Source: an optimization exercise on an open RTL-to-GDS flow (aim: small area). Production flows keep margins and buffers that such runs may drop.
Where RTL was checked, it was by simulation tests only, not by an equivalence proof against the original.
Some runs may be left out. An edit can pass the tests and still lose a function that they never use.
No functional check of the RTL was part of runs 4, 5 and 11.
The clock cells of runs 7 to 9 come from the design's own scripts or RTL, not from TritonCTS.
The clock port is modelled as an ideal driver, which makes a skipped or thinned clock tree look cheaper than it is; a real chip needs a root buffer or a tree.

===== config.mk =====
export PLATFORM = sky130hd
export DESIGN_NAME = main
export DESIGN_NICKNAME = main
export VERILOG_FILES = /design/flow/design.v
export SDC_FILE = /design/flow/constraint.sdc
export NUM_CORES = 4
export LEC_CHECK = 0
export CAP_MARGIN = 20
export CORE_MARGIN = 2
export CORE_UTILIZATION = 40
export SLEW_MARGIN = 20

===== constraint.sdc =====
create_clock -name core_clock -period 10.0 [get_ports {clk100MHZ}]
set_input_delay 2.0000 -clock core_clock [delete_from_list [all_inputs] [get_ports {clk100MHZ}]]
set_output_delay 2.0000 -clock core_clock [all_outputs]
set_load 0.01 [all_outputs]

===== design.v =====
`timescale 1ns / 1ps
module BCD(
	input [4:0]		   binary,	 
	output reg [7:0]   bcd       
);
    always @(*) begin
        bcd[3:0] = binary % 4'b1010;
        bcd[7:4] = binary / 4'b1010;
    end
endmodule
`timescale 1ns / 1ps
module seven_seg_dec(
    input               power,
	input [4:0]         data,
    output reg [7:0]    segments
);
	always @(*) begin
        if (power == 1) begin
            case(data)
                5'b00000: segments = 8'b000_0001_1;  
                5'b00001: segments = 8'b100_1111_1;  
                5'b00010: segments = 8'b001_0010_1;  
                5'b00011: segments = 8'b000_0110_1;  
                5'b00100: segments = 8'b100_1100_1;  
                5'b00101: segments = 8'b010_0100_1;  
                5'b00110: segments = 8'b010_0000_1;  
                5'b00111: segments = 8'b000_1111_1;  
                5'b01000: segments = 8'b000_0000_1;  
                5'b01001: segments = 8'b000_1100_1;  
                5'b10000: segments = 8'b000_0001_0;  
                5'b10001: segments = 8'b100_1111_0;  
                5'b10010: segments = 8'b001_0010_0;  
                5'b10011: segments = 8'b000_0110_0;  
                5'b10100: segments = 8'b100_1100_0;  
                5'b10101: segments = 8'b010_0100_0;  
                5'b10110: segments = 8'b010_0000_0;  
                5'b10111: segments = 8'b000_1111_0;  
                5'b11000: segments = 8'b000_0000_0;  
                5'b11001: segments = 8'b000_1100_0;  
                5'b01010: segments = 8'b100_1000_1;  
                5'b01011: segments = 8'b011_0000_1;  
                5'b01100: segments = 8'b111_0001_1;  
                5'b01101: segments = 8'b000_0001_1;  
                default:  segments = 8'b111_1111_1;
            endcase
        end
        else begin
            segments = 8'b111_1111_1;
        end
    end
endmodule
`timescale 1ns / 1ps
module display_sel(num, dig, code);
	input [2:0]			num;		 
	input [39:0]		dig;
	output reg [4:0]	code;		 
	always @(*) begin
        case(num)
            3'd0: code = dig[4:0];
            3'd1: code = dig[9:5];
            3'd2: code = dig[14:10];
            3'd3: code = dig[19:15];
            3'd4: code = dig[24:20];
            3'd5: code = dig[29:25];
            3'd6: code = dig[34:30];
            3'd7: code = dig[39:35];
            default: code = 5'b00000;
        endcase
    end
endmodule
`timescale 1ns / 1ps
module decoder3_8(num, sel);
	input [2:0]       num;       	 
    output reg [7:0]  sel;           
    always @(*) begin
        case(num)
            3'd0: sel = 8'b11111110;
            3'd1: sel = 8'b11111101;
            3'd2: sel = 8'b11111011;
            3'd3: sel = 8'b11110111;
            3'd4: sel = 8'b11101111;
            3'd5: sel = 8'b11011111;
            3'd6: sel = 8'b10111111;
            3'd7: sel = 8'b01111111;
            default: sel = 8'b11111111;
        endcase
    end
endmodule
`timescale 1ns / 1ps
module counter(clk, rst, en, out);
	input                   clk;	 
	input                   rst;	 
	input                   en;	 
    output reg [2:0]        out;	 
    always @(posedge clk) begin		 
        if (rst)
            out <= 3'd0;
        else if (en)
            out <= out + 1;
    end
endmodule
`timescale 1ns / 1ps
module divider (clk, rst, clk_N, rise);
    input           clk;                     
    input           rst;                     
    output reg      clk_N;                   
    output          rise;                    
    parameter	    N = 50_000_000;          
    reg [31:0]      counter;                
    assign rise = (counter == N) && !clk_N;
    always @(posedge clk) begin
        if (rst) begin
            clk_N <= 1'b0;
            counter <= 32'h0;
        end
        else if(counter == N) begin
        	clk_N <= ~clk_N;
            counter <= 32'h0;
        end   
        else
            counter <= counter + 1;
    end
endmodule
`timescale 1ns / 1ps
module seven_seg_display(
    input             power,
	input             clk100MHZ,
    input             rst,
    input [39:0]      dig,
    output [7:0]      SEG,
    output [7:0]      AN
);
    parameter   SCAN_DIV = 5000;
	wire		clk_N;
	wire		scan_en;
	wire [2:0]	num;
	wire [4:0]	data;
	divider #(SCAN_DIV) _divider(.clk(clk100MHZ), .rst(rst), .clk_N(clk_N), .rise(scan_en));
    counter _counter(.clk(clk100MHZ), .rst(rst), .en(scan_en), .out(num));
	decoder3_8 _d38(.num(num), .sel(AN));
	display_sel _ds(.num(num), .dig(dig), .code(data));
	seven_seg_dec _ssd(.power(power), .data(data), .segments(SEG));
endmodule
`timescale 1ns / 1ps
module dig_dec(
	input				hold,
	input				clk,
	input				rst,		 
	input [5:0]			coin_sum,	 
	output reg [39:0] 	dig
);
	wire [7:0] bcd;
	BCD _bcd(
		.binary(coin_sum[5:1]),
		.bcd(bcd)
	);
	always @(posedge clk) begin
		if (rst) begin
			dig = 40'd0;
		end
		else if (hold == 1) begin	 
			if (coin_sum[0] == 1) begin
				dig[3:0] = 4'b0101;
			end
			else begin
				dig[3:0] = 4'b0000;
			end
			dig[13:10] = bcd[7:4];
			dig[8:5] = bcd[3:0];
			dig[4] = 0;
			dig[9] = 1;
			dig[14] = 0;
			dig[19:15] = 5'b11111;
			dig[24:20] = 5'b11111;
			dig[29:25] = 5'b11111;
			dig[34:30] = 5'b11111;
			dig[39:35] = 5'b11111;
		end
		else begin	 
			dig[14:0]  = 15'b11111_11111_11111;	 
			dig[19:15] = 5'b01101;	 
			dig[24:20] = 5'b01100;	 
			dig[29:25] = 5'b01100;	 
			dig[34:30] = 5'b01011;	 
			dig[39:35] = 5'b01010;	 
		end
	end
endmodule
`timescale 1ns / 1ps
module FSM(
    input               power,           
    input               clk,             
    input               rst,             
    input               en,              
    input               insert,          
    input [1:0]         coin_val,        
    input [1:0]         drink_op,        
    input               cancel_flag,     
    output reg          hold_ind,        
    output reg          drink_1_ind,     
    output reg          drink_2_ind,     
    output reg          drinktk_ind,     
    output reg          charge_ind,      
    output reg [5:0]    coin_sum         
);
    parameter DRINK_1 = 5,
              DRINK_2 = 10,
              SUM_MAX = 40;
    parameter s0 = 3'b000,
              s1 = 3'b001,
              s2 = 3'b010,
              s3 = 3'b011,
              s4 = 3'b100,   
              s5 = 3'b101;   
    reg [2:0] state;
    reg [5:0] sum_next;              
    always @(posedge clk) begin
      sum_next = coin_sum;
      if (rst) begin
        coin_sum <= 6'd0;
        drink_1_ind <= 1'b0;
        drink_2_ind <= 1'b0;
      end
      else if (en) begin
        if (power == 1) begin
            if (insert == 1) begin
                if (coin_val == 2'b01) begin     
                    if (sum_next + 1 * 2 <= SUM_MAX)
                        sum_next = sum_next + 1 * 2;
                end
                else if (coin_val == 2'b10) begin    
                    if (sum_next + 10 * 2 <= SUM_MAX)
                        sum_next = sum_next + 10 * 2;
                end
            end
            else begin
                case (state)
                    s2:
                        if (drink_op == 1)
                            sum_next = sum_next - 5;
                    s3:
                        begin
                            if (drink_op == 1)
                                sum_next = sum_next - 5;
                            else if (drink_op == 2)
                                sum_next = sum_next - 10;
                        end
                    s5:
                        sum_next = 0;    
                    default :
                        sum_next = sum_next;
                endcase
            end
            if (sum_next < 5) begin
                    drink_1_ind <= 0;
                    drink_2_ind <= 0;
            end
            else if (sum_next < 10) begin
                drink_1_ind <= 1;
                drink_2_ind <= 0;
            end
            else begin
                drink_1_ind <= 1;
                drink_2_ind <= 1;
            end
        end
        else begin
            sum_next = 0;
            drink_1_ind <= 0;
            drink_2_ind <= 0;
        end
        coin_sum <= sum_next;
      end
    end
    always @(posedge clk) begin
      if (rst)
        state <= s0;
      else if (en) begin
        if (power) begin
            case (state)
                s0:
                    begin
                        if (coin_sum > 0) begin
                            if (coin_sum < 5)
                                state <= s1;
                            else if (coin_sum <= 40)
                                state <= s3;
                        else
                            state <= s0;
                        end
                    end
                s1:
                    begin
                        if (cancel_flag == 1) begin
                            if (coin_sum > 0)
                                state <= s5;
                            else
                                state <= s0;
                        end
                        else if (coin_sum >= 5) begin
                            if (coin_sum < 10)
                                state <= s2;
                            else if (coin_sum <= 40)
                                state <= s3;
                        end
                        else
                            state <= s1;
                    end
                s2:
                    begin
                        if (cancel_flag == 1)
                            state <= s5;
                        else if (drink_op == 1)
                            state <= s4;
                        else if (coin_sum >= 10)
                            state <= s3;
                        else
                            state <= s2;
                    end
                s3:
                    begin
                        if (cancel_flag == 1)
                            state <= s5;
                        else if (drink_op == 1)
                            state <= s4;
                        else if (drink_op == 2)
                            state <= s4;
                        else
                            state <= s3;
                    end
                s4:
                    begin
                        if (coin_sum < 5)
                            state <= s1;
                        else if (coin_sum < 10)
                            state <= s2;
                        else
                            state <= s3;
                    end
                s5:
                    begin
                        state <= s0;
                    end
                default:
                    state <= s0;
            endcase
        end
        else begin
            if (state == s5)
                state <= s0;
            else if (state == s0)
                state <= s0;
            else
                state <= s5;
        end
      end
    end
    always @(*) begin
        case (state)
            s0:
                begin
                    hold_ind = 0;
                    drinktk_ind = 0;
                    charge_ind = 0;
                end
            s1:
                begin
                    hold_ind = 1;
                    drinktk_ind = 0;
                    charge_ind = 0;
                end
            s2:
                begin
                    hold_ind = 1;
                    drinktk_ind = 0;
                    charge_ind = 0;
                end
            s3:
                begin
                    hold_ind = 1;
                    drinktk_ind = 0;
                    charge_ind = 0;
                end
            s4:
                begin
                    hold_ind = 1;
                    drinktk_ind = 1;
                    charge_ind = 0;
                end
            s5:
                begin
                    hold_ind = 1;
                    drinktk_ind = 0;
                    charge_ind = 1;
                end
            default :
                begin
                    hold_ind = 0;
                    drinktk_ind = 0;
                    charge_ind = 0;
                end
        endcase
    end
endmodule
`timescale 1ns / 1ps
module main(
    input           power,
    input			clk100MHZ,
    input           rst,
    input			insert,
	input [1:0]     coin_val,
    input [1:0]     drink_op,
    input           cancel_flag,
	output			hold_ind,
    output			drink_1_ind,
    output			drink_2_ind,
    output			drinktk_ind,
    output			charge_ind,
    output          power_ind,
    output [7:0]    AN,
    output [7:0]    SEG,
    output          clk_1HZ
);
    parameter FSM_DIV  = 99;
    parameter SCAN_DIV = 4;
    wire [39:0]     dig;
    wire [5:0]		coin_sum;
    wire hold;
    wire fsm_en;
    assign hold = hold_ind;
    assign power_ind = power;
    divider #(FSM_DIV) _1HZ(.clk(clk100MHZ), .rst(rst), .clk_N(clk_1HZ), .rise(fsm_en));
    FSM _FSM(
        .power(power),
        .clk(clk100MHZ),
        .rst(rst),
        .en(fsm_en),
        .insert(insert),
        .coin_val(coin_val),
        .drink_op(drink_op),
        .cancel_flag(cancel_flag),
        .hold_ind(hold_ind),
        .drink_1_ind(drink_1_ind),
        .drink_2_ind(drink_2_ind),
        .drinktk_ind(drinktk_ind),
        .charge_ind(charge_ind),
        .coin_sum(coin_sum)
    );
    dig_dec _dd(
        .hold(hold),
        .clk(clk100MHZ),
        .rst(rst),
    	.coin_sum(coin_sum),
    	.dig(dig)
    );
    seven_seg_display #(.SCAN_DIV(SCAN_DIV)) _dis(
        .power(power),
        .clk100MHZ(clk100MHZ),
        .rst(rst),
        .dig(dig),
        .SEG(SEG),
        .AN(AN)
    );
endmodule

===== run.sh =====
#!/bin/bash
# synth_recipe.tcl (not shown) runs the flow's synth.tcl, then flattens the netlist and writes it again
# the make line also repeats each setting of config.mk as NAME=value (left out here)
make -C /OpenROAD-flow-scripts/flow DESIGN_CONFIG=/design/flow/config.mk WORK_HOME=/design/flow/orfs CLKGATE_MAP_FILE= SYNTH_SCRIPT=/design/flow/synth_recipe.tcl finish

### Port wiring, run 1

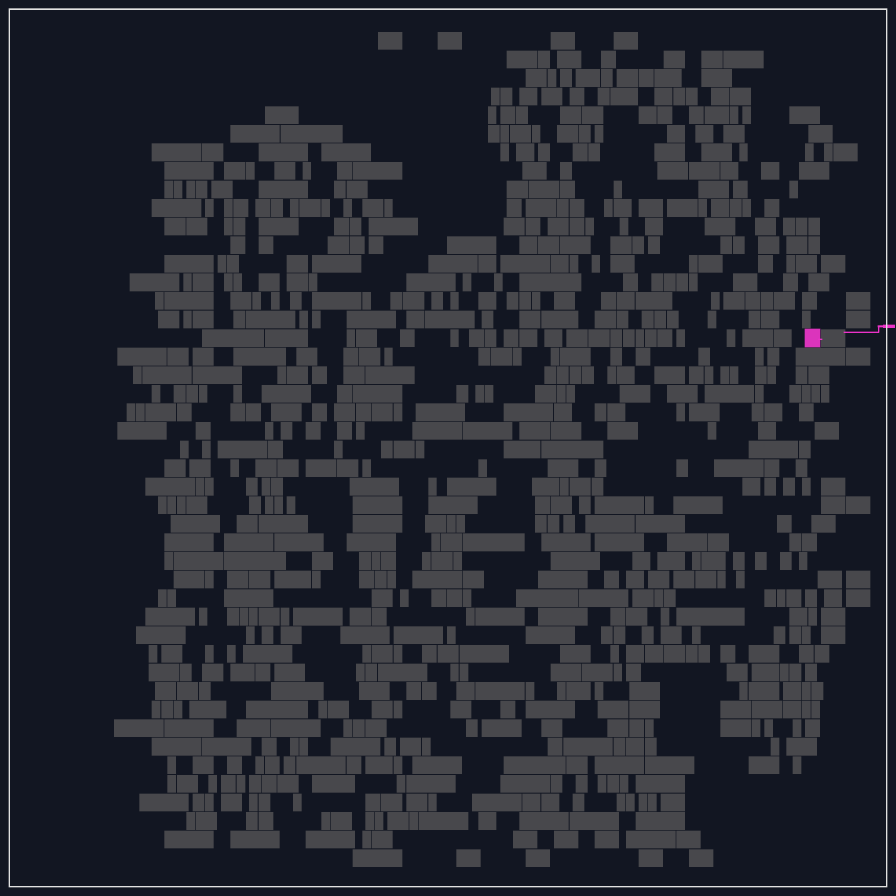
color	port	direction	edge	end cells	buffers	wire
magenta	drinktk_ind	output	east	1	1	7.10 um

### Final layout, run 1

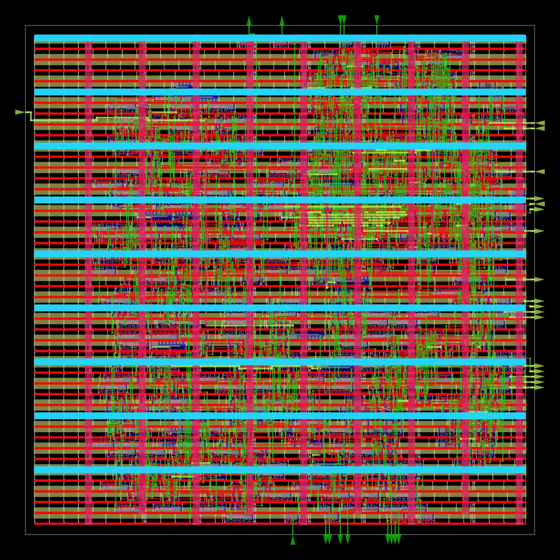
final core utilization: 0.453
Routed WL: 13,600 um
Cell Rows: 45
Finished Layout Cells: 951
die area: 16,500 um^2

==> impl_metrics.ini, run 1 <==
[outcome]
status = no timing/DRC/antenna violations

[setup_path]
r2r-start = _FSM.coin_sum[2]
crit_path_end_kind = output port
crit_fanout = 15
critical_path_required_ns = 8.00
critical_path_arrival_ns = 3.94
cp.buffers_inverters = 2
worstPathCellList = clkdlybuf4s50_1 > o21ai_0 > or3_1 > clkdlybuf4s50_1
cpMostUsedCell = clkdlybuf4s50_1
startpoint = power

[timing]
hold_viol_final = 0
max_slew_margin = 0.494
slew_viol_final = 0
fin_crit_sh = 0.594
fin_ws_ns = 4.06
finalCriticalPeriod_ns = 5.94
clock_skew_ns = 0.00647
rsz0062_at_grt = false

[logic_synthesis]
netlist_instances = 746
synth_most_common_cell = nor2_1
async_reset_ff_frac = 0
ys_ff_latch = 99
synth_area_leaders = dfxtp_1 (32%), ha_1 (7.7%), nor2_1 (6.5%)
synth-edff-count = 0
synth_area_um2 = 6180
yosysUniqueCellTypes = 81

[final_layout]
design_area_um2 = 6870
nFillCells = 1451
nNetsFinal = 807
antenna_cells = 0
drive_above_1_share = 0.0773

[drt]
routedLengthMet1_um = 6430
drt.antenna.violating_nets = 0
drt_iter0_drc = 275
viasPerCell = 5.60
first_pass_iters = 5
wl_met3_um = 480
vias = 5323
wl_met2_um = 6420

[clock_network]
clock_sinks = 99
cts-root-buf = clkbuf_16
cts.path.max_buffers = 2
htreeDepth = 3
cts_tree = done
cts_hold_buf = 0

[place]
place.gp.congestion = 0.903
hpwl_um = 9810
io_buffer_count = 31
place_area_um2 = 6590

[min_path]
hold_start = _1HZ.counter[0]
hold_class = flip-flop to flip-flop

[job]
drv_cap = 0

[global_route]
grt_pass1_vias = 5027
antenna_found_initial = 0
gr-total-overflow = 0

[floorplanning]
die_w_um = 128
io_pins = 32
### Hierarchy map of the flops, run 1

The bar under the picture is 50 um long. Other sequential cells in the stronger gray, the rest of the logic in the fainter gray.
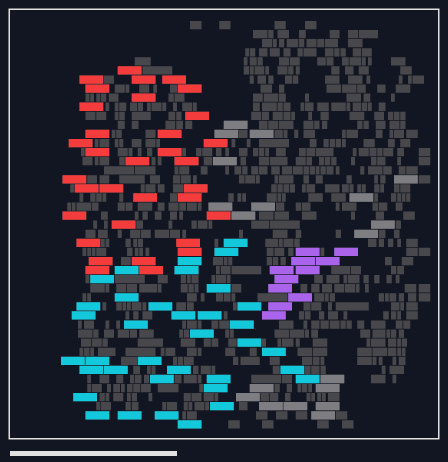
color	scope	placed flops
cyan	_dis	36
red	_1HZ	33
purple	_dd	11
not colored	19

### Congestion heat map, run 1

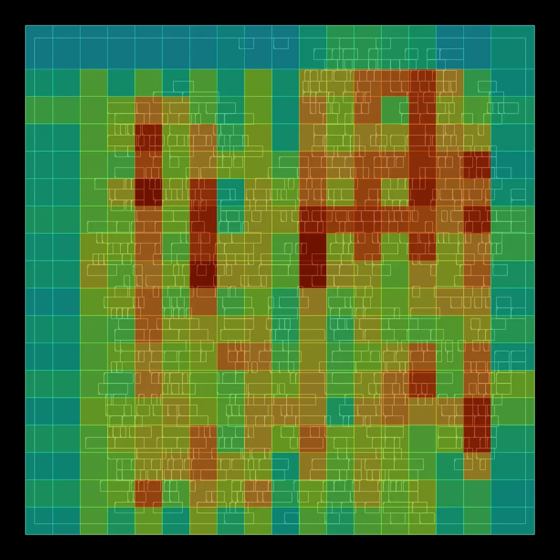
GRT Util Overall: 0.172
routed len/inst: 14.3 um
GR peak layer: met2
GRT met2 Usage: 0.288
met1 GRT Util: 0.221

run 1: final timing paths:
path	to	slack (ns)	depth (start not counted)
min reg2reg	_1HZ.counter[0]	0.46	1
max	SEG[7]	4.06	4
min	_1HZ.counter[0]	0.46	1
max reg2reg	_FSM.drink_1_ind	6.78	9
run 1: cell usage in the layout (no fill, tap or decap), types with 13 or more instances in the layout:
master	netlist	routed
nor2_1	107	107
dfxtp_1	99	99
nand2_1	57	57
a21oi_1	42	42
ha_1	38	38
xor2_1	36	36
nand3_1	34	34
inv_1	31	31
clkdlybuf4s50_1	0	31
xnor2_1	29	29
o21ai_0	28	28
nand4_1	20	20
nor3_1	13	13
run 1: sequential cells by signal, summed over array words and instances, names as in the netlist:
| signal | count |
|---|---|
| _1HZ.counter | 32 |
| _FSM.coin_sum | 6 |
| _FSM.drink_2_ind | 1 |
| _FSM.drink_1_ind | 1 |
| _FSM.state | 3 |
| _dis._divider.clk_N | 1 |
| _dis._counter.out | 3 |
| _1HZ.clk_N | 1 |
| AN | 8 |
| _dd.dig | 11 |
| _dis._divider.counter | 32 |
run 1: worst register-to-register path, delay by kind of cell, from the launching register on:
kind | cells | cell delay (ns)
AO/OA/AOI/OAI | 6 | 1.35
adder cells (fa/ha/maj) | 1 | 0.42
buffers and inverters | 1 | 0.38
flip-flops | 1 | 0.80
AND/OR/NAND/NOR | 1 | 0.17
run 1: per-layer routing:
layer,vias to the layer above,global-route usage
met5,-,0
met4,0,0.0711
met3,20,0.0263
met2,105,0.288
met1,2516,0.221
li1,2682,-
run 1: area by class of cell:
cell class	count	area, um^2	share of cell area
multi-input combinational	582	3900	0.569
sequential	99	1980	0.289
timing repair buffer	36	348	0.0507
clock buffer	11	253	0.0368
tap	188	235	0.0343
inverter	32	121	0.0177
clock inverter	3	22.5	0.00328
run 1: stage by stage:
stage,hold WS [ns],instances
2_1_floorplan,0.430,746
6_report,0.463,951
4_1_cts,0.469,951
3_3_place_gp,0.441,937
3_5_place_dp,0.454,937
5_1_grt,0.500,951
run 1: kinds of logic (layout without fill, tap and decap cells):
| group | after synthesis | after routing | share of synthesized area |
|---|---|---|---|
| fa+ha+maj | 38 | 38 | 0.0770 |
| buf+inv | 65 | 82 | 0.0486 |
| mux | 4 | 4 | 0.00709 |
| compound gates | 151 | 151 | 0.172 |
| xor+xnor | 65 | 65 | 0.0921 |
| simple gates | 324 | 324 | 0.282 |
| flops | 99 | 99 | 0.321 |
### Gate families picked out, run 1

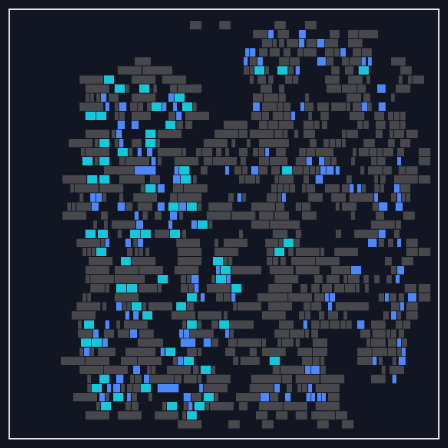

==> run 2: a larger rewrite; changed files in full <==
==> design.v <==
`timescale 1ns / 1ps
module main(
    input           power,
    input           clk100MHZ,
    input           rst,
    input           insert,
    input [1:0]     coin_val,
    input [1:0]     drink_op,
    input           cancel_flag,
    output          hold_ind,
    output          drink_1_ind,
    output          drink_2_ind,
    output          drinktk_ind,
    output          charge_ind,
    output          power_ind,
    output reg [7:0] AN,
    output reg [7:0] SEG,
    output reg      clk_1HZ
);
    localparam s0 = 3'd0, s1 = 3'd1, s2 = 3'd2, s3 = 3'd3, s4 = 3'd4, s5 = 3'd5;
    reg [3:0] u;
    reg [2:0] num;
    reg [2:0] p;
    reg [2:0] state;
    reg [5:0] coin_sum;
    reg       prev_hold;
    reg [1:0] prev_tens;
    wire u_wrap  = (u == 4'd9);
    wire tick    = (u == 4'd4) && (p == 3'd0);
    wire fsm_en  = tick && (num[1:0] == 2'd2);
    wire clk_tog = tick && !num[0];
    always @(posedge clk100MHZ) begin
        if (rst) begin
            u <= 4'd5;
            num <= 3'd0;
            p <= 3'd0;
            clk_1HZ <= 1'b0;
        end else begin
            u <= u_wrap ? 4'd0 : u + 4'd1;
            if (u_wrap) begin
                num <= num + 3'd1;
                p <= (p == 3'd4) ? 3'd0 : p + 3'd1;
            end
            if (clk_tog)
                clk_1HZ <= ~clk_1HZ;
        end
    end
    wire ge5  = coin_sum >= 6'd5;
    wire ge10 = coin_sum >= 6'd10;
    wire gt40 = coin_sum > 6'd40;
    assign hold_ind    = state != s0;
    assign drinktk_ind = state == s4;
    assign charge_ind  = state == s5;
    assign drink_1_ind = ge5;
    assign drink_2_ind = ge10;
    assign power_ind   = power;
    reg [5:0] sum_next;
    reg [2:0] state_next;
    always @(*) begin
        sum_next = coin_sum;
        if (!power)
            sum_next = 6'd0;
        else if (insert) begin
            if (coin_val == 2'b01 && coin_sum <= 6'd38)
                sum_next = coin_sum + 6'd2;
            else if (coin_val == 2'b10 && coin_sum <= 6'd20)
                sum_next = coin_sum + 6'd20;
        end else begin
            case (state)
                s2: if (drink_op == 2'd1) sum_next = coin_sum - 6'd5;
                s3: if (drink_op == 2'd1) sum_next = coin_sum - 6'd5;
                    else if (drink_op == 2'd2) sum_next = coin_sum - 6'd10;
                s5: sum_next = 6'd0;
                default: ;
            endcase
        end
        state_next = state;
        if (power) begin
            case (state)
                s0: if (coin_sum != 6'd0) begin
                        if (!ge5) state_next = s1;
                        else if (!gt40) state_next = s3;
                        else state_next = s0;
                    end
                s1: if (cancel_flag) state_next = (coin_sum != 6'd0) ? s5 : s0;
                    else if (ge5) begin
                        if (!ge10) state_next = s2;
                        else if (!gt40) state_next = s3;
                    end
                s2: if (cancel_flag) state_next = s5;
                    else if (drink_op == 2'd1) state_next = s4;
                    else if (ge10) state_next = s3;
                s3: if (cancel_flag) state_next = s5;
                    else if (drink_op == 2'd1 || drink_op == 2'd2) state_next = s4;
                s4: state_next = !ge5 ? s1 : !ge10 ? s2 : s3;
                default: state_next = s0;
            endcase
        end else
            state_next = (state == s0 || state == s5) ? s0 : s5;
    end
    always @(posedge clk100MHZ) begin
        if (rst) begin
            state <= s0;
            coin_sum <= 6'd0;
        end else if (fsm_en) begin
            state <= state_next;
            coin_sum <= sum_next;
        end
    end
    wire [4:0] yuan = coin_sum[5:1];
    reg  [3:0] ones;
    reg  [1:0] tens;
    always @(*) begin
        if (yuan >= 5'd30)      begin tens = 2'd3; ones = yuan - 5'd30; end
        else if (yuan >= 5'd20) begin tens = 2'd2; ones = yuan - 5'd20; end
        else if (yuan >= 5'd10) begin tens = 2'd1; ones = yuan - 5'd10; end
        else                    begin tens = 2'd0; ones = yuan[3:0]; end
    end
    always @(posedge clk100MHZ) begin
        prev_hold <= rst | hold_ind;
        prev_tens <= tens;
    end
    always @(*) begin
        case (num)
            3'd0: AN = 8'b11111110;
            3'd1: AN = 8'b11111101;
            3'd2: AN = 8'b11111011;
            3'd3: AN = 8'b11110111;
            3'd4: AN = 8'b11101111;
            3'd5: AN = 8'b11011111;
            3'd6: AN = 8'b10111111;
            default: AN = 8'b01111111;
        endcase
    end
    reg [4:0] code;
    always @(*) begin
        code = 5'b11111;
        if (prev_hold) begin
            case (num)
                3'd0: code = {2'b00, coin_sum[0], 1'b0, coin_sum[0]};
                3'd1: code = {1'b1, ones};
                3'd2: code = {3'b000, prev_tens};
                default: ;
            endcase
        end else begin
            case (num)
                3'd3: code = 5'b01101;
                3'd4: code = 5'b01100;
                3'd5: code = 5'b01100;
                3'd6: code = 5'b01011;
                3'd7: code = 5'b01010;
                default: ;
            endcase
        end
    end
    always @(*) begin
        if (!power)
            SEG = 8'b1111_1111;
        else case (code)
            5'b00000: SEG = 8'b000_0001_1;
            5'b00001: SEG = 8'b100_1111_1;
            5'b00010: SEG = 8'b001_0010_1;
            5'b00011: SEG = 8'b000_0110_1;
            5'b00100: SEG = 8'b100_1100_1;
            5'b00101: SEG = 8'b010_0100_1;
            5'b00110: SEG = 8'b010_0000_1;
            5'b00111: SEG = 8'b000_1111_1;
            5'b01000: SEG = 8'b000_0000_1;
            5'b01001: SEG = 8'b000_1100_1;
            5'b10000: SEG = 8'b000_0001_0;
            5'b10001: SEG = 8'b100_1111_0;
            5'b10010: SEG = 8'b001_0010_0;
            5'b10011: SEG = 8'b000_0110_0;
            5'b10100: SEG = 8'b100_1100_0;
            5'b10101: SEG = 8'b010_0100_0;
            5'b10110: SEG = 8'b010_0000_0;
            5'b10111: SEG = 8'b000_1111_0;
            5'b11000: SEG = 8'b000_0000_0;
            5'b11001: SEG = 8'b000_1100_0;
            5'b01010: SEG = 8'b100_1000_1;
            5'b01011: SEG = 8'b011_0000_1;
            5'b01100: SEG = 8'b111_0001_1;
            5'b01101: SEG = 8'b000_0001_1;
            default:  SEG = 8'b111_1111_1;
        endcase
    end
endmodule
### Gate families picked out, run 2

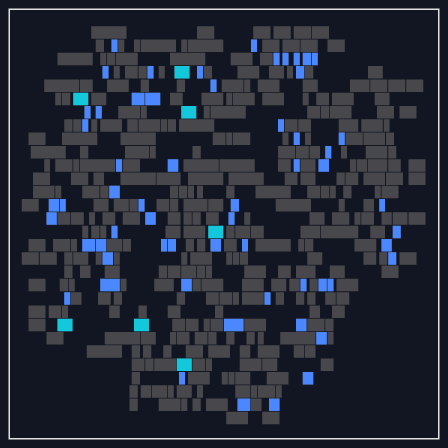
color	family	cells
cyan	XOR/XNOR gates	7
blue	NAND gates	59

### I/O pins on the die edge, run 2

The bar under the picture is 20 um long. Pins as bars across the die edge, other pins in gray.
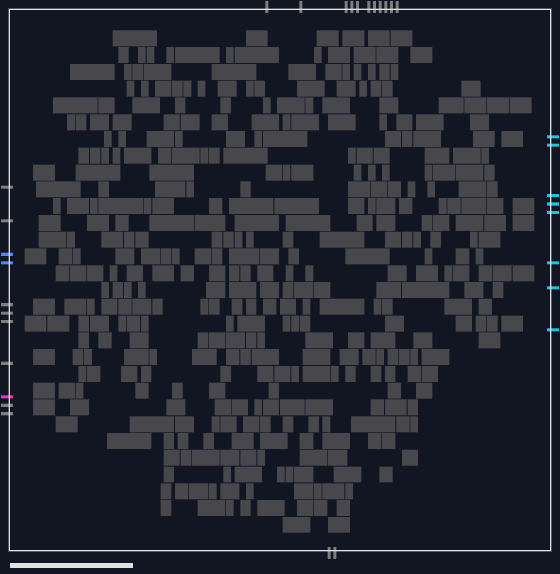
color	port	pins	direction	edge
magenta	drinktk_ind	1	output	west
blue	drink_op	2	input	west
cyan	SEG	8	output	east
all pins by edge	11 north, 11 west, 8 east, 2 south

==> impl_metrics.ini, run 2 <==
[outcome]
status = no timing/DRC/antenna violations

[timing]
rsz0062_at_grt = false
hold_viol_final = 0
clock_skew_ns = 0.00350
fin_crit_sh = 0.626
max_slew_margin = 0.453
finalCriticalPeriod_ns = 6.26
slew_viol_final = 0
fin_ws_ns = 3.74
tightest_slew_ns = 0.810

[logic_synthesis]
synth_area_um2 = 2790
synth_common_cells = ha_1 (36), a21oi_1 (33), inv_1 (31), nand2_1 (31), nor2_1 (28)
synth_most_common_cell = ha_1
ys_ff_latch = 23
synth_area_leaders = dfxtp_1 (16%), ha_1 (16%), a21oi_1 (5.9%)
synth-edff-count = 0
async_reset_ff_frac = 0
netlist_instances = 371
yosysUniqueCellTypes = 61

[min_path]
min_to = p[1]
hold_class = flip-flop to flip-flop
min_path_cells = 2
hold_start = p[1]

[clock_network]
cts_tree = done
htreeDepth = 1
clock_sinks = 23
cts-root-buf = clkbuf_8
cts.path.max_buffers = 2
cts_hold_buf = 0

[place]
io_buffer_count = 31
place.gp.congestion = 0.874
hpwl_um = 5340

[final_layout]
layout_common_cells = ha_1 (36), a21oi_1 (33), inv_1 (31), nand2_1 (31), clkdlybuf4s50_1 (31)
nFillCells = 691
antenna_cells = 0
largest_reg_flops = 6
drive_above_1_share = 0.0438
nNetsFinal = 434
max_flop_register = coin_sum

[setup_path]
critical_path_required_ns = 8.00
crit_fanout = 22
crit_path_end_kind = output port
r2r-start = coin_sum[3]
reg2regPathDepth = 8
critical_path_arrival_ns = 4.26
reg2reg_slack_ns = 6.86
rr_endpoint = coin_sum[5]

[drt]
wl_met2_um = 3280
wl_per_cell_um = 14.9
viasPerCell = 5.79
wl_met3_um = 175
totalWireLength_um = 6960
routedLengthMet1_um = 3390
drt_iter0_drc = 148
vias = 2710
first_pass_iters = 4
drt.antenna.violating_nets = 0

[job]
drv_cap = 0

[global_route]
grt_usage = 0.188
gr-total-overflow = 0
grt_pass1_vias = 2515

[floorplanning]
die_w_um = 87.6
placementRows = 30
die_h_um = 87.6
io_pins = 32
dieArea_um2 = 7670
-- run 2: cell families after synthesis --
logic type,Yosys count,share of synthesized area
DFF,23,0.165
muxes,9,0.0332
buffers and inverters,50,0.0771
and+or+nand+nor,121,0.230
xor gates and xnor gates,7,0.0220
adders and majority gates,36,0.161
AOI/OAI and AO/OA,125,0.311
-- run 2: cell type report --
type | instances | area [um^2] | area share
Clock buffer | 3 | 41.3 | 0.0131
Clock inverter | 1 | 5.00 | 0.00158
Inverter | 31 | 116 | 0.0368
Multi-Input combinational cell | 298 | 2120 | 0.670
Sequential cell | 23 | 460 | 0.146
Tap cell | 80 | 100 | 0.0317
Timing Repair Buffer | 32 | 318 | 0.101
-- run 2: through the flow --
step	util	hold slack [ns]	cell area [um^2]	std cells
3_5_place_dp	0.461	0.468	3110	464
5_1_grt	0.467	0.504	3160	468
2_1_floorplan	-	0.453	2790	371
4_1_cts	0.467	0.481	3160	468
3_3_place_gp	0.461	0.466	3110	464
6_report	0.467	0.478	3160	468
-- run 2: critical path, cell delays in order (launching register included) --
cell,delay (ns)
dfxtp_1,0.77
inv_1,0.19
ha_1,0.29
a211o_1,0.37
and3_4,0.21
or3_4,0.37
a31oi_4,0.34
inv_1,0.17
ha_1,0.33
inv_1,0.05
o21ai_0,0.13
o21ai_0,0.08
o211ai_1,0.13
clkdlybuf4s50_1,0.55
-- run 2: layer usage --
metal  vias to the layer above  track usage
met1                      1260        0.255
met5                         -            0
met3                        11       0.0189
li1                       1390            -
met2                        49        0.322
met4                         0       0.0462
-- run 2: worst max path at each step --
stage / cells past startpoint / endpoint / slack [ns] / from
2_1_floorplan: 14 / SEG[6] / 4.99 / coin_sum[4]
3_3_place_gp: 13 / SEG[6] / 4.12 / coin_sum[4]
3_5_place_dp: 13 / SEG[6] / 4.04 / coin_sum[4]
4_1_cts: 13 / SEG[6] / 3.75 / coin_sum[4]
5_1_grt: 13 / SEG[6] / 3.39 / coin_sum[4]
6_report: 13 / SEG[6] / 3.74 / coin_sum[4]
### Final layout, run 2

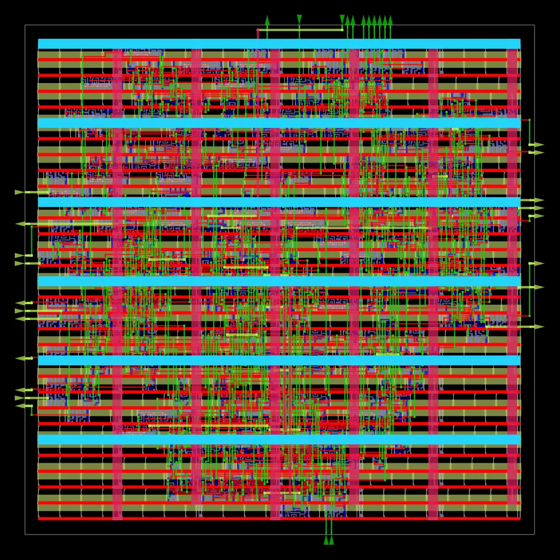

--- run 3 (diff from run 2) ---
==> flow/run.sh (new file) <==
#!/bin/bash
# Own layout flow: the standard ORFS flow with three changes.
#  - Synthesis runs without the full/half-adder extraction step (ADDER_MAP_FILE
#    empty) and maps with a stronger area-oriented ABC script (abc_area.script
#    here, used through a copy of the ORFS scripts folder).
#  - Ports are buffered with the smallest buffer, sky130_fd_sc_hd__buf_1.
# Everything else (floorplan, power grid, tap cells, placement, CTS, routing)
# is the standard flow. Each step's log stays in orfs/logs; make's output is in
# make_synth.log and make_finish.log.
set -euo pipefail
HERE=$(pwd)
rm -rf "$HERE/scripts_local"
cp -r "$FLOW_HOME/scripts" "$HERE/scripts_local"
cp "$HERE/flow/abc_area.script" "$HERE/scripts_local/abc_area.script"
export ADDER_MAP_FILE=
export ABC_AREA=1
export BUFFER_PORTS_ARGS="-buffer_cell sky130_fd_sc_hd__buf_1"
bash standard.sh SCRIPTS_DIR="$HERE/scripts_local" synth > "$HERE/make_synth.log" 2>&1
bash standard.sh finish > "$HERE/make_finish.log" 2>&1
==> flow/abc_area.script (new file) <==
strash
dc2
balance; rewrite; refactor; balance; rewrite; rewrite -z; balance; refactor -z; rewrite -z; balance
dch -f
map -a
mfs2
strash
dch -f
map -a
topo
==> standard.sh (new file) <==
#!/bin/bash
# synth_recipe.tcl (not shown) runs the flow's synth.tcl, then flattens the netlist and writes it again
# the make line also repeats each setting of config.mk as NAME=value (left out here)
make -C /OpenROAD-flow-scripts/flow DESIGN_CONFIG=/design/flow/config.mk WORK_HOME=/design/flow/orfs CLKGATE_MAP_FILE= SYNTH_SCRIPT=/design/flow/synth_recipe.tcl "${@:-finish}"
removed: run.sh
### Final layout, run 3

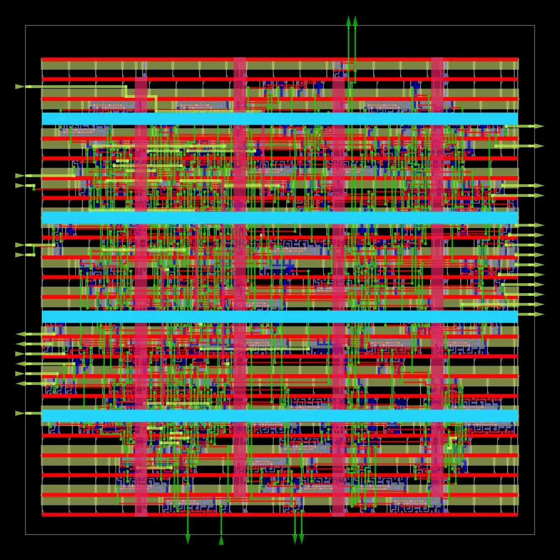
Finished Layout Cells: 387
Routed WL: 4660 um
DIE WIDTH: 69.9 um
Top-Level Pins: 32

==> impl_metrics.ini, run 3 <==
[outcome]
status = no timing/DRC/antenna violations

[min_path]
hold_class = flip-flop to flip-flop

[logic_synthesis]
netlist_instances = 302
async_reset_ff_frac = 0
synth_area_leaders = dfxtp_1 (26%), nor2_1 (13%), clkinv_1 (12%)
synth_area_um2 = 1740
synth_most_common_cell = nor2_1
synth-edff-count = 0
yosysUniqueCellTypes = 25
synth_common_cells = nor2_1 (58), clkinv_1 (57), o21ai_0 (42)

[setup_path]
crit_path_end_kind = output port
slowest_delay_ns = 0.30
cp.buffers_inverters = 4
path_delay_family = buffers and inverters
cpMaxStageDelayCell = buf_1

[drt]
vias = 2078
drt_iter0_drc = 92
viasPerCell = 5.37
wl_per_cell_um = 12.0

[global_route]
antenna_found_initial = 0
grt_pass1_vias = 1742
grt_usage = 0.194
gr-total-overflow = 0

[place]
placedCellCount = 382
hpwl_um = 3740

[final_layout]
antenna_cells = 0
layout_commonest_cell = nor2_1
nFillCells = 454
max_flop_register = coin_sum
multiInputGateArea_um2 = 1060
post-route-util = 0.480

[clock_network]
cts_tree = done
cts.path.max_buffers = 2
cts_hold_buf = 0
cts-root-buf = clkbuf_8
clock_sinks = 23

[timing]
hold_viol_final = 0
max_slew_margin = 0.624
slew_viol_final = 0
fin_ws_ns = 4.55

[floorplanning]
dieArea_um2 = 4890
placementRows = 23

[job]
drv_cap = 0
### Port wiring, run 3

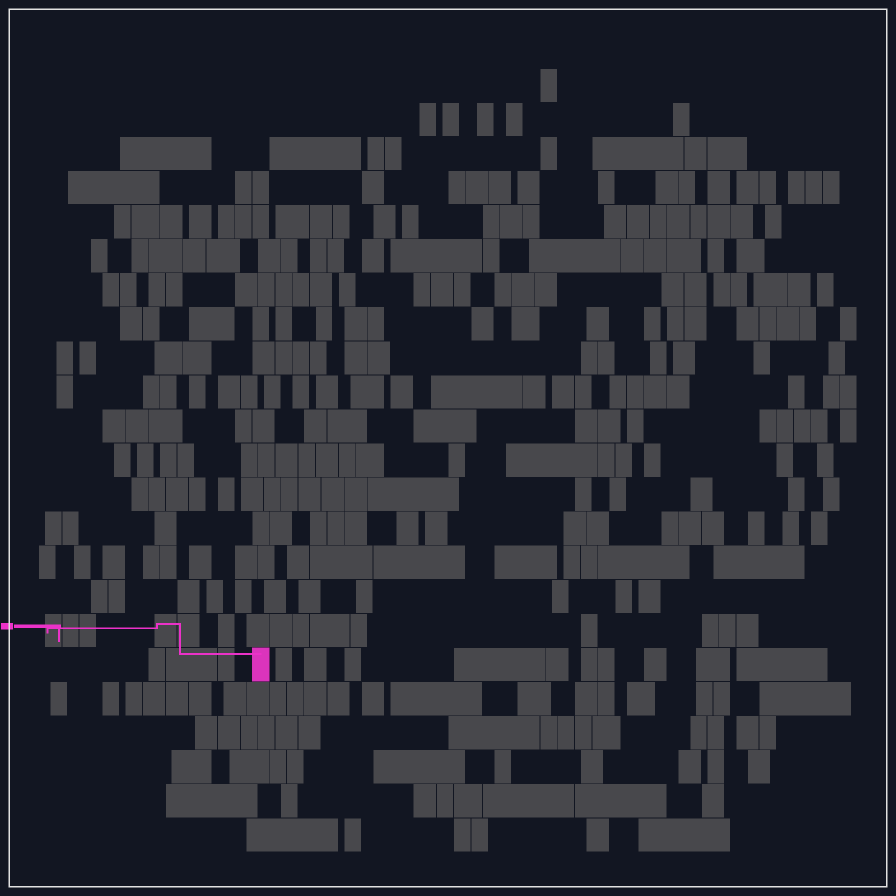
color	port	direction	edge	end cells	buffers	wire
magenta	drinktk_ind	output	west	1	1	24.7 um
# port buffers: 31

==> run 3: kinds of logic after synthesis <==
family	Yosys count	share of synthesized area
AOI/OAI and AO/OA	91	0.291
xor gates and xnor gates	1	0.00504
buffers and inverters	58	0.127
DFF	23	0.265
and+or+nand+nor	129	0.312
==> run 3: final timing paths <==
kind	startpoint	endpoint	cells past startpoint
setup / recovery	power	SEG[3]	7
hold / removal	u[0]	u[0]	1
setup reg to reg	state[2]	coin_sum[2]	9
hold reg to reg	u[0]	u[0]	1
==> run 3: per-layer routing <==
layer / GRT usage / vias up / part of all wire
li1: - / 1095 / -
met4: 0.0577 / 0 / 0.016
met3: 0.0317 / 8 / 0.056
met5: 0 / - / 0
met2: 0.311 / 69 / 0.44
met1: 0.267 / 906 / 0.49
==> run 3: stage by stage <==
step                      area (um^2)  hold WS [ns]
after detailed placement         1910         0.430
after global routing             1960         0.468
after floorplan                  1740         0.409
after CTS                        1960         0.451
after global placement           1910         0.426
final                            1960         0.447
==> run 3: worst register-to-register path, stage by stage (launching register included) <==
cell      delay, ns
dfxtp_1        0.42
clkinv_1       0.15
nor3_1         0.44
nor3_1         0.14
nand2_1        0.09
nand3_1        0.14
a21oi_1        0.39
clkinv_1       0.24
o21ai_0        0.19
a21oi_1        0.08
==> run 3: cell type report <==
type	count	share of cell area
multi-input combinational	221	0.539
sequential	23	0.235
inverter	57	0.109
timing repair buffer	32	0.0619
tap	50	0.0319
clock buffer	3	0.0210
clock inverter	1	0.00255
### Local utilization, run 3

The bar under the picture is 20 um long. The die is cut into 7 by 7 equal tiles; dark purple is low, yellow is high, 0 to 100% covered.
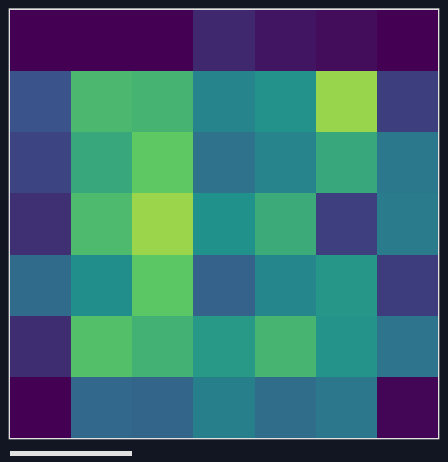

--- run 4 (diff from run 3) ---
--- a/design.v
+++ b/design.v
@@ -17,8 +17,7 @@
     output reg [7:0] SEG,
-    output reg      clk_1HZ
+    output wire      clk_1HZ
 );
     localparam s0 = 3'd0, s1 = 3'd1, s2 = 3'd2, s3 = 3'd3, s4 = 3'd4, s5 = 3'd5;
-    reg [3:0] u;
     reg [2:0] num;
-    reg [2:0] p;
+    reg [2:0] p, p_n;
     reg [2:0] state;
@@ -27,21 +26,78 @@
     reg [1:0] prev_tens;
-    wire u_wrap  = (u == 4'd9);
-    wire tick    = (u == 4'd4) && (p == 3'd0);
-    wire fsm_en  = tick && (num[1:0] == 2'd2);
-    wire clk_tog = tick && !num[0];
+    reg [3:0] u;
+    wire u_wrap = (u == 4'd9);
+    wire u_four = (u == 4'd4);
+    wire u_hi   = (u >= 4'd5);
+    always @(posedge clk100MHZ)
+        if (rst) u <= 4'd5;
+        else u <= u_wrap ? 4'd0 : u + 4'd1;
+    always @(*) begin
+        p_n = 3'bxxx;
+        case (p)
+            3'd0: p_n = 3'd1;
+            3'd1: p_n = 3'd2;
+            3'd2: p_n = 3'd3;
+            3'd3: p_n = 3'd4;
+            3'd4: p_n = 3'd0;
+            default: ;
+        endcase
+    end
+    wire p_zero = (p == 3'd0);
+    wire tick   = u_four && p_zero;
+    wire fsm_en = tick && (num[1:0] == 2'd2);
     always @(posedge clk100MHZ) begin
         if (rst) begin
-            u <= 4'd5;
             num <= 3'd0;
             p <= 3'd0;
-            clk_1HZ <= 1'b0;
-        end else begin
-            u <= u_wrap ? 4'd0 : u + 4'd1;
-            if (u_wrap) begin
-                num <= num + 3'd1;
-                p <= (p == 3'd4) ? 3'd0 : p + 3'd1;
-            end
-            if (clk_tog)
-                clk_1HZ <= ~clk_1HZ;
-        end
+        end else if (u_wrap) begin
+            num <= num + 3'd1;
+            p <= p_n;
+        end
+    end
+    reg clk_c;
+    assign clk_1HZ = clk_c;
+    always @(*) begin
+        case ({num[1:0], p, u_hi})
+            {2'd0, 3'd0, 1'b0}: clk_c = 1'b1;
+            {2'd0, 3'd0, 1'b1}: clk_c = 1'b0;
+            {2'd1, 3'd1, 1'b0}: clk_c = 1'b0;
+            {2'd1, 3'd1, 1'b1}: clk_c = 1'b0;
+            {2'd2, 3'd2, 1'b0}: clk_c = 1'b0;
+            {2'd2, 3'd2, 1'b1}: clk_c = 1'b0;
+            {2'd3, 3'd3, 1'b0}: clk_c = 1'b0;
+            {2'd3, 3'd3, 1'b1}: clk_c = 1'b0;
+            {2'd0, 3'd4, 1'b0}: clk_c = 1'b0;
+            {2'd0, 3'd4, 1'b1}: clk_c = 1'b0;
+            {2'd1, 3'd0, 1'b0}: clk_c = 1'b0;
+            {2'd1, 3'd0, 1'b1}: clk_c = 1'b0;
+            {2'd2, 3'd1, 1'b0}: clk_c = 1'b0;
+            {2'd2, 3'd1, 1'b1}: clk_c = 1'b0;
+            {2'd3, 3'd2, 1'b0}: clk_c = 1'b0;
+            {2'd3, 3'd2, 1'b1}: clk_c = 1'b0;
+            {2'd0, 3'd3, 1'b0}: clk_c = 1'b0;
+            {2'd0, 3'd3, 1'b1}: clk_c = 1'b0;
+            {2'd1, 3'd4, 1'b0}: clk_c = 1'b0;
+            {2'd1, 3'd4, 1'b1}: clk_c = 1'b0;
+            {2'd2, 3'd0, 1'b0}: clk_c = 1'b0;
+            {2'd2, 3'd0, 1'b1}: clk_c = 1'b1;
+            {2'd3, 3'd1, 1'b0}: clk_c = 1'b1;
+            {2'd3, 3'd1, 1'b1}: clk_c = 1'b1;
+            {2'd0, 3'd2, 1'b0}: clk_c = 1'b1;
+            {2'd0, 3'd2, 1'b1}: clk_c = 1'b1;
+            {2'd1, 3'd3, 1'b0}: clk_c = 1'b1;
+            {2'd1, 3'd3, 1'b1}: clk_c = 1'b1;
+            {2'd2, 3'd4, 1'b0}: clk_c = 1'b1;
+            {2'd2, 3'd4, 1'b1}: clk_c = 1'b1;
+            {2'd3, 3'd0, 1'b0}: clk_c = 1'b1;
+            {2'd3, 3'd0, 1'b1}: clk_c = 1'b1;
+            {2'd0, 3'd1, 1'b0}: clk_c = 1'b1;
+            {2'd0, 3'd1, 1'b1}: clk_c = 1'b1;
+            {2'd1, 3'd2, 1'b0}: clk_c = 1'b1;
+            {2'd1, 3'd2, 1'b1}: clk_c = 1'b1;
+            {2'd2, 3'd3, 1'b0}: clk_c = 1'b1;
+            {2'd2, 3'd3, 1'b1}: clk_c = 1'b1;
+            {2'd3, 3'd4, 1'b0}: clk_c = 1'b1;
+            {2'd3, 3'd4, 1'b1}: clk_c = 1'b1;
+            default: clk_c = 1'b0;
+        endcase
     end
--- a/flow/run.sh
+++ b/flow/run.sh
@@ -17,2 +17,3 @@
 export BUFFER_PORTS_ARGS="-buffer_cell sky130_fd_sc_hd__buf_1"
+export CTS_ARGS="-root_buf sky130_fd_sc_hd__clkbuf_4 -buf_list sky130_fd_sc_hd__clkbuf_4 -sink_clustering_enable -sink_clustering_size 8 -dont_use_dummy_load -repair_clock_nets"
 bash standard.sh SCRIPTS_DIR="$HERE/scripts_local" synth > "$HERE/make_synth.log" 2>&1
==> flow/abc_area.script (replaced) <==
strash
dc2
&get -n
&deepsyn -J 100 -S 1 -T 100
&deepsyn -J 100 -S 2 -T 100
&put
strash
dch -f
map -a
mfs2
strash
dch -f
amap
topo
### Local utilization, run 4

The bar under the picture is 20 um long. The die is cut into 6 by 6 equal tiles; dark purple is low, yellow is high, 0 to 100% covered.
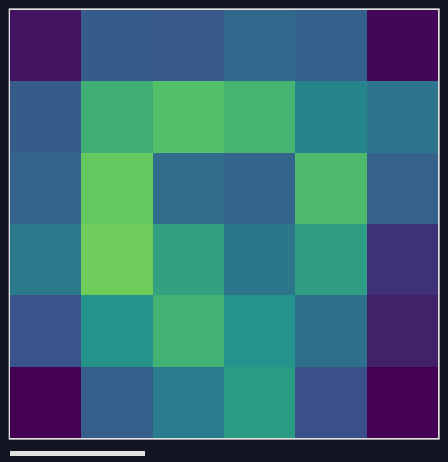
mean over tiles	39%
tiles over 75% full	5.6%
nearly empty tiles	8.3%
emptiest ninth of the die	south-east
fullest tile	78%
final core utilization: 0.478
Initial Util: 0.420
CORE AREA: 3360 um^2

### Port wiring, run 4

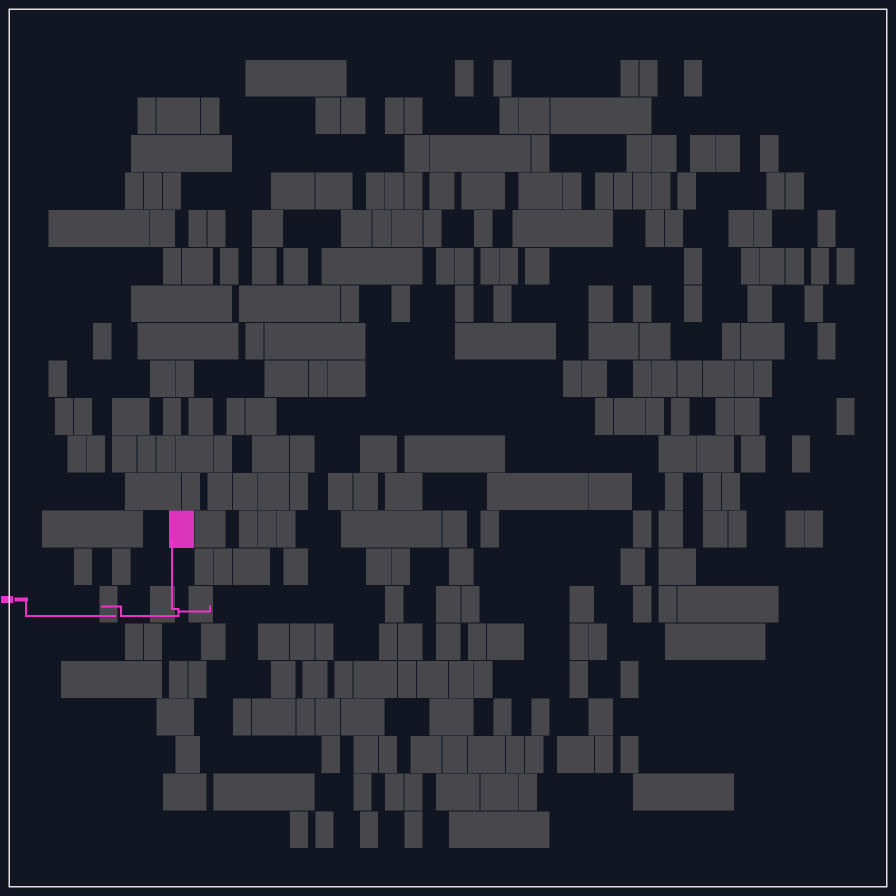
color	port	direction	edge	end cells	buffers	wire
magenta	drinktk_ind	output	west	1	1	23.1 um

==> impl_metrics.ini, run 4 <==
[logic_synthesis]
yosysUniqueCellTypes = 33
synth.net_count = 229
ys_seq_area_frac = 0.312
synth_area_um2 = 1410
synth_most_common_cell = nor2_1
synth_ff_type = dfxtp_1
async_reset_ff_frac = 0
synth_area_leaders = dfxtp_1 (31%), nor2_1 (11%), clkinv_1 (10%)
synth_top_cell_area_share = 0.312
synth-edff-count = 0
netlist_instances = 220
avgSynthCellArea_um2 = 6.42
synth_common_cells = nor2_1 (43), clkinv_1 (38), dfxtp_1 (22), nand2_1 (22), o21ai_0 (17)
ys_ff_latch = 22

[setup_path]
worstPathCellList = clkinv_1 > nor2_1 > o21ai_0 > a22oi_1 > a21oi_1 > a221oi_1 > o21ai_0 > a222oi_1 > or2_0 > a21oi_1 > nor3_1 > clkinv_1 > a32oi_1 > buf_1
crit_path_end_kind = output port
reg2regPathDepth = 9
critical_path_arrival_ns = 3.74
slowest_delay_ns = 0.58
worst-setup-path-type = flip-flop to output port
r2r-start = p[1]
cpMaxStageDelayCell = a221oi_1
critical_path_required_ns = 8.00
reg2reg_slack_ns = 7.09
crit_fanout = 5
rr_endpoint = coin_sum[5]
start_kind = flip-flop

[floorplanning]
io_pins = 32
placementRows = 21
die_w_um = 63.4
die_h_um = 63.4
dieArea_um2 = 4020

[final_layout]
largest_reg_flops = 6
area_growth_pct = 13.9
nNetsFinal = 265
max_flop_register = coin_sum
stdcell_count = 300
drive_above_1_share = 0.0157
antenna_cells = 0
layout_common_cells = nor2_1 (43), clkinv_1 (38), buf_1 (31)
layout_commonest_cell = nor2_1

[drt]
wl_met2_um = 1410
first_pass_iters = 4
totalWireLength_um = 3600
routedLengthMet1_um = 1840
drt.antenna.violating_nets = 0
viasPerCell = 5.46
wl_met3_um = 285
vias = 1637
wl_per_cell_um = 12.0
top_layer = met4
drc = 0
drt_iter0_drc = 136

[place]
pre_cts_slack_ns = 4.38
io_buffer_count = 31
hpwl_um = 2860
place.gp.congestion = 0.940
placedCellCount = 297

[min_path]
min_path_cells = 1
min_to = u[0]
hold_start = u[0]
hold_class = flip-flop to flip-flop

[global_route]
grt_pass1_vias = 1443
antenna_found_initial = 0
grt_usage = 0.186
grt_max_degree = 13
gr-total-overflow = 0

[timing]
fin_ws_ns = 4.26
timing.hold.ws_ns = 0.420
clock_skew_ns = 0.00398
finalCriticalPeriod_ns = 5.74
tightest_slew_ns = 0.766
slew_viol_final = 0
hold_viol_final = 0
rsz0062_at_grt = false
fin_crit_sh = 0.574
max_slew_margin = 0.484

[clock_network]
cts_setup_buffers = 0
cts.path.max_buffers = 2
htreeDepth = 1
clock_sinks = 22
clkTransAtPathRegs_ns = 0.12
postCtsResizedCells = 0
cts_hold_buf = 0
cts-root-buf = clkbuf_4
numCtsBuffers = 3
cts_tree = done
clkLatencyLatePin_ns = 0.30

[outcome]
status = no timing/DRC/antenna violations

[job]
drv_cap = 0
run 4: cell count changes after synthesis, moves of 3 or more:
cell      previous run  this run
a21oi_1             31        15
clkinv_1            57        38
nand2_1             32        22
nand3_1             13         7
nor2_1              58        43
nor3_1              20        14
o21ai_0             42        17
o22ai_1              0         4
o32ai_1              0         3
run 4: cells by family (layout without fill, tap and decap cells):
kind of cell,count (synthesis),in the layout,share of synthesized area
AND/OR/NAND/NOR,96,96,0.293
AO/OA/AOI/OAI,63,63,0.289
buffers and inverters,39,73,0.106
flip-flops,22,22,0.312
run 4: worst max path at each step:
stage / cells after the start / from / slack [ns] / end
2_1_floorplan: 9 / power / 4.77 / SEG[4]
3_3_place_gp: 11 / power / 4.47 / SEG[4]
3_5_place_dp: 11 / power / 4.38 / SEG[4]
4_1_cts: 14 / coin_sum[5] / 4.27 / SEG[1]
5_1_grt: 14 / coin_sum[5] / 3.83 / SEG[1]
6_report: 14 / coin_sum[5] / 4.26 / SEG[1]
run 4: metal layers:
| layer | global-route usage | vias up |
|---|---|---|
| li1 | - | 855 |
| met1 | 0.272 | 710 |
| met2 | 0.272 | 66 |
| met3 | 0.0286 | 6 |
| met4 | 0.0707 | 0 |
| met5 | 0 | - |
run 4: stage by stage:
| step | util | area [um^2] |
|---|---|---|
| global placement | 0.472 | 1590 |
| floorplan | - | 1410 |
| CTS | 0.478 | 1610 |
| finish | 0.478 | 1610 |
| global route | 0.478 | 1610 |
| detailed placement | 0.472 | 1590 |
run 4: critical path: cells and delay by family (launching register included):
family	cells	cell delay (ns)
AO/OA/AOI/OAI	8	1.85
flip-flops	1	0.43
AND/OR/NAND/NOR	3	0.70
buffers and inverters	3	0.46
run 4: area by class of cell:
| class | instances | area, um^2 |
|---|---|---|
| inverters | 38 | 143 |
| flip-flops and latches | 22 | 440 |
| fillers | 397 | 1750 |
| well taps | 46 | 57.6 |
| repair buffers | 32 | 124 |
| clock buffers | 3 | 22.5 |
| multi-input cells | 159 | 822 |
--- run 5 (diff from run 4) ---
--- a/flow/run.sh
+++ b/flow/run.sh
@@ -17,3 +17,3 @@
 export BUFFER_PORTS_ARGS="-buffer_cell sky130_fd_sc_hd__buf_1"
-export CTS_ARGS="-root_buf sky130_fd_sc_hd__clkbuf_4 -buf_list sky130_fd_sc_hd__clkbuf_4 -sink_clustering_enable -sink_clustering_size 8 -dont_use_dummy_load -repair_clock_nets"
+export CTS_ARGS="-root_buf sky130_fd_sc_hd__clkbuf_4 -buf_list sky130_fd_sc_hd__clkbuf_4 -sink_clustering_enable -sink_clustering_size 12 -dont_use_dummy_load -repair_clock_nets"
 bash standard.sh SCRIPTS_DIR="$HERE/scripts_local" synth > "$HERE/make_synth.log" 2>&1
### Final layout, run 5

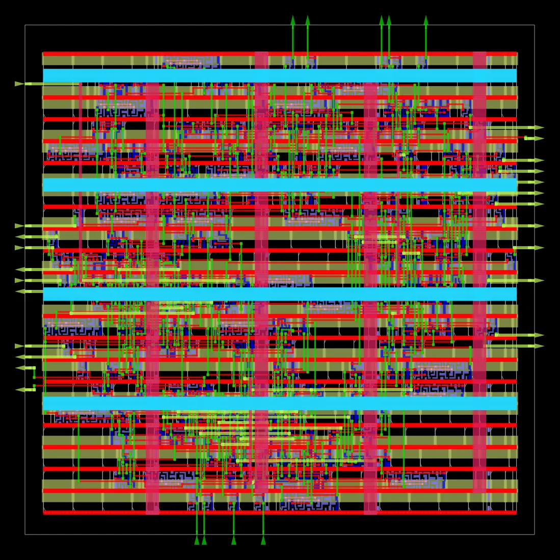
DIE WIDTH: 63.4 um
design area: 1610 um^2
Finished Layout Cells: 300

==> impl_metrics.ini, run 5 <==
[setup_path]
critical_path_arrival_ns = 3.74
start_kind = flip-flop
r2r-start = p[1]
critical_path_required_ns = 8.00
worst-setup-path-type = flip-flop to output port
crit_fanout = 5
rr_endpoint = coin_sum[5]
reg2regPathDepth = 9
reg2reg_slack_ns = 7.09
crit_path_end_kind = output port

[floorplanning]
coreArea_um2 = 3360
placementRows = 21
io_pins = 32
dieArea_um2 = 4020
initial_core_util = 0.420

[logic_synthesis]
synth_area_leaders = dfxtp_1 (31%), nor2_1 (11%), clkinv_1 (10%)
netlist_instances = 220
yosysUniqueCellTypes = 33
synth-edff-count = 0
synth_most_common_cell = nor2_1
ys_seq_area_frac = 0.312
synth.net_count = 229
avgSynthCellArea_um2 = 6.42
synth_top_cell_area_share = 0.312
async_reset_ff_frac = 0
synth_ff_type = dfxtp_1
synth_area_um2 = 1410
ys_ff_latch = 22

[timing]
fin_crit_sh = 0.574
max_slew_margin = 0.484
finalCriticalPeriod_ns = 5.74
tightest_slew_ns = 0.766
timing.hold.ws_ns = 0.420
slew_viol_final = 0
clock_skew_ns = 0.00398
hold_viol_final = 0
rsz0062_at_grt = false

[drt]
viasPerCell = 5.46
drc = 0
totalWireLength_um = 3600
drt.antenna.violating_nets = 0
drt_iter0_drc = 136
vias = 1637
wl_per_cell_um = 12.0
first_pass_iters = 4

[clock_network]
clkLatencyLatePin_ns = 0.30
clkTransAtPathRegs_ns = 0.12
numCtsBuffers = 3
postCtsResizedCells = 0
cts.path.max_buffers = 2
clock_sinks = 22
cts-root-buf = clkbuf_4
cts_setup_buffers = 0
cts_tree = done
cts_hold_buf = 0

[place]
place.gp.congestion = 0.940
hpwl_um = 2860
io_buffer_count = 31
place_area_um2 = 1590

[final_layout]
layout_commonest_cell = nor2_1
antenna_cells = 0
layout_common_cells = nor2_1 (43), clkinv_1 (38), buf_1 (31)
drive_above_1_share = 0.0157
largest_reg_flops = 6
area_growth_pct = 13.9
max_flop_register = coin_sum

[global_route]
grt_pass1_vias = 1443
grt_max_degree = 13
antenna_found_initial = 0
gr-total-overflow = 0
grt_usage = 0.186

[job]
drv_cap = 0

[min_path]
min_path_cells = 1
hold_class = flip-flop to flip-flop
hold_start = u[0]
min_to = u[0]

[outcome]
status = no timing/DRC/antenna violations
### Gate families picked out, run 5

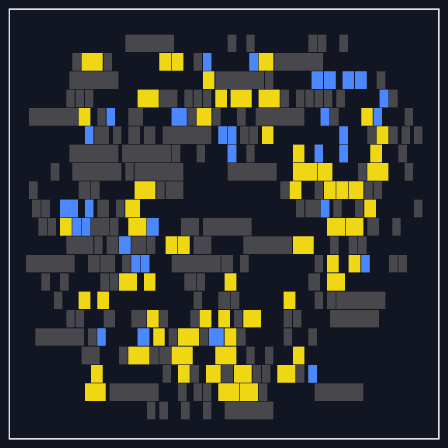
color	family	cells
blue	NAND gates	32
yellow	inverting AOI/OAI gates	61

## run 5: cell counts in the layout (fill, tap and decap cells not counted)
Identical to the previous run, type by type.
## run 5: per-stage QoR
step,worst slack [ns],instances,util
2_1_floorplan,4.77,220,-
3_3_place_gp,4.47,297,0.472
3_5_place_dp,4.38,297,0.472
4_1_cts,4.27,300,0.478
5_1_grt,3.83,300,0.478
6_report,4.26,300,0.478
## run 5: kinds of logic after synthesis
group,count (synthesis),synth area share
flops,22,0.312
compound gates,63,0.289
buf+inv,39,0.106
simple gates,96,0.293
## run 5: area by class of cell
type	instances	area, um^2
sequential	22	440
fill	397	1750
tap	46	57.6
inverter	38	143
timing repair buffer	32	124
clock buffer	3	22.5
multi-input combinational	159	822
## run 5: worst max path at each step
stage | from | cells past startpoint | endpoint
after floorplan | power | 9 | SEG[4]
after global placement | power | 11 | SEG[4]
after detailed placement | power | 11 | SEG[4]
after CTS | coin_sum[5] | 14 | SEG[1]
after global routing | coin_sum[5] | 14 | SEG[1]
final | coin_sum[5] | 14 | SEG[1]
## run 5: routing by layer
layer	vias up	routed length (um)	GRT usage
met5	-	0	0
met4	0	57	0.0707
met3	6	285	0.0286
met2	66	1410	0.272
met1	710	1840	0.272
li1	855	-	-
## run 5: critical path: stages (launching register included)
cell      delay, ns
dfxtp_1        0.43
clkinv_1       0.19
nor2_1         0.22
o21ai_0        0.16
a22oi_1        0.31
a21oi_1        0.12
a221oi_1       0.58
o21ai_0        0.16
a222oi_1       0.26
or2_0          0.19
a21oi_1        0.07
nor3_1         0.29
clkinv_1       0.10
a32oi_1        0.19
buf_1          0.17
### Congestion heat map, run 5

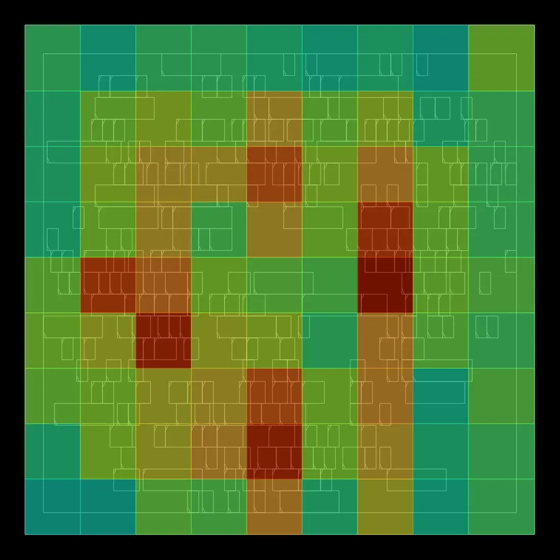

--- run 6 (diff from run 5) ---
--- a/design.v
+++ b/design.v
@@ -34,3 +34,3 @@
     always @(*) begin
-        p_n = 3'bxxx;
+        p_n = 3'd0;
         case (p)
==> flow/run.sh (replaced) <==
#!/bin/bash
# Own layout flow: the standard ORFS flow (standard.sh) with these changes.
#  - Synthesis skips the full/half-adder extraction step (ADDER_MAP_FILE empty)
#    and replaces ORFS's single ABC call (synth.tcl) with abc_best.tcl: ABC runs
#    once with each abc_*.script here and the smallest mapping is kept.
#    This uses a copy of the ORFS scripts folder with that one line changed.
#  - Ports are buffered with the smallest buffer, sky130_fd_sc_hd__buf_1.
#  - CTS uses clkbuf_8 for all clock buffers, without dummy loads.
# Floorplan, power grid, tap cells, placement, routing and the rest are the
# standard flow. Each ORFS step logs to orfs/logs; make's output is in
# make_synth.log and make_finish.log.
set -euo pipefail
HERE=$(pwd)
rm -rf "$HERE/scripts_local"
cp -r "$FLOW_HOME/scripts" "$HERE/scripts_local"
python3 - "$HERE/scripts_local/synth.tcl" <<'PY'
import sys
p = sys.argv[1]
s = open(p).read()
old = "  log_cmd abc {*}$abc_args\n"
assert s.count(old) == 1
s = s.replace(old, "  source $::env(ABC_SCRIPT_DIR)/abc_best.tcl\n")
open(p, "w").write(s)
PY
export ABC_SCRIPT_DIR="$HERE/flow"
export ADDER_MAP_FILE=
export ABC_AREA=1
export BUFFER_PORTS_ARGS="-buffer_cell sky130_fd_sc_hd__buf_1"
export CTS_ARGS="-root_buf sky130_fd_sc_hd__clkbuf_8 -buf_list sky130_fd_sc_hd__clkbuf_8 -sink_clustering_enable -dont_use_dummy_load -repair_clock_nets"
bash standard.sh SCRIPTS_DIR="$HERE/scripts_local" synth > "$HERE/make_synth.log" 2>&1
bash standard.sh finish > "$HERE/make_finish.log" 2>&1
==> flow/abc_1.script (new file) <==
strash
dc2
&get -n
&deepsyn -J 100 -S 1 -T 100
&deepsyn -J 100 -S 11 -T 100
&put
strash
dch -f
map -a
mfs2
strash
dch -f
amap
topo
==> flow/abc_2.script (new file) <==
strash
dc2
&get -n
&deepsyn -J 100 -S 2 -T 100
&deepsyn -J 100 -S 12 -T 100
&put
strash
dch -f
map -a
mfs2
strash
dch -f
amap
topo
==> flow/abc_3.script (new file) <==
strash
dc2
&get -n
&deepsyn -J 100 -S 3 -T 100
&deepsyn -J 100 -S 13 -T 100
&put
strash
dch -f
map -a
mfs2
strash
dch -f
amap
topo
==> flow/abc_4.script (new file) <==
strash
dc2
&get -n
&deepsyn -J 100 -S 4 -T 100
&deepsyn -J 100 -S 14 -T 100
&put
strash
dch -f
map -a
mfs2
strash
dch -f
amap
topo
==> flow/abc_5.script (new file) <==
strash
dc2
&get -n
&deepsyn -J 100 -S 5 -T 100
&deepsyn -J 100 -S 15 -T 100
&put
strash
dch -f
map -a
mfs2
strash
dch -f
map -a
topo
==> flow/abc_6.script (new file) <==
strash
dc2
&get -n
&deepsyn -J 100 -S 6 -T 100
&deepsyn -J 100 -S 16 -T 100
&put
strash
dch -f
map -a
mfs2
strash
dch -f
map -a
topo
==> flow/abc_best.tcl (new file) <==
# Replaces the single ABC call of ORFS synth.tcl: run ABC once with each
# abc_*.script in the flow folder and keep the mapping with the smallest area.
set abc_rest [lrange $abc_args 2 end]
design -save pre_abc
set best_area ""
set best_script ""
foreach script [lsort [glob $::env(ABC_SCRIPT_DIR)/abc_*.script]] {
  design -load pre_abc
  log_cmd abc -script $script {*}$abc_rest
  opt_clean
  set st [tee -q -s result.string stat {*}$lib_args]
  if { [regexp {Chip area for module '[^']*': ([0-9.]+)} $st -> area] } {
    puts "ABC script $script: area $area"
    if { $best_area eq "" || $area < $best_area } {
      set best_area $area
      set best_script $script
      design -save best_abc
    }
  }
}
design -load best_abc
puts "Best ABC script: $best_script, area $best_area"
removed: flow/abc_area.script
### Congestion heat map, run 6

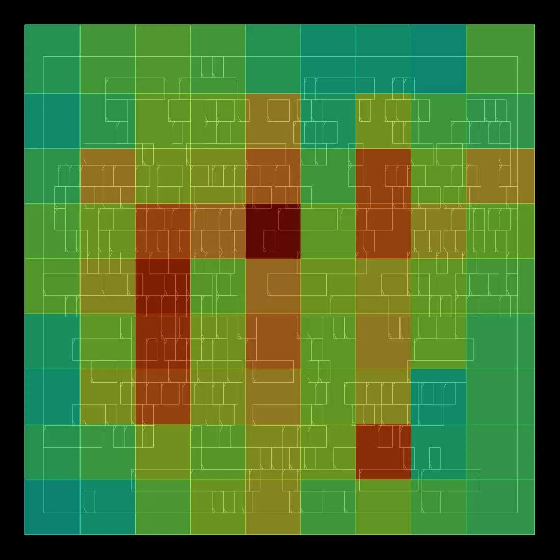
met1 GRT Util: 0.248
routed len/inst: 11.9 um
final core utilization: 0.483

### Gate families picked out, run 6

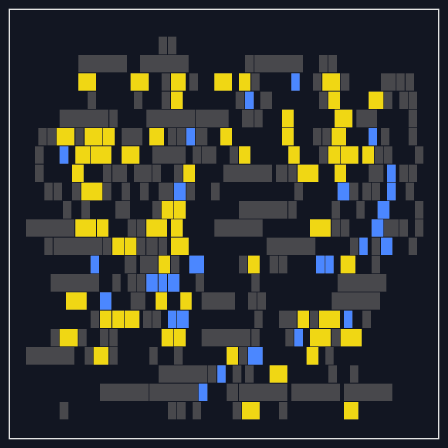
color	family	cells
blue	NAND gates	28
yellow	inverting AOI/OAI gates	63
Finished Layout Cells: 303
most common cell after layout, fill and taps aside: nor2_1

==> impl_metrics.ini, run 6 <==
[outcome]
status = no timing/DRC/antenna violations

[logic_synthesis]
synth_area_um2 = 1430
yosys.area.top_type = dfxtp_1
synth_common_cells = nor2_1 (52), clkinv_1 (38), dfxtp_1 (22)
netlist_instances = 224
yosysUniqueCellTypes = 25
avgSynthCellArea_um2 = 6.38
synth_top_cell_area_share = 0.308
ys_warn_count = 1
synth_area_leaders = dfxtp_1 (31%), nor2_1 (14%), clkinv_1 (10%)
async_reset_ff_frac = 0
synth_ff_type = dfxtp_1
synth-edff-count = 0
synth_most_common_cell = nor2_1
ys_seq_area_frac = 0.308
ys_ff_latch = 22
synth.net_count = 233

[global_route]
antenna_found_initial = 0
grt_pass1_wl_um = 6180
gr-total-overflow = 0
grt_max_degree = 14
grt_pass1_vias = 1424
grt_usage = 0.188

[timing]
fin_crit_sh = 0.558
fin_ws_ns = 4.42
fmax_mhz = 179
tightest_slew_ns = 0.694
timing.hold.ws_ns = 0.432
slew_viol_final = 0
finalCriticalPeriod_ns = 5.58
clock_skew_ns = 0.0155
rsz0062_at_grt = false
setup_tns_ns = 0
hold_viol_final = 0
finalSetupViolations = 0
max_slew_margin = 0.534

[setup_path]
crit_path_end_kind = output port
critical_path_required_ns = 8.00
start_kind = primary input
crit_fanout = 6
critical_path_arrival_ns = 3.58
worst-setup-path-type = primary input to output port
reg2regPathDepth = 11
reg2reg_slack_ns = 7.27
rr_endpoint = coin_sum[2]
r2r-start = num[0]

[place]
hpwl_um = 2860
io_buffer_count = 31
place.gp.congestion = 0.851
pre_cts_slack_ns = 4.43

[drt]
drt_iter0_drc = 77
first_pass_iters = 4
viasPerCell = 5.21
vias = 1580
drc = 0
totalWireLength_um = 3620
drt.antenna.violating_nets = 0

[clock_network]
cts_hold_buf = 0
clkTransAtPathRegs_ns = 0.09
cts_tree = done
clock_sinks = 22
cts.path.max_buffers = 2
numCtsBuffers = 3
postCtsResizedCells = 0
clkLatencyLatePin_ns = 0.27
cts_setup_buffers = 0
cts-root-buf = clkbuf_8
htreeDepth = 1

[min_path]
min_path_cells = 1
hold_class = flip-flop to flip-flop
min_to = u[0]
hold_start = u[0]

[floorplanning]
placementRows = 21
coreArea_um2 = 3390
io_pins = 32
die_h_um = 63.8
dieArea_um2 = 4070
die_w_um = 63.8
initial_core_util = 0.422

[final_layout]
area_growth_pct = 14.5
layout_common_cells = nor2_1 (52), clkinv_1 (38), buf_1 (31)
nNetsFinal = 268
largest_reg_flops = 6
drive_above_1_share = 0.0117
antenna_cells = 0
max_flop_register = coin_sum

[job]
drv_cap = 0
==> run 6: kinds of logic (layout without fill, tap and decap cells) <==
family,after synthesis,after routing,share of synthesized area
flip-flops,22,22,0.308
buffers and inverters,39,72,0.105
AO/OA/AOI/OAI,68,68,0.306
AND/OR/NAND/NOR,95,95,0.281
==> run 6: worst max-delay path by stage <==
stage / from / endpoint / slack, ns / cells past startpoint
4_1_cts: coin_sum[5] / SEG[6] / 4.38 / 18
2_1_floorplan: power / SEG[6] / 4.90 / 6
3_3_place_gp: power / SEG[6] / 4.45 / 8
6_report: power / SEG[6] / 4.42 / 8
3_5_place_dp: power / SEG[6] / 4.43 / 8
5_1_grt: coin_sum[5] / SEG[6] / 3.80 / 18
==> run 6: worst max-delay path, stage by stage <==
cell	delay, ns
buf_1	0.20
o221ai_1	0.29
o21bai_1	0.25
o22ai_1	0.20
nand2_1	0.10
o22ai_1	0.23
a31o_1	0.17
buf_1	0.15
==> run 6: metal layers <==
layer	GRT usage	wire, um	vias to the layer above
met2	0.316	1640	44
met4	0.0543	27	0
met1	0.248	1760	673
met5	0	0	-
met3	0.0317	193	3
li1	-	-	860
==> run 6: cell type report <==
cell class | count | area (um^2)
sequential | 22 | 440
timing repair buffer | 31 | 116
inverter | 38 | 143
multi-input combinational | 163 | 838
tap | 46 | 57.6
fill | 381 | 1750
clock buffer | 3 | 41.3
==> run 6: through the flow <==
stage	util	instances	cell area, um^2
detailed placement	0.471	300	1600
finish	0.483	303	1640
global route	0.483	303	1640
floorplan	-	224	1430
global placement	0.471	300	1600
CTS	0.483	303	1640
### Local utilization, run 6

The bar under the picture is 20 um long. The die is cut into 6 by 6 equal tiles; dark purple is low, yellow is high, 0 to 100% covered.
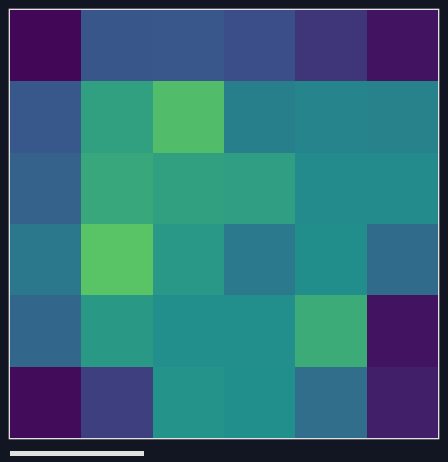

--- run 7 (diff from run 6) ---
--- a/flow/run.sh
+++ b/flow/run.sh
@@ -7,3 +7,4 @@
 #  - Ports are buffered with the smallest buffer, sky130_fd_sc_hd__buf_1.
-#  - CTS uses clkbuf_8 for all clock buffers, without dummy loads.
+#  - In place of CTS's tree, one clkbuf_16 drives all flip-flop clock pins
+#    (cts_single.tcl, sourced through the PRE_CTS_TCL hook of cts.tcl).
 # Floorplan, power grid, tap cells, placement, routing and the rest are the
@@ -28,3 +29,3 @@
 export BUFFER_PORTS_ARGS="-buffer_cell sky130_fd_sc_hd__buf_1"
-export CTS_ARGS="-root_buf sky130_fd_sc_hd__clkbuf_8 -buf_list sky130_fd_sc_hd__clkbuf_8 -sink_clustering_enable -dont_use_dummy_load -repair_clock_nets"
+export PRE_CTS_TCL="$HERE/flow/cts_single.tcl"
 bash standard.sh SCRIPTS_DIR="$HERE/scripts_local" synth > "$HERE/make_synth.log" 2>&1
==> flow/cts_single.tcl (new file) <==
# Sourced by ORFS cts.tcl before CTS (PRE_CTS_TCL). The design has only a
# couple of dozen flip-flops, so instead of CTS's two-level tree one
# clkbuf_16, placed at the centre of the flip-flops, drives every clock sink.
# The clock port drives only this buffer.
rename clock_tree_synthesis orfs_clock_tree_synthesis
proc clock_tree_synthesis { args } {
  set block [ord::get_db_block]
  set clk_net [$block findNet clk100MHZ]
  set sx 0
  set sy 0
  set n 0
  foreach iterm [$clk_net getITerms] {
    set bb [[$iterm getInst] getBBox]
    set sx [expr { $sx + ([$bb xMin] + [$bb xMax]) / 2 }]
    set sy [expr { $sy + ([$bb yMin] + [$bb yMax]) / 2 }]
    incr n
  }
  set dbu [$block getDbUnitsPerMicron]
  set x [expr { double($sx) / $n / $dbu }]
  set y [expr { double($sy) / $n / $dbu }]
  puts "Single clock buffer for $n clock sinks at ($x, $y)"
  insert_buffer -buffer_cell sky130_fd_sc_hd__clkbuf_16 -net clk100MHZ \
    -location [list $x $y] -buffer_name clkbuf_root -net_name clk_root
}
### Local utilization, run 7

The bar under the picture is 20 um long. The die is cut into 6 by 6 equal tiles; dark purple is low, yellow is high, 0 to 100% covered.
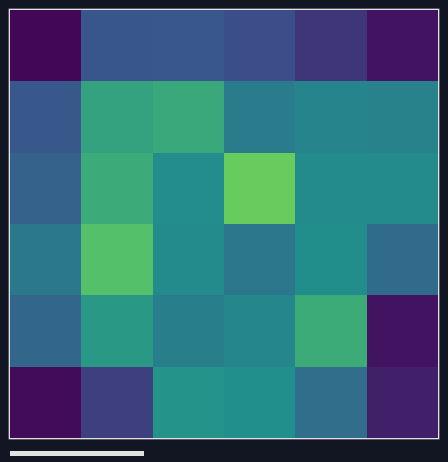
mean over tiles	38%
tiles over 75% full	2.8%
fullest tile	77%
Initial Util: 0.422
final core utilization: 0.478
CORE AREA: 3390 um^2

==> impl_metrics.ini, run 7 <==
[outcome]
status = no timing/DRC/antenna violations

[timing]
fin_crit_sh = 0.559
fmax_mhz = 179
hold_viol_final = 0
setup_tns_ns = 0
slew_viol_final = 0
finalSetupViolations = 0
finalCriticalPeriod_ns = 5.59
tightest_slew_ns = 0.688
max_slew_margin = 0.538
rsz0062_at_grt = false
clock_skew_ns = 0.00233

[clock_network]
clkLatencyLatePin_ns = 0.15
cts_hold_buf = 0
cts_setup_buffers = 0
postCtsResizedCells = 0
clkTransAtPathRegs_ns = 0.09

[place]
place_area_um2 = 1600
placedCellCount = 300
io_buffer_count = 31
place.gp.congestion = 0.851
hpwl_um = 2860

[setup_path]
worst-setup-path-type = primary input to output port
critical_path_required_ns = 8.00
crit_fanout = 6
crit_path_end_kind = output port
start_kind = primary input
critical_path_arrival_ns = 3.59

[drt]
wl_per_cell_um = 11.8
drc = 0
vias = 1561
viasPerCell = 5.19
drt_iter0_drc = 63
first_pass_iters = 4
totalWireLength_um = 3560
drt.antenna.violating_nets = 0

[job]
drv_cap = 0

[floorplanning]
die_w_um = 63.8
die_h_um = 63.8
dieArea_um2 = 4070
placementRows = 21
io_pins = 32

[logic_synthesis]
synth_top_cell_area_share = 0.308
synth_area_leaders = dfxtp_1 (31%), nor2_1 (14%), clkinv_1 (10%)
synth.net_count = 233
synth_common_cells = nor2_1 (52), clkinv_1 (38), dfxtp_1 (22)
synth_most_common_cell = nor2_1
ys_warn_count = 1
async_reset_ff_frac = 0
yosysUniqueCellTypes = 25
synth_ff_type = dfxtp_1
yosys.area.top_type = dfxtp_1
ys_ff_latch = 22
avgSynthCellArea_um2 = 6.38
synth-edff-count = 0
netlist_instances = 224
ys_seq_area_frac = 0.308
synth_area_um2 = 1430

[final_layout]
max_flop_register = coin_sum
design_area_um2 = 1620
layout_commonest_cell = nor2_1
nNetsFinal = 266
layout_common_cells = nor2_1 (52), clkinv_1 (38), buf_1 (31)
stdcell_count = 301
drive_above_1_share = 0.00392
largest_reg_flops = 6
nFillCells = 380
antenna_cells = 0
area_growth_pct = 13.4

[global_route]
grt_max_degree = 23
grt_pass1_vias = 1405
antenna_found_initial = 0
gr-total-overflow = 0
grt_pass1_wl_um = 6140

[min_path]
hold_class = flip-flop to flip-flop
### Congestion heat map, run 7

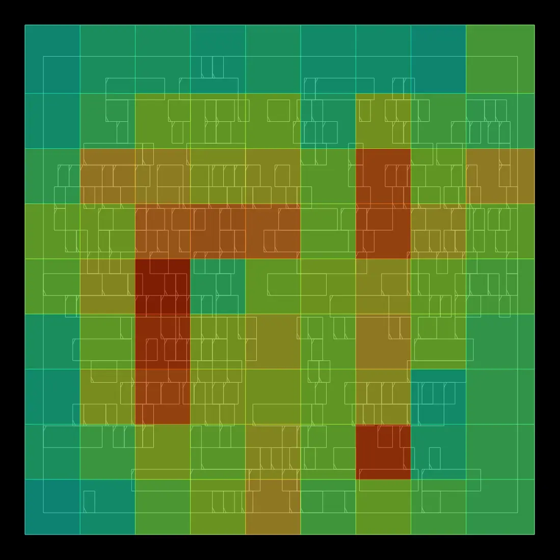
GRT Util Overall: 0.179
GRT met2 Usage: 0.317

-- run 7: changes by cell type in the layout (fill, tap and decap cells not counted) --
cell	previous run	this run
clkbuf_8	3	0
clkbuf_16	0	1
-- run 7: path summary, 6_finish.rpt --
kind | from | endpoint | slack (ns) | cells after the start
max | power | SEG[6] | 4.41 | 8
min reg2reg | u[0] | u[0] | 0.43 | 1
max reg2reg | num[0] | coin_sum[2] | 7.25 | 11
min | u[0] | u[0] | 0.43 | 1
-- run 7: metal layers --
layer  wire (um)  GRT usage  share of wire  up-vias
li1            -          -              -      861
met2        1600      0.317           0.45       40
met5           0          0              0        -
met4          16     0.0136         0.0045        0
met1        1770      0.249           0.50      658
met3         171     0.0123          0.048        2
-- run 7: area by class of cell, clock buffers not listed --
type	instances	area (um^2)	share of cell area
Timing Repair Buffer	31	116	0.0718
Tap cell	46	57.6	0.0355
Sequential cell	22	440	0.272
Inverter	38	143	0.0880
Multi-Input combinational cell	163	838	0.517
-- run 7: cells by family (layout without fill, tap and decap cells) --
family / after synthesis / count (layout) / share of synthesized area
flops: 22 / 22 / 0.308
simple gates: 95 / 95 / 0.281
buf+inv: 39 / 70 / 0.105
compound gates: 68 / 68 / 0.306
-- run 7: metrics by stage --
stage / setup WS (ns) / util / hold slack (ns)
after floorplan: 4.90 / - / 0.384
after global placement: 4.45 / 0.471 / 0.407
after detailed placement: 4.43 / 0.471 / 0.406
after CTS: 4.42 / 0.478 / 0.407
after global routing: 3.87 / 0.478 / 0.472
final: 4.41 / 0.478 / 0.432
-- run 7: worst max-delay path: stages --
cell and delay, ns:
buf_1 0.21, o221ai_1 0.29, o21bai_1 0.25, o22ai_1 0.20
nand2_1 0.10, o22ai_1 0.23, a31o_1 0.17, buf_1 0.15
### Gate families picked out, run 7

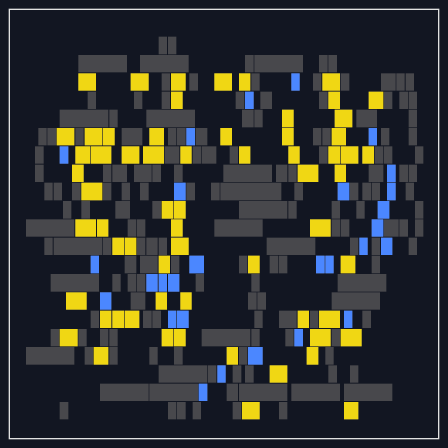

--- run 8 (diff from run 7) ---
--- a/design.v
+++ b/design.v
@@ -19,3 +19,3 @@
 );
-    localparam s0 = 3'd0, s1 = 3'd1, s2 = 3'd2, s3 = 3'd3, s4 = 3'd4, s5 = 3'd5;
+    localparam s0 = 3'd0, s1 = 3'd1, s2 = 3'd2, s3 = 3'd3, s4 = 3'd6, s5 = 3'd7;
     reg [2:0] num;
### Gate families picked out, run 8

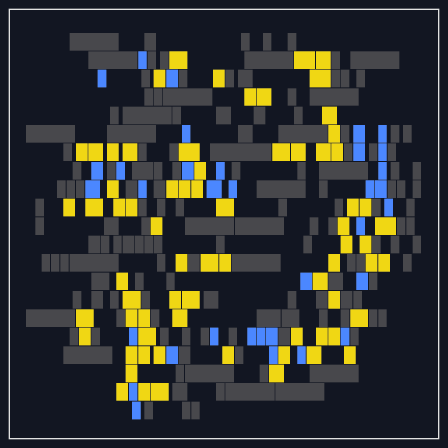
color	family	cells
yellow	inverting AOI/OAI gates	70
blue	NAND gates	34
multi-input gate share of the layout cell area: 0.523
Finished Layout Cells: 297

==> impl_metrics.ini, run 8 <==
[logic_synthesis]
synth_ff_type = dfxtp_1
ys_seq_area_frac = 0.315
netlist_instances = 220
avgSynthCellArea_um2 = 6.36
synth_most_common_cell = nor2_1
synth.net_count = 229
synth_common_cells = nor2_1 (38), clkinv_1 (32), o21ai_0 (25)
synth_area_um2 = 1400
synth_area_leaders = dfxtp_1 (31%), nor2_1 (10%), o21ai_0 (8.9%)

[setup_path]
r2r-start = num[1]
reg2regPathDepth = 11
critical_path_arrival_ns = 3.45

[min_path]
min_to = u[0]
hold_start = u[0]
hold_class = flip-flop to flip-flop

[drt]
viasPerCell = 5.35
drc = 0
wl_per_cell_um = 12.1
drt_iter0_drc = 66
vias = 1588

[clock_network]
cts_hold_buf = 0

[global_route]
grt_usage = 0.185
grt_pass1_vias = 1467
grt_pass1_wl_um = 6370

[floorplanning]
die_w_um = 63.2
coreArea_um2 = 3340

[place]
place_area_um2 = 1570

[final_layout]
max_flop_register = coin_sum
area_growth_pct = 13.7
drive_above_1_share = 0.00398
nFillCells = 370
antenna_cells = 0
largest_reg_flops = 6
layout_common_cells = nor2_1 (38), clkinv_1 (32), buf_1 (31)

[timing]
finalCriticalPeriod_ns = 5.45
rsz0062_at_grt = false
tightest_slew_ns = 0.754
slew_viol_final = 0

[outcome]
status = no timing/DRC/antenna violations
### Congestion heat map, run 8

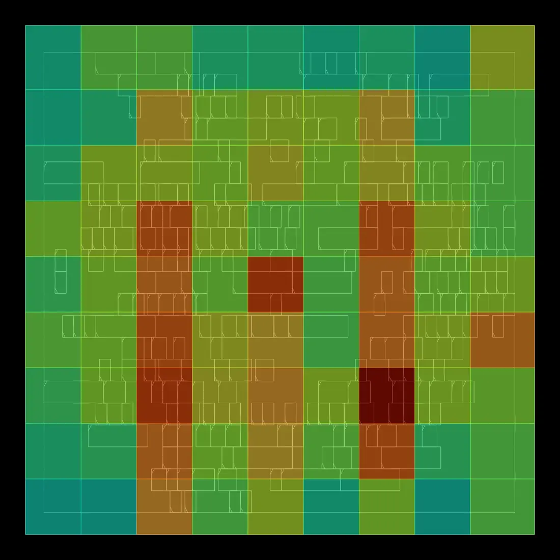
final core utilization: 0.477
GRT met3 Usage: 0.0125

[run 8: cell families (layout without fill, tap and decap cells)]
| group | after synthesis | after routing | share of synthesized area |
|---|---|---|---|
| AND/OR/NAND/NOR | 91 | 91 | 0.280 |
| flip-flops | 22 | 22 | 0.315 |
| AO/OA/AOI/OAI | 74 | 74 | 0.315 |
| buffers and inverters | 33 | 64 | 0.0912 |
[run 8: metrics by stage]
stage	hold WS, ns	setup slack [ns]
floorplan	0.385	4.91
global route	0.461	4.32
detailed placement	0.403	4.55
finish	0.422	4.55
global placement	0.408	4.62
CTS	0.404	4.55
[run 8: worst max path at each step]
stage	from	to	slack [ns]
global placement	power	SEG[6]	4.62
floorplan	power	SEG[6]	4.91
CTS	power	SEG[6]	4.55
global route	power	SEG[6]	4.32
detailed placement	power	SEG[6]	4.55
finish	power	SEG[6]	4.55
[run 8: cell type report, clock buffers not listed]
type,count,area [um^2],share of cell area
Multi-Input combinational cell,165,832,0.523
Sequential cell,22,440,0.277
Inverter,32,120,0.0755
Timing Repair Buffer,31,116,0.0731
Tap cell,46,57.6,0.0362
[run 8: metal layers]
metal	routed length (um)	global-route usage
met1	1800	0.261
met5	0	0
met3	265	0.0125
met4	13	0.0278
met2	1520	0.315
[run 8: critical path, cell delays in order]
cell and delay [ns]:
buf_1 0.20, o21ai_0 0.12, a21oi_1 0.30, clkinv_1 0.15
nor2_1 0.18, nand3_1 0.13, o21ai_0 0.20, buf_1 0.17
### I/O pins on the die edge, run 8

The bar under the picture is 20 um long. Pins as bars across the die edge, other pins in gray.
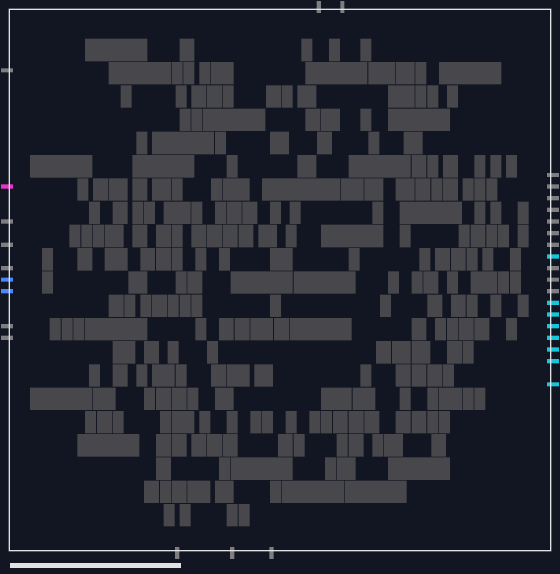

--- run 9 (diff from run 8) ---
--- a/design.v
+++ b/design.v
@@ -19,3 +19,3 @@
 );
-    localparam s0 = 3'd0, s1 = 3'd1, s2 = 3'd2, s3 = 3'd3, s4 = 3'd6, s5 = 3'd7;
+    localparam s0 = 3'd0, s1 = 3'd1, s2 = 3'd3, s3 = 3'd2, s4 = 3'd4, s5 = 3'd5;
     reg [2:0] num;
@@ -26,9 +26,9 @@
     reg [1:0] prev_tens;
-    reg [3:0] u;
-    wire u_wrap = (u == 4'd9);
-    wire u_four = (u == 4'd4);
-    wire u_hi   = (u >= 4'd5);
+    reg [4:0] u;
+    wire u_wrap = u[4] & ~u[3];      
+    wire u_four = ~u[4] & u[3];      
+    wire u_hi   = u[4];              
     always @(posedge clk100MHZ)
-        if (rst) u <= 4'd5;
-        else u <= u_wrap ? 4'd0 : u + 4'd1;
+        if (rst) u <= 5'b11111;
+        else u <= {u[3:0], ~u[4]};
     always @(*) begin
==> flow/abc_10.script (new file) <==
strash
dc2
&get -n
&deepsyn -J 100 -S 10 -T 100
&deepsyn -J 100 -S 20 -T 100
&put
strash
dch -f
map -a
mfs2
strash
dch -f
map -a
topo
==> flow/abc_7.script (new file) <==
strash
dc2
&get -n
&deepsyn -J 100 -S 7 -T 100
&deepsyn -J 100 -S 17 -T 100
&put
strash
dch -f
map -a
mfs2
strash
dch -f
amap
topo
==> flow/abc_8.script (new file) <==
strash
dc2
&get -n
&deepsyn -J 100 -S 8 -T 100
&deepsyn -J 100 -S 18 -T 100
&put
strash
dch -f
map -a
mfs2
strash
dch -f
amap
topo
==> flow/abc_9.script (new file) <==
strash
dc2
&get -n
&deepsyn -J 100 -S 9 -T 100
&deepsyn -J 100 -S 19 -T 100
&put
strash
dch -f
map -a
mfs2
strash
dch -f
amap
topo
### I/O pins on the die edge, run 9

The bar under the picture is 20 um long. Pins as bars across the die edge, other pins in gray.
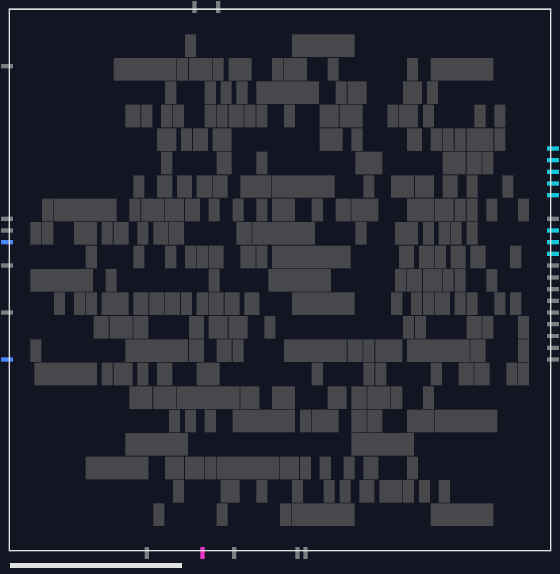
color	port	pins	direction	edge
magenta	drinktk_ind	1	output	south
blue	drink_op	2	input	west
cyan	SEG	8	output	east
all pins by edge	18 east, 7 west, 5 south, 2 north
die height: 62.6 um
DIE WIDTH: 62.6 um

### Congestion heat map, run 9

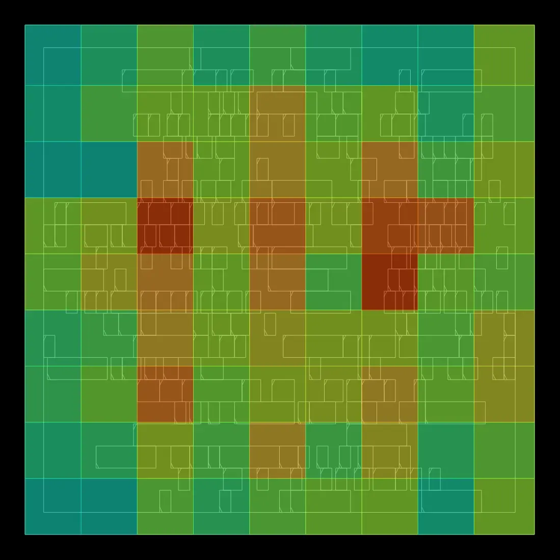
met1 GRT Util: 0.248
final core utilization: 0.473
routed len/inst: 12.1 um

==> impl_metrics.ini, run 9 <==
[setup_path]
worstPathCellList = buf_1 > o21ai_0 > a31oi_1 > o21a_1 > nor2_1 > a21oi_1 > nand2_1 > nand2_1 > buf_1
slowest_delay_ns = 0.24
rr_endpoint = coin_sum[5]
critical_path_arrival_ns = 3.21
critical_path_required_ns = 8.00
reg2regPathDepth = 13
reg2reg_slack_ns = 6.72
start_kind = primary input
crit_fanout = 3
r2r-start = num[0]
cp.buffers_inverters = 2

[place]
place.gp.congestion = 0.836
pre_cts_slack_ns = 4.83

[timing]
hold_viol_final = 0
max_slew_margin = 0.492
finalCriticalPeriod_ns = 5.21
rsz0062_at_grt = false
clock_skew_ns = 0.00264
fin_ws_ns = 4.79
tightest_slew_ns = 0.755
setup_tns_ns = 0

[logic_synthesis]
synth_mux_area_frac = 0
async_reset_ff_frac = 0
yosysUniqueCellTypes = 25
ys_seq_area_frac = 0.335
synth_top_family_by_area = simple AND/OR/NAND/NOR gates
yosys.area.top_type = dfxtp_1
yosys.area_share.simple = 0.304
synth_top_cell_area_share = 0.335
synth_common_cells = nor2_1 (40), clkinv_1 (28), dfxtp_1 (23)
synth_most_common_cell = nor2_1
ys_ff_latch = 23
synth_area_leaders = dfxtp_1 (33%), nor2_1 (11%), clkinv_1 (7.6%)
synth-edff-count = 0
synth_xor_xnor_area_share = 0
netlist_instances = 207
avgSynthCellArea_um2 = 6.64

[global_route]
grt_pass1_wl_um = 5900
gr-total-overflow = 0
antenna_found_initial = 0
grt_pass1_vias = 1323
grt_usage = 0.174

[clock_network]
clkTransAtPathRegs_ns = 0.10
clkLatencyLatePin_ns = 0.16

[drt]
drt.antenna.violating_nets = 0
viasPerCell = 5.25
totalWireLength_um = 3430
drt_iter0_drc = 94

[final_layout]
nFillCells = 370
area_growth_pct = 13.9
drive_above_1_share = 0.00420
layout_commonest_cell = nor2_1

[floorplanning]
initial_core_util = 0.415
coreArea_um2 = 3310
dieArea_um2 = 3920
placementRows = 21

[outcome]
status = no timing/DRC/antenna violations

[job]
drv_cap = 0

[min_path]
hold_class = flip-flop to flip-flop
hold_start = u[0]
min_to = u[1]
## run 9: metrics by stage
stage	util	cells	hold slack (ns)	cell area, um^2
floorplan	-	207	0.380	1380
global placement	0.466	283	0.397	1540
detailed placement	0.466	283	0.413	1540
CTS	0.473	284	0.413	1570
global route	0.473	284	0.443	1570
finish	0.473	284	0.431	1570
## run 9: cell type report, clock buffers not listed
| class | instances | area [um^2] | area share |
|---|---|---|---|
| repair buffers | 31 | 116 | 0.0743 |
| flip-flops and latches | 23 | 460 | 0.294 |
| well taps | 46 | 57.6 | 0.0367 |
| multi-input cells | 155 | 802 | 0.512 |
| inverters | 28 | 105 | 0.0671 |
## run 9: routing by layer
metal  GRT usage  part of all wire  up-vias
met5           0                 0        -
met4      0.0111            0.0061        0
met2       0.300              0.42       53
li1            -                 -      789
met3      0.0126             0.059        2
met1       0.248              0.51      648
## run 9: worst max path at each step
stage                     start  endpoint  slack, ns  cells after the start
after global routing      power    SEG[6]       4.67                      9
after CTS                 power    SEG[6]       4.82                      9
after global placement    power    SEG[6]       4.89                      9
final                     power    SEG[6]       4.79                      9
after detailed placement  power    SEG[6]       4.83                      9
after floorplan           power    SEG[6]       5.22                      7
## run 9: logic make-up (layout without fill, tap and decap cells)
kind of cell	count (synthesis)	count (layout)
AND/OR/NAND/NOR	96	96
AO/OA/AOI/OAI	59	59
buffers and inverters	29	60
flip-flops	23	23
--- run 10 (diff from run 9) ---
--- a/flow/cts_single.tcl
+++ b/flow/cts_single.tcl
@@ -21,3 +21,3 @@
   puts "Single clock buffer for $n clock sinks at ($x, $y)"
-  insert_buffer -buffer_cell sky130_fd_sc_hd__clkbuf_16 -net clk100MHZ \
+  insert_buffer -buffer_cell sky130_fd_sc_hd__clkbuf_8 -net clk100MHZ \
     -location [list $x $y] -buffer_name clkbuf_root -net_name clk_root
--- a/config.mk
+++ b/config.mk
@@ -9,3 +9,4 @@
 export CORE_MARGIN = 2
-export CORE_UTILIZATION = 40
+export CORE_UTILIZATION = 85
+export PLACE_DENSITY = 0.95
 export SLEW_MARGIN = 20
==> impl_metrics.ini, run 10 <==
[logic_synthesis]
ys_seq_area_frac = 0.335
yosysUniqueCellTypes = 25
synth.net_count = 216
synth_top_family_by_area = simple AND/OR/NAND/NOR gates
yosys.area_share.simple = 0.304
synth_area_um2 = 1380
synth_compound_area_frac = 0.279
synth_mux_area_frac = 0
synth-edff-count = 0
synth_top_cell_area_share = 0.335
synthAdderAreaFrac = 0
netlist_instances = 207
ys_warn_count = 1
synth_area_leaders = dfxtp_1 (33%), nor2_1 (11%), clkinv_1 (7.6%)
async_reset_ff_frac = 0
synth_most_common_cell = nor2_1
synth_ff_type = dfxtp_1
synth_common_cells = nor2_1 (40), clkinv_1 (28), dfxtp_1 (23)
ys_ff_latch = 23
synth_xor_xnor_area_share = 0
yosys.area.top_type = dfxtp_1
avgSynthCellArea_um2 = 6.64

[outcome]
firstError = [ERROR GPL-0301] Utilization 107.974 % exceeds 100%.
haltStage = 3_1_place_gp_skip_io
status = aborted with a tool error

[floorplanning]
die_h_um = 44.2
die_w_um = 44.2
initial_core_util = 0.913
placementRows = 14
==> run 10: cells by family after synthesis <==
family | after synthesis
AND/OR/NAND/NOR | 96
AO/OA/AOI/OAI | 59
buffers and inverters | 29
flip-flops | 23
==> run 11: a larger rewrite; changed files in full <==
removed: flow/abc_1.script
removed: flow/abc_10.script
removed: flow/abc_2.script
removed: flow/abc_3.script
removed: flow/abc_4.script
removed: flow/abc_5.script
removed: flow/abc_6.script
removed: flow/abc_7.script
removed: flow/abc_8.script
removed: flow/abc_9.script
removed: flow/abc_best.tcl
removed: flow/cts_single.tcl
==> design.v <==
`timescale 1ns / 1ps
module main(
    input           power,
    input           clk100MHZ,
    input           rst,
    input           insert,
    input [1:0]     coin_val,
    input [1:0]     drink_op,
    input           cancel_flag,
    output          hold_ind,
    output          drink_1_ind,
    output          drink_2_ind,
    output          drinktk_ind,
    output          charge_ind,
    output          power_ind,
    output reg [7:0] AN,
    output reg [7:0] SEG,
    output reg      clk_1HZ
);
    reg [3:0] u;
    reg [2:0] num;
    reg [2:0] p;
    wire u_wrap = u[3] & u[0];                       
    wire u_four = u[2] & ~u[1] & ~u[0];              
    wire u_hi   = u[3] | (u[2] & (u[1] | u[0]));     
    wire p_zero = ~p[2] & ~p[0];                     
    wire fsm_en = u_four & p_zero & num[1] & ~num[0];
    always @(posedge clk100MHZ) begin
        if (rst) begin
            u <= 4'd5;
            num <= 3'd0;
            p <= 3'd0;
        end else begin
            u <= {u[3] ? ~u[0] : (u[2] & u[1] & u[0]),
                  u[2] ^ (u[1] & u[0]),
                  ~u[3] & (u[1] ^ u[0]),
                  ~u[0]};
            if (u_wrap) begin
                num <= num + 3'd1;
                p <= {p[1], p[0], ~p[2] & ~p[1]};
            end
        end
    end
    always @(*) begin
        case ({num[1:0], p})
            {2'd2, 3'b000}: clk_1HZ = u_hi;      
            {2'd0, 3'b000}: clk_1HZ = ~u_hi;     
            {2'd3, 3'b001}, {2'd0, 3'b011}, {2'd1, 3'b110}, {2'd2, 3'b100},   
            {2'd3, 3'b000}, {2'd0, 3'b001}, {2'd1, 3'b011}, {2'd2, 3'b110},   
            {2'd3, 3'b100}:                                                   
                clk_1HZ = 1'b1;
            default: clk_1HZ = 1'b0;
        endcase
    end
    reg [2:0] st;
    reg [5:0] sum;       
    wire is_s0 = ~st[2] & ~st[1] & ~st[0];
    wire is_s1 = ~st[2] & ~st[1] &  st[0];
    wire is_s2 =  st[1] & ~st[0];
    wire is_s3 =  st[1] &  st[0];
    wire is_s4 =  st[2] & ~st[0];
    wire is_s5 =  st[2] &  st[0];
    wire zero = ~|sum;
    wire ge5  = sum[5] | sum[4] | sum[3] | (sum[2] & (sum[1] | sum[0]));
    wire ge10 = sum[5] | sum[4] | (sum[3] & (sum[2] | sum[1]));
    wire gt40 = sum[5] & (sum[4] | (sum[3] & (sum[2] | sum[1] | sum[0])));
    wire le38 = ~(sum[5] & (sum[4] | sum[3] | (sum[2] & sum[1] & sum[0])));
    wire le20 = ~(sum[5] | (sum[4] & (sum[3] | (sum[2] & (sum[1] | sum[0])))));
    assign hold_ind    = ~is_s0;
    assign drinktk_ind = is_s4;
    assign charge_ind  = is_s5;
    assign drink_1_ind = ge5;
    assign drink_2_ind = ge10;
    assign power_ind   = power;
    wire op1   = ~drink_op[1] &  drink_op[0];
    wire op2   =  drink_op[1] & ~drink_op[0];
    wire inc2  = insert & ~coin_val[1] & coin_val[0] & le38;
    wire inc20 = insert & coin_val[1] & ~coin_val[0] & le20;
    wire dec5  = ~insert & (is_s2 | is_s3) & op1;
    wire dec10 = ~insert & is_s3 & op2;
    wire clr   = ~power | (~insert & is_s5);
    wire [4:0] addend = {dec5 | dec10, inc20 | dec5 | dec10, dec5, inc20 | dec10,
                         inc2 | dec5 | dec10};
    wire [4:0] yuan_n = sum[5:1] + addend + {4'd0, dec5 & sum[0]};
    wire [5:0] sum_n  = clr ? 6'd0 : {yuan_n, sum[0] ^ dec5};
    reg [2:0] st_n;
    always @(*) begin
        st_n = st;
        if (!power)
            st_n = (is_s0 | is_s5) ? 3'b000 : 3'b101;
        else if (is_s0) begin
            if (!zero) st_n = !ge5 ? 3'b001 : !gt40 ? 3'b011 : 3'b000;
        end else if (is_s1) begin
            if (cancel_flag) st_n = zero ? 3'b000 : 3'b101;
            else if (ge5) begin
                if (!ge10) st_n = 3'b010;
                else if (!gt40) st_n = 3'b011;
            end
        end else if (is_s2) begin
            if (cancel_flag) st_n = 3'b101;
            else if (op1) st_n = 3'b100;
            else if (ge10) st_n = 3'b011;
        end else if (is_s3) begin
            if (cancel_flag) st_n = 3'b101;
            else if (op1 | op2) st_n = 3'b100;
        end else if (is_s4)
            st_n = !ge5 ? 3'b001 : !ge10 ? 3'b010 : 3'b011;
        else
            st_n = 3'b000;
    end
    always @(posedge clk100MHZ) begin
        if (rst) begin
            st <= 3'b000;
            sum <= 6'd0;
        end else if (fsm_en) begin
            st <= st_n;
            sum <= sum_n;
        end
    end
    reg       prev_hold;
    reg [1:0] prev_tens;
    wire [4:0] y = sum[5:1];
    wire [1:0] tens = {y[4] & (y[3] | y[2]),
                       (~y[4] & y[3] & (y[2] | y[1])) | (y[4] & ~y[3] & ~y[2]) |
                       (y[4] & y[3] & y[2] & y[1])};
    always @(posedge clk100MHZ) begin
        prev_hold <= rst | hold_ind;
        prev_tens <= tens;
    end
    reg [3:0] ones;
    always @(*) begin
        case (y)
            5'd0,  5'd10, 5'd20, 5'd30: ones = 4'd0;
            5'd1,  5'd11, 5'd21, 5'd31: ones = 4'd1;
            5'd2,  5'd12, 5'd22: ones = 4'd2;
            5'd3,  5'd13, 5'd23: ones = 4'd3;
            5'd4,  5'd14, 5'd24: ones = 4'd4;
            5'd5,  5'd15, 5'd25: ones = 4'd5;
            5'd6,  5'd16, 5'd26: ones = 4'd6;
            5'd7,  5'd17, 5'd27: ones = 4'd7;
            5'd8,  5'd18, 5'd28: ones = 4'd8;
            default: ones = 4'd9;
        endcase
    end
    always @(*) begin
        case (num)
            3'd0: AN = 8'b11111110;
            3'd1: AN = 8'b11111101;
            3'd2: AN = 8'b11111011;
            3'd3: AN = 8'b11110111;
            3'd4: AN = 8'b11101111;
            3'd5: AN = 8'b11011111;
            3'd6: AN = 8'b10111111;
            default: AN = 8'b01111111;
        endcase
    end
    localparam [69:0] SEG7 = {7'b000_1100, 7'b000_0000, 7'b000_1111, 7'b010_0000, 7'b010_0100,
                              7'b100_1100, 7'b000_0110, 7'b001_0010, 7'b100_1111, 7'b000_0001};
    always @(*) begin
        SEG = 8'b1111_1111;
        if (power) begin
            if (prev_hold) begin
                case (num)
                    3'd0: SEG = {sum[0] ? 7'b010_0100 : 7'b000_0001, 1'b1};
                    3'd1: SEG = {SEG7[ones * 7 +: 7], 1'b0};
                    3'd2: SEG = {SEG7[prev_tens * 7 +: 7], 1'b1};
                    default: ;
                endcase
            end else begin
                case (num)
                    3'd3: SEG = 8'b000_0001_1;   
                    3'd4: SEG = 8'b111_0001_1;   
                    3'd5: SEG = 8'b111_0001_1;   
                    3'd6: SEG = 8'b011_0000_1;   
                    3'd7: SEG = 8'b100_1000_1;   
                    default: ;
                endcase
            end
        end
    end
endmodule
==> flow/run.sh <==
#!/bin/bash
# Own layout flow: the standard ORFS flow with three changes.
#  - Synthesis runs without the full/half-adder extraction step (ADDER_MAP_FILE
#    empty) and maps with a stronger area-oriented ABC script (abc_area.script
#    here, used through a copy of the ORFS scripts folder).
#  - Ports are buffered with the smallest buffer, sky130_fd_sc_hd__buf_1.
# Everything else (floorplan, power grid, tap cells, placement, CTS, routing)
# is the standard flow. Each step's log stays in orfs/logs; make's output is in
# make_synth.log and make_finish.log.
set -euo pipefail
HERE=$(pwd)
rm -rf "$HERE/scripts_local"
cp -r "$FLOW_HOME/scripts" "$HERE/scripts_local"
cp "$HERE/flow/abc_area.script" "$HERE/scripts_local/abc_area.script"
export ADDER_MAP_FILE=
export ABC_AREA=1
export BUFFER_PORTS_ARGS="-buffer_cell sky130_fd_sc_hd__buf_1"
bash standard.sh SCRIPTS_DIR="$HERE/scripts_local" synth > "$HERE/make_synth.log" 2>&1
bash standard.sh finish > "$HERE/make_finish.log" 2>&1
==> flow/abc_area.script <==
strash
dc2
&get -n
&deepsyn -J 100 -S 1 -T 100
&deepsyn -J 100 -S 2 -T 100
&put
strash
dch -f
map -a
mfs2
strash
dch -f
amap
topo
==> config.mk <==
export PLATFORM = sky130hd
export DESIGN_NAME = main
export DESIGN_NICKNAME = main
export VERILOG_FILES = /design/flow/design.v
export SDC_FILE = /design/flow/constraint.sdc
export NUM_CORES = 4
export LEC_CHECK = 0
export CAP_MARGIN = 20
export CORE_MARGIN = 2
export CORE_UTILIZATION = 40
export SLEW_MARGIN = 20
### Congestion heat map, run 11

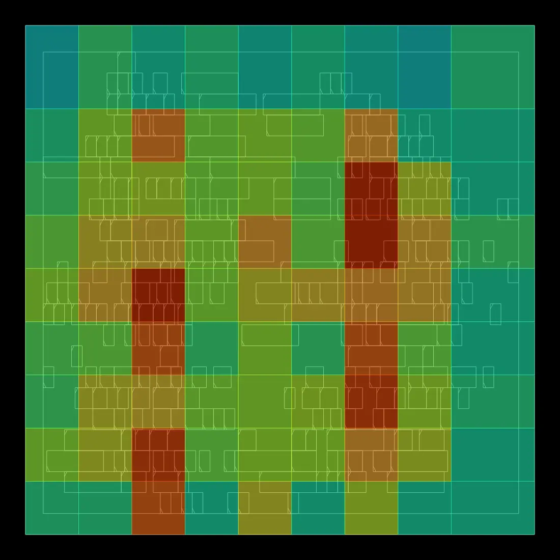
GRT met3 Usage: 0.0239
final core utilization: 0.482

### Port wiring, run 11

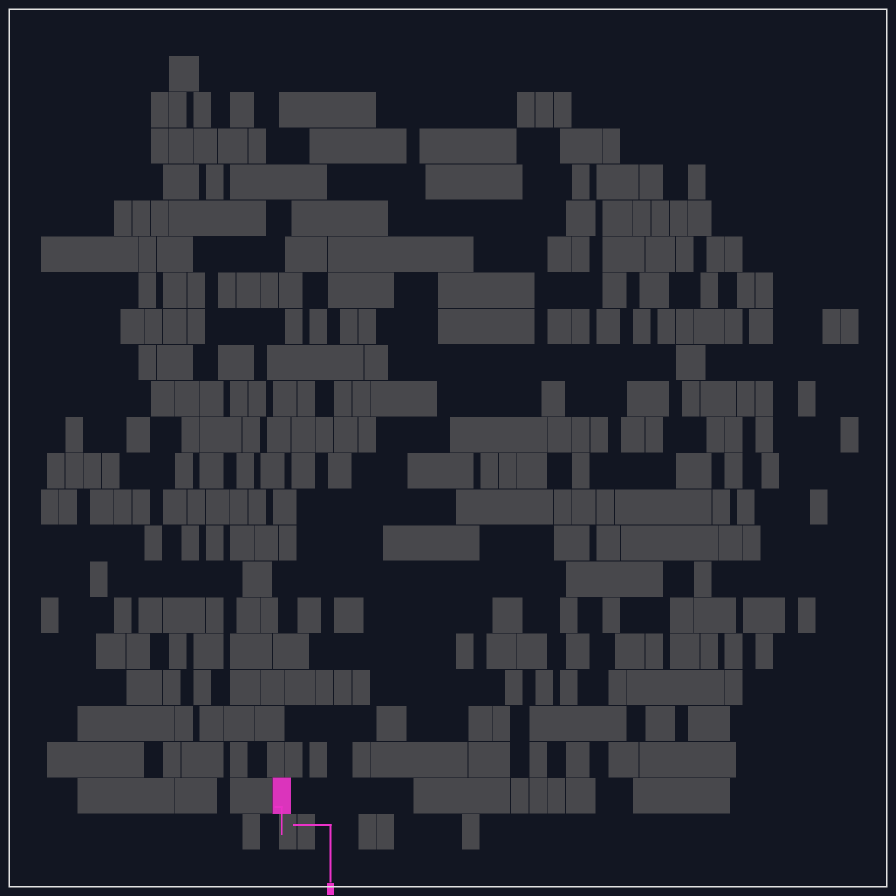
color	port	direction	edge	end cells	buffers	wire
magenta	drinktk_ind	output	south	1	1	9.50 um

==> impl_metrics.ini, run 11 <==
[job]
drv_cap = 0

[floorplanning]
io_pins = 32
initial_core_util = 0.417
die_h_um = 66
dieArea_um2 = 4360
die_w_um = 66
placementRows = 22
coreArea_um2 = 3690

[clock_network]
cts_hold_buf = 0
cts.path.max_buffers = 2
clock_sinks = 26
cts_tree = done
numCtsBuffers = 3
clkTransAtPathRegs_ns = 0.09
cts_setup_buffers = 0
cts-root-buf = clkbuf_8
postCtsResizedCells = 0
htreeDepth = 1
clkLatencyLatePin_ns = 0.27

[setup_path]
critical_path_required_ns = 8.00
reg2regPathDepth = 19
crit_fanout = 6
rr_endpoint = ones[1]
worst-setup-path-type = primary input to output port
crit_path_end_kind = output port
critical_path_arrival_ns = 3.25
r2r-start = num[1]
reg2reg_slack_ns = 6.16
start_kind = primary input

[place]
io_buffer_count = 31
pre_cts_slack_ns = 4.67
hpwl_um = 3160
place_area_um2 = 1710
place.gp.congestion = 0.953
placedCellCount = 311

[min_path]
hold_class = flip-flop to flip-flop
hold_start = u[0]
min_path_cells = 1
min_to = u[0]

[final_layout]
register_area_um2 = 520
multiInputGateArea_um2 = 875
antenna_cells = 0
nFillCells = 390
layout_commonest_cell = nor2_1
layout_common_cells = nor2_1 (48), clkinv_1 (36), buf_1 (31)
area_growth_pct = 15.6
nNetsFinal = 277
stdcell_count = 315
design_area_um2 = 1780
max_flop_register = sum
largest_reg_flops = 6
drive_above_1_share = 0.0150

[global_route]
grt_pass1_wl_um = 6540
grt_usage = 0.187
gr-total-overflow = 0
antenna_found_initial = 0
grt_pass1_vias = 1569
grt_max_degree = 16

[timing]
rsz0062_at_grt = false
timing.hold.ws_ns = 0.486
slew_viol_final = 0
tightest_slew_ns = 0.703
fmax_mhz = 190
finalSetupViolations = 0
setup_tns_ns = 0
fin_ws_ns = 4.75
max_slew_margin = 0.525
finalCriticalPeriod_ns = 5.25
clock_skew_ns = 0.00669
fin_crit_sh = 0.525
hold_viol_final = 0

[logic_synthesis]
yosysUniqueCellTypes = 30
async_reset_ff_frac = 0
synth_ff_type = dfxtp_1
synth_area_leaders = dfxtp_1 (34%), nor2_1 (12%), clkinv_1 (8.8%)
ys_warn_count = 1
synth_common_cells = nor2_1 (48), clkinv_1 (36), dfxtp_1 (26)
ys_seq_area_frac = 0.338
synth_most_common_cell = nor2_1
synth_area_um2 = 1540
synth-edff-count = 0
netlist_instances = 233
avgSynthCellArea_um2 = 6.60
synth.net_count = 242
synth_top_cell_area_share = 0.338
yosys.area.top_type = dfxtp_1
ys_ff_latch = 26

[outcome]
status = no timing/DRC/antenna violations

[drt]
wl_per_cell_um = 12.5
viasPerCell = 5.43
drc = 0
drt.antenna.violating_nets = 0
totalWireLength_um = 3940
vias = 1710
first_pass_iters = 5
drt_iter0_drc = 162
[run 11: cell type report]
cell class	instances	area share
clock buffers	3	0.0232
repair buffers	31	0.0654
multi-input cells	170	0.492
well taps	48	0.0338
clock inverters	1	0.0169
flip-flops and latches	26	0.293
inverters	36	0.0760
[run 11: critical path: stages]
cell and delay (ns):
buf_1 0.23, nand4_1 0.28, or2_0 0.32, o22ai_1 0.20, nor3_1 0.09, buf_1 0.13
[run 11: worst max path at each step]
stage	slack (ns)	start	cells after the start	to
5_1_grt	4.39	drink_op[1]	20	ones[1]
3_5_place_dp	4.67	drink_op[1]	20	ones[1]
4_1_cts	4.75	power	6	SEG[5]
2_1_floorplan	5.33	drink_op[1]	19	ones[1]
6_report	4.75	power	6	SEG[5]
3_3_place_gp	4.77	power	6	SEG[5]
[run 11: metal layers]
metal  share of wire  GRT usage  wire (um)  vias up
met2            0.46      0.317       1800       60
met1            0.48      0.249       1890      757
li1                -          -          -      889
met3           0.056     0.0239        220        4
met4          0.0074     0.0561         29        0
met5               0          0          0        -
[run 11: cells by family (layout without fill, tap and decap cells)]
logic type / Yosys count / count (layout) / synth area share
AND/OR/NAND/NOR: 105 / 105 / 0.300
AO/OA/AOI/OAI: 65 / 65 / 0.269
buffers and inverters: 37 / 71 / 0.0928
flip-flops: 26 / 26 / 0.338
[run 11: metrics by stage]
step,utilization
global placement,0.463
global route,0.482
floorplan,-
finish,0.482
detailed placement,0.463
CTS,0.482

==> screenshots <==
I/O pins on the die edge.
image #1
The bar under the picture is 20 um long. Pins as bars across the die edge, other pins in gray.
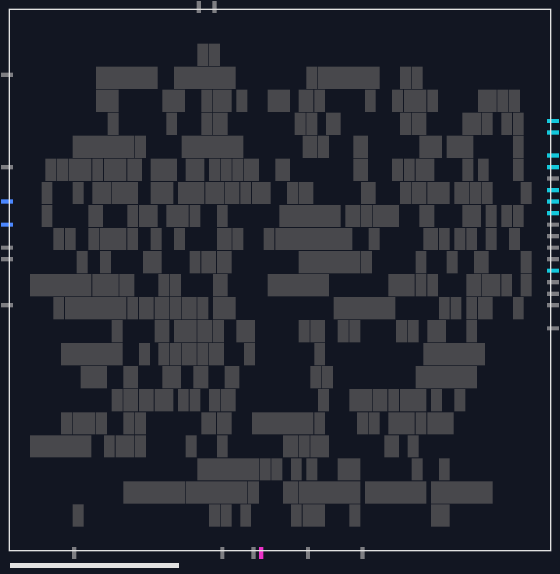
image #2
The bar under the picture is 20 um long. Pins as bars across the die edge, other pins in gray.
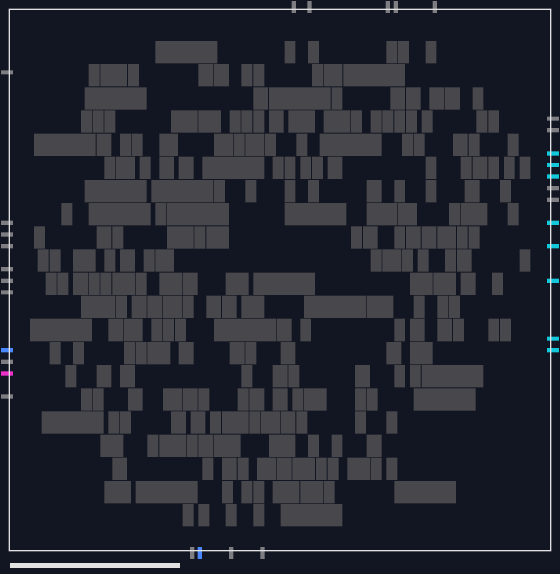
image #3
The bar under the picture is 20 um long. Pins as bars across the die edge, other pins in gray.
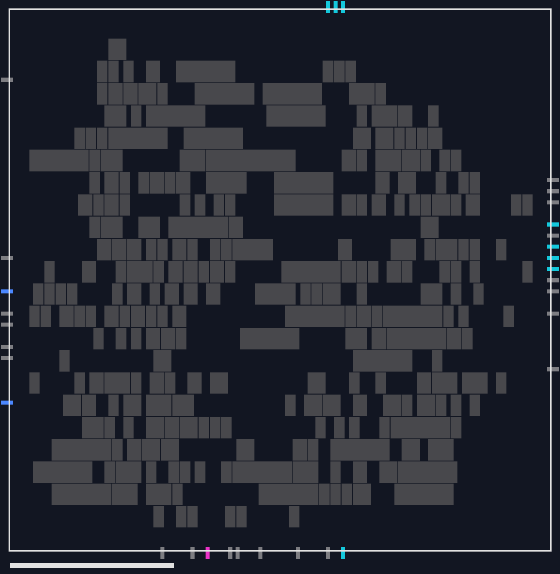
image #4
The bar under the picture is 20 um long. Pins as bars across the die edge, other pins in gray.
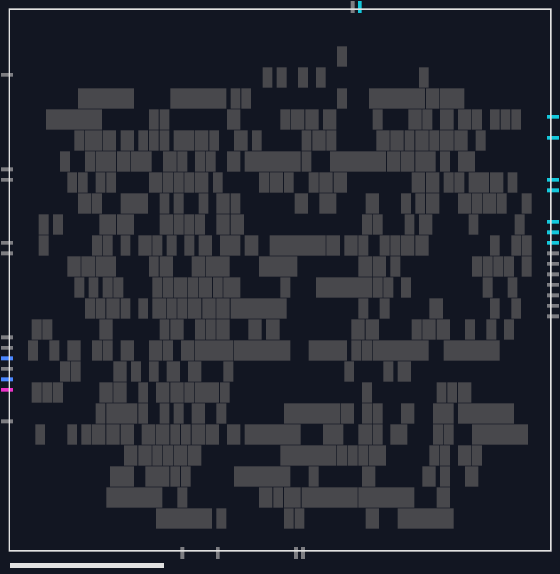
image #5
The bar under the picture is 50 um long. Pins as bars across the die edge, other pins in gray.
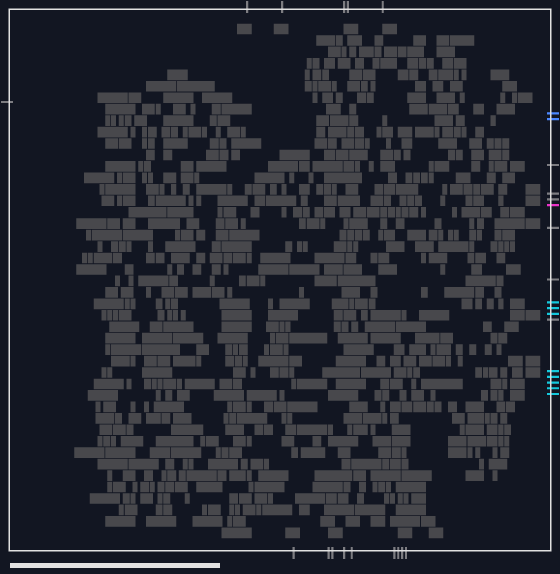
- image #4 = run 3
- image #5 = run 1
- image #3 = run 11
- image #2 = run 5
- image #1 = run 7
- largest die: image #5


==> screenshots <==
Port wiring.
(a)
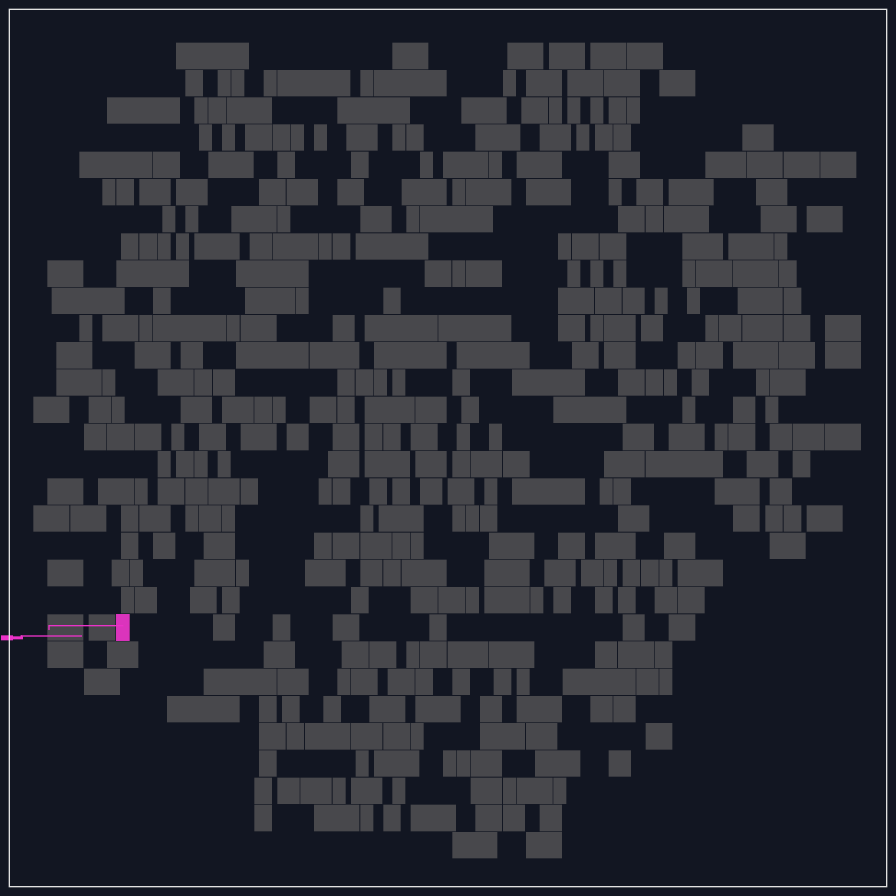
(b)
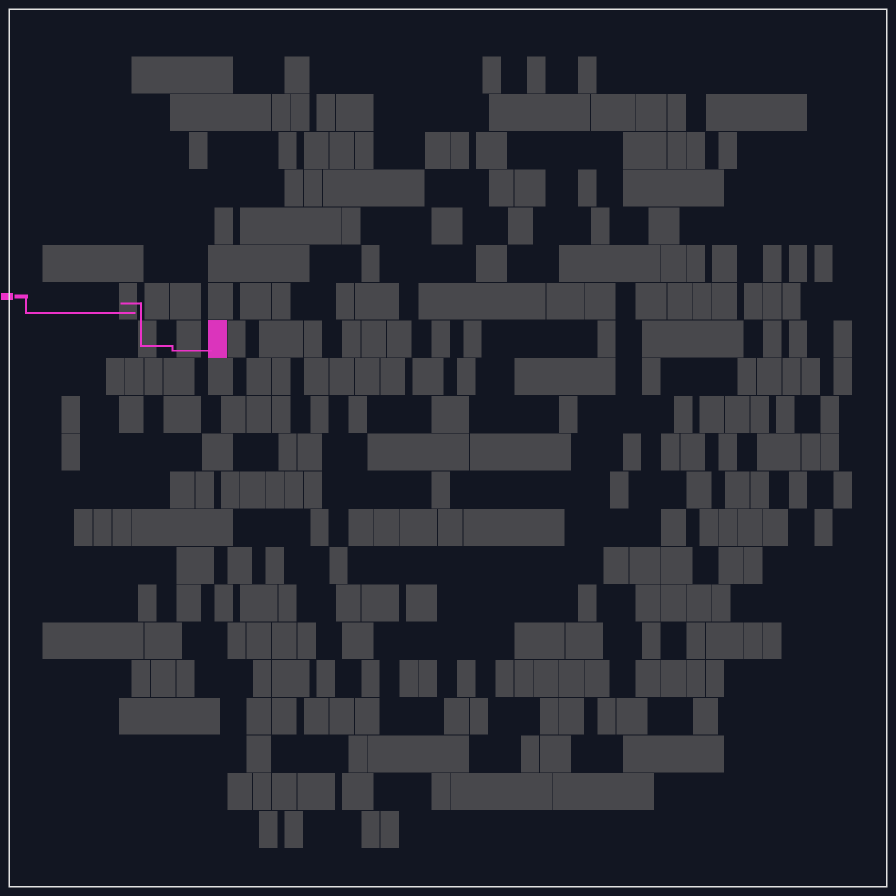
(c)
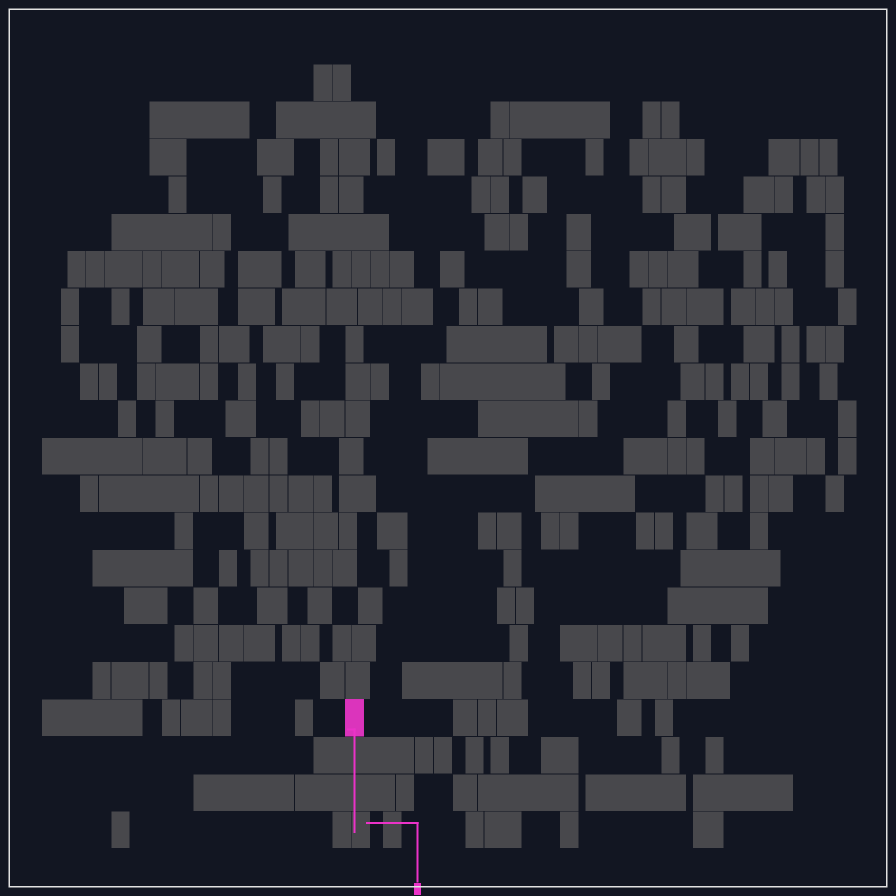
(d)
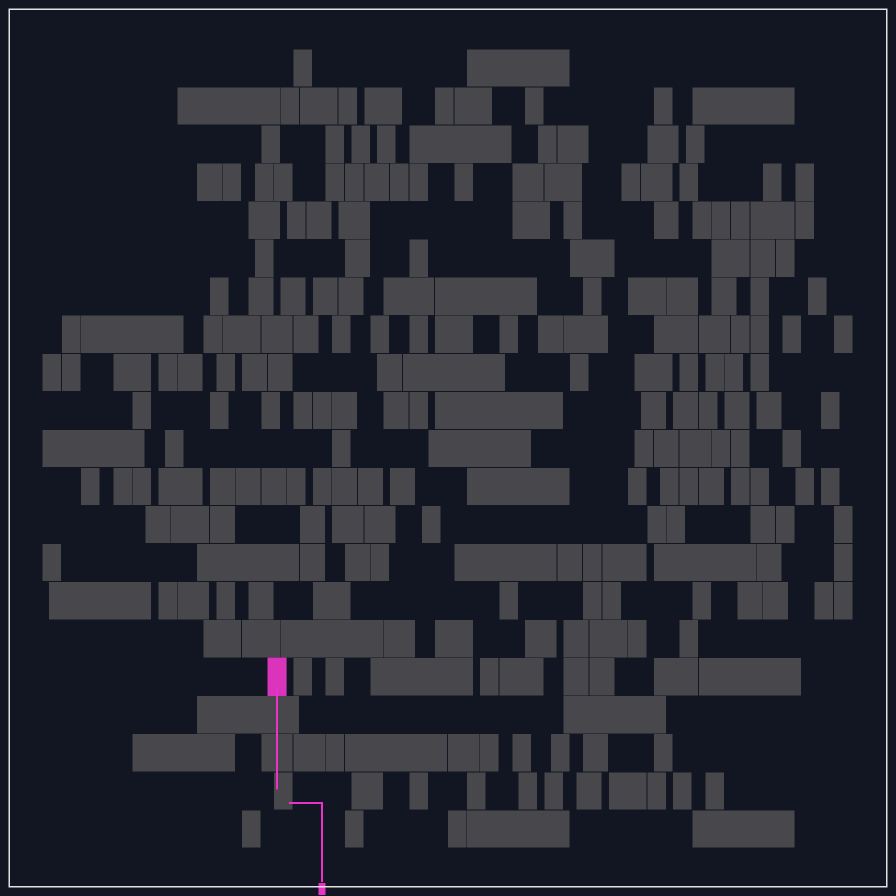
run 2 -> (a)
run 9 -> (d)
run 7 -> (c)
run 8 -> (b)
Of these, most cells: (a)

Key to (d):
color	port	direction	edge	end cells	buffers	wire
magenta	drinktk_ind	output	south	1	1	15.1 um

static timing again, ports no longer ideal:
The results above use ideal ports. As a check the final layouts listed here were re-extracted and re-timed, cells and wires unchanged. Step 1 assumes that a clkbuf_16 drives the clock port and a buf_2 every other input. Step 2 moves the port delays by t, midway between the first and last clock arrival at a register: inputs arrive t later, outputs are due t later. That takes back most of the time a late clock gives input paths. a / b / c = ideal ports / drivers / drivers and shift; a / b = the first two.
run	t (ns)	slack for setup (ns)	worst register clock-pin slew, ns
run 1	0.382	4.063 / 4.040 / 4.040	0.07 / 0.07
run 2	0.288	3.735 / 3.709 / 3.998	0.09 / 0.09
run 3	0.289	4.550 / 4.528 / 4.529	0.09 / 0.09
run 4	0.319	4.260 / 4.236 / 4.349	0.12 / 0.12
run 5	0.319	4.260 / 4.236 / 4.349	0.12 / 0.12
run 6	0.284	4.417 / 4.391 / 4.391	0.09 / 0.09
run 7	0.181	4.411 / 4.385 / 4.385	0.09 / 0.09
run 8	0.181	4.547 / 4.525 / 4.525	0.09 / 0.09
run 9	0.188	4.788 / 4.765 / 4.765	0.10 / 0.10
run 11	0.286	4.745 / 4.724 / 4.579	0.09 / 0.09
After both steps setup and hold are still met in every run listed. For run 11, which loses most, drivers alone change the setup slack by -0.021 ns; drivers and shift together by -0.166 ns.
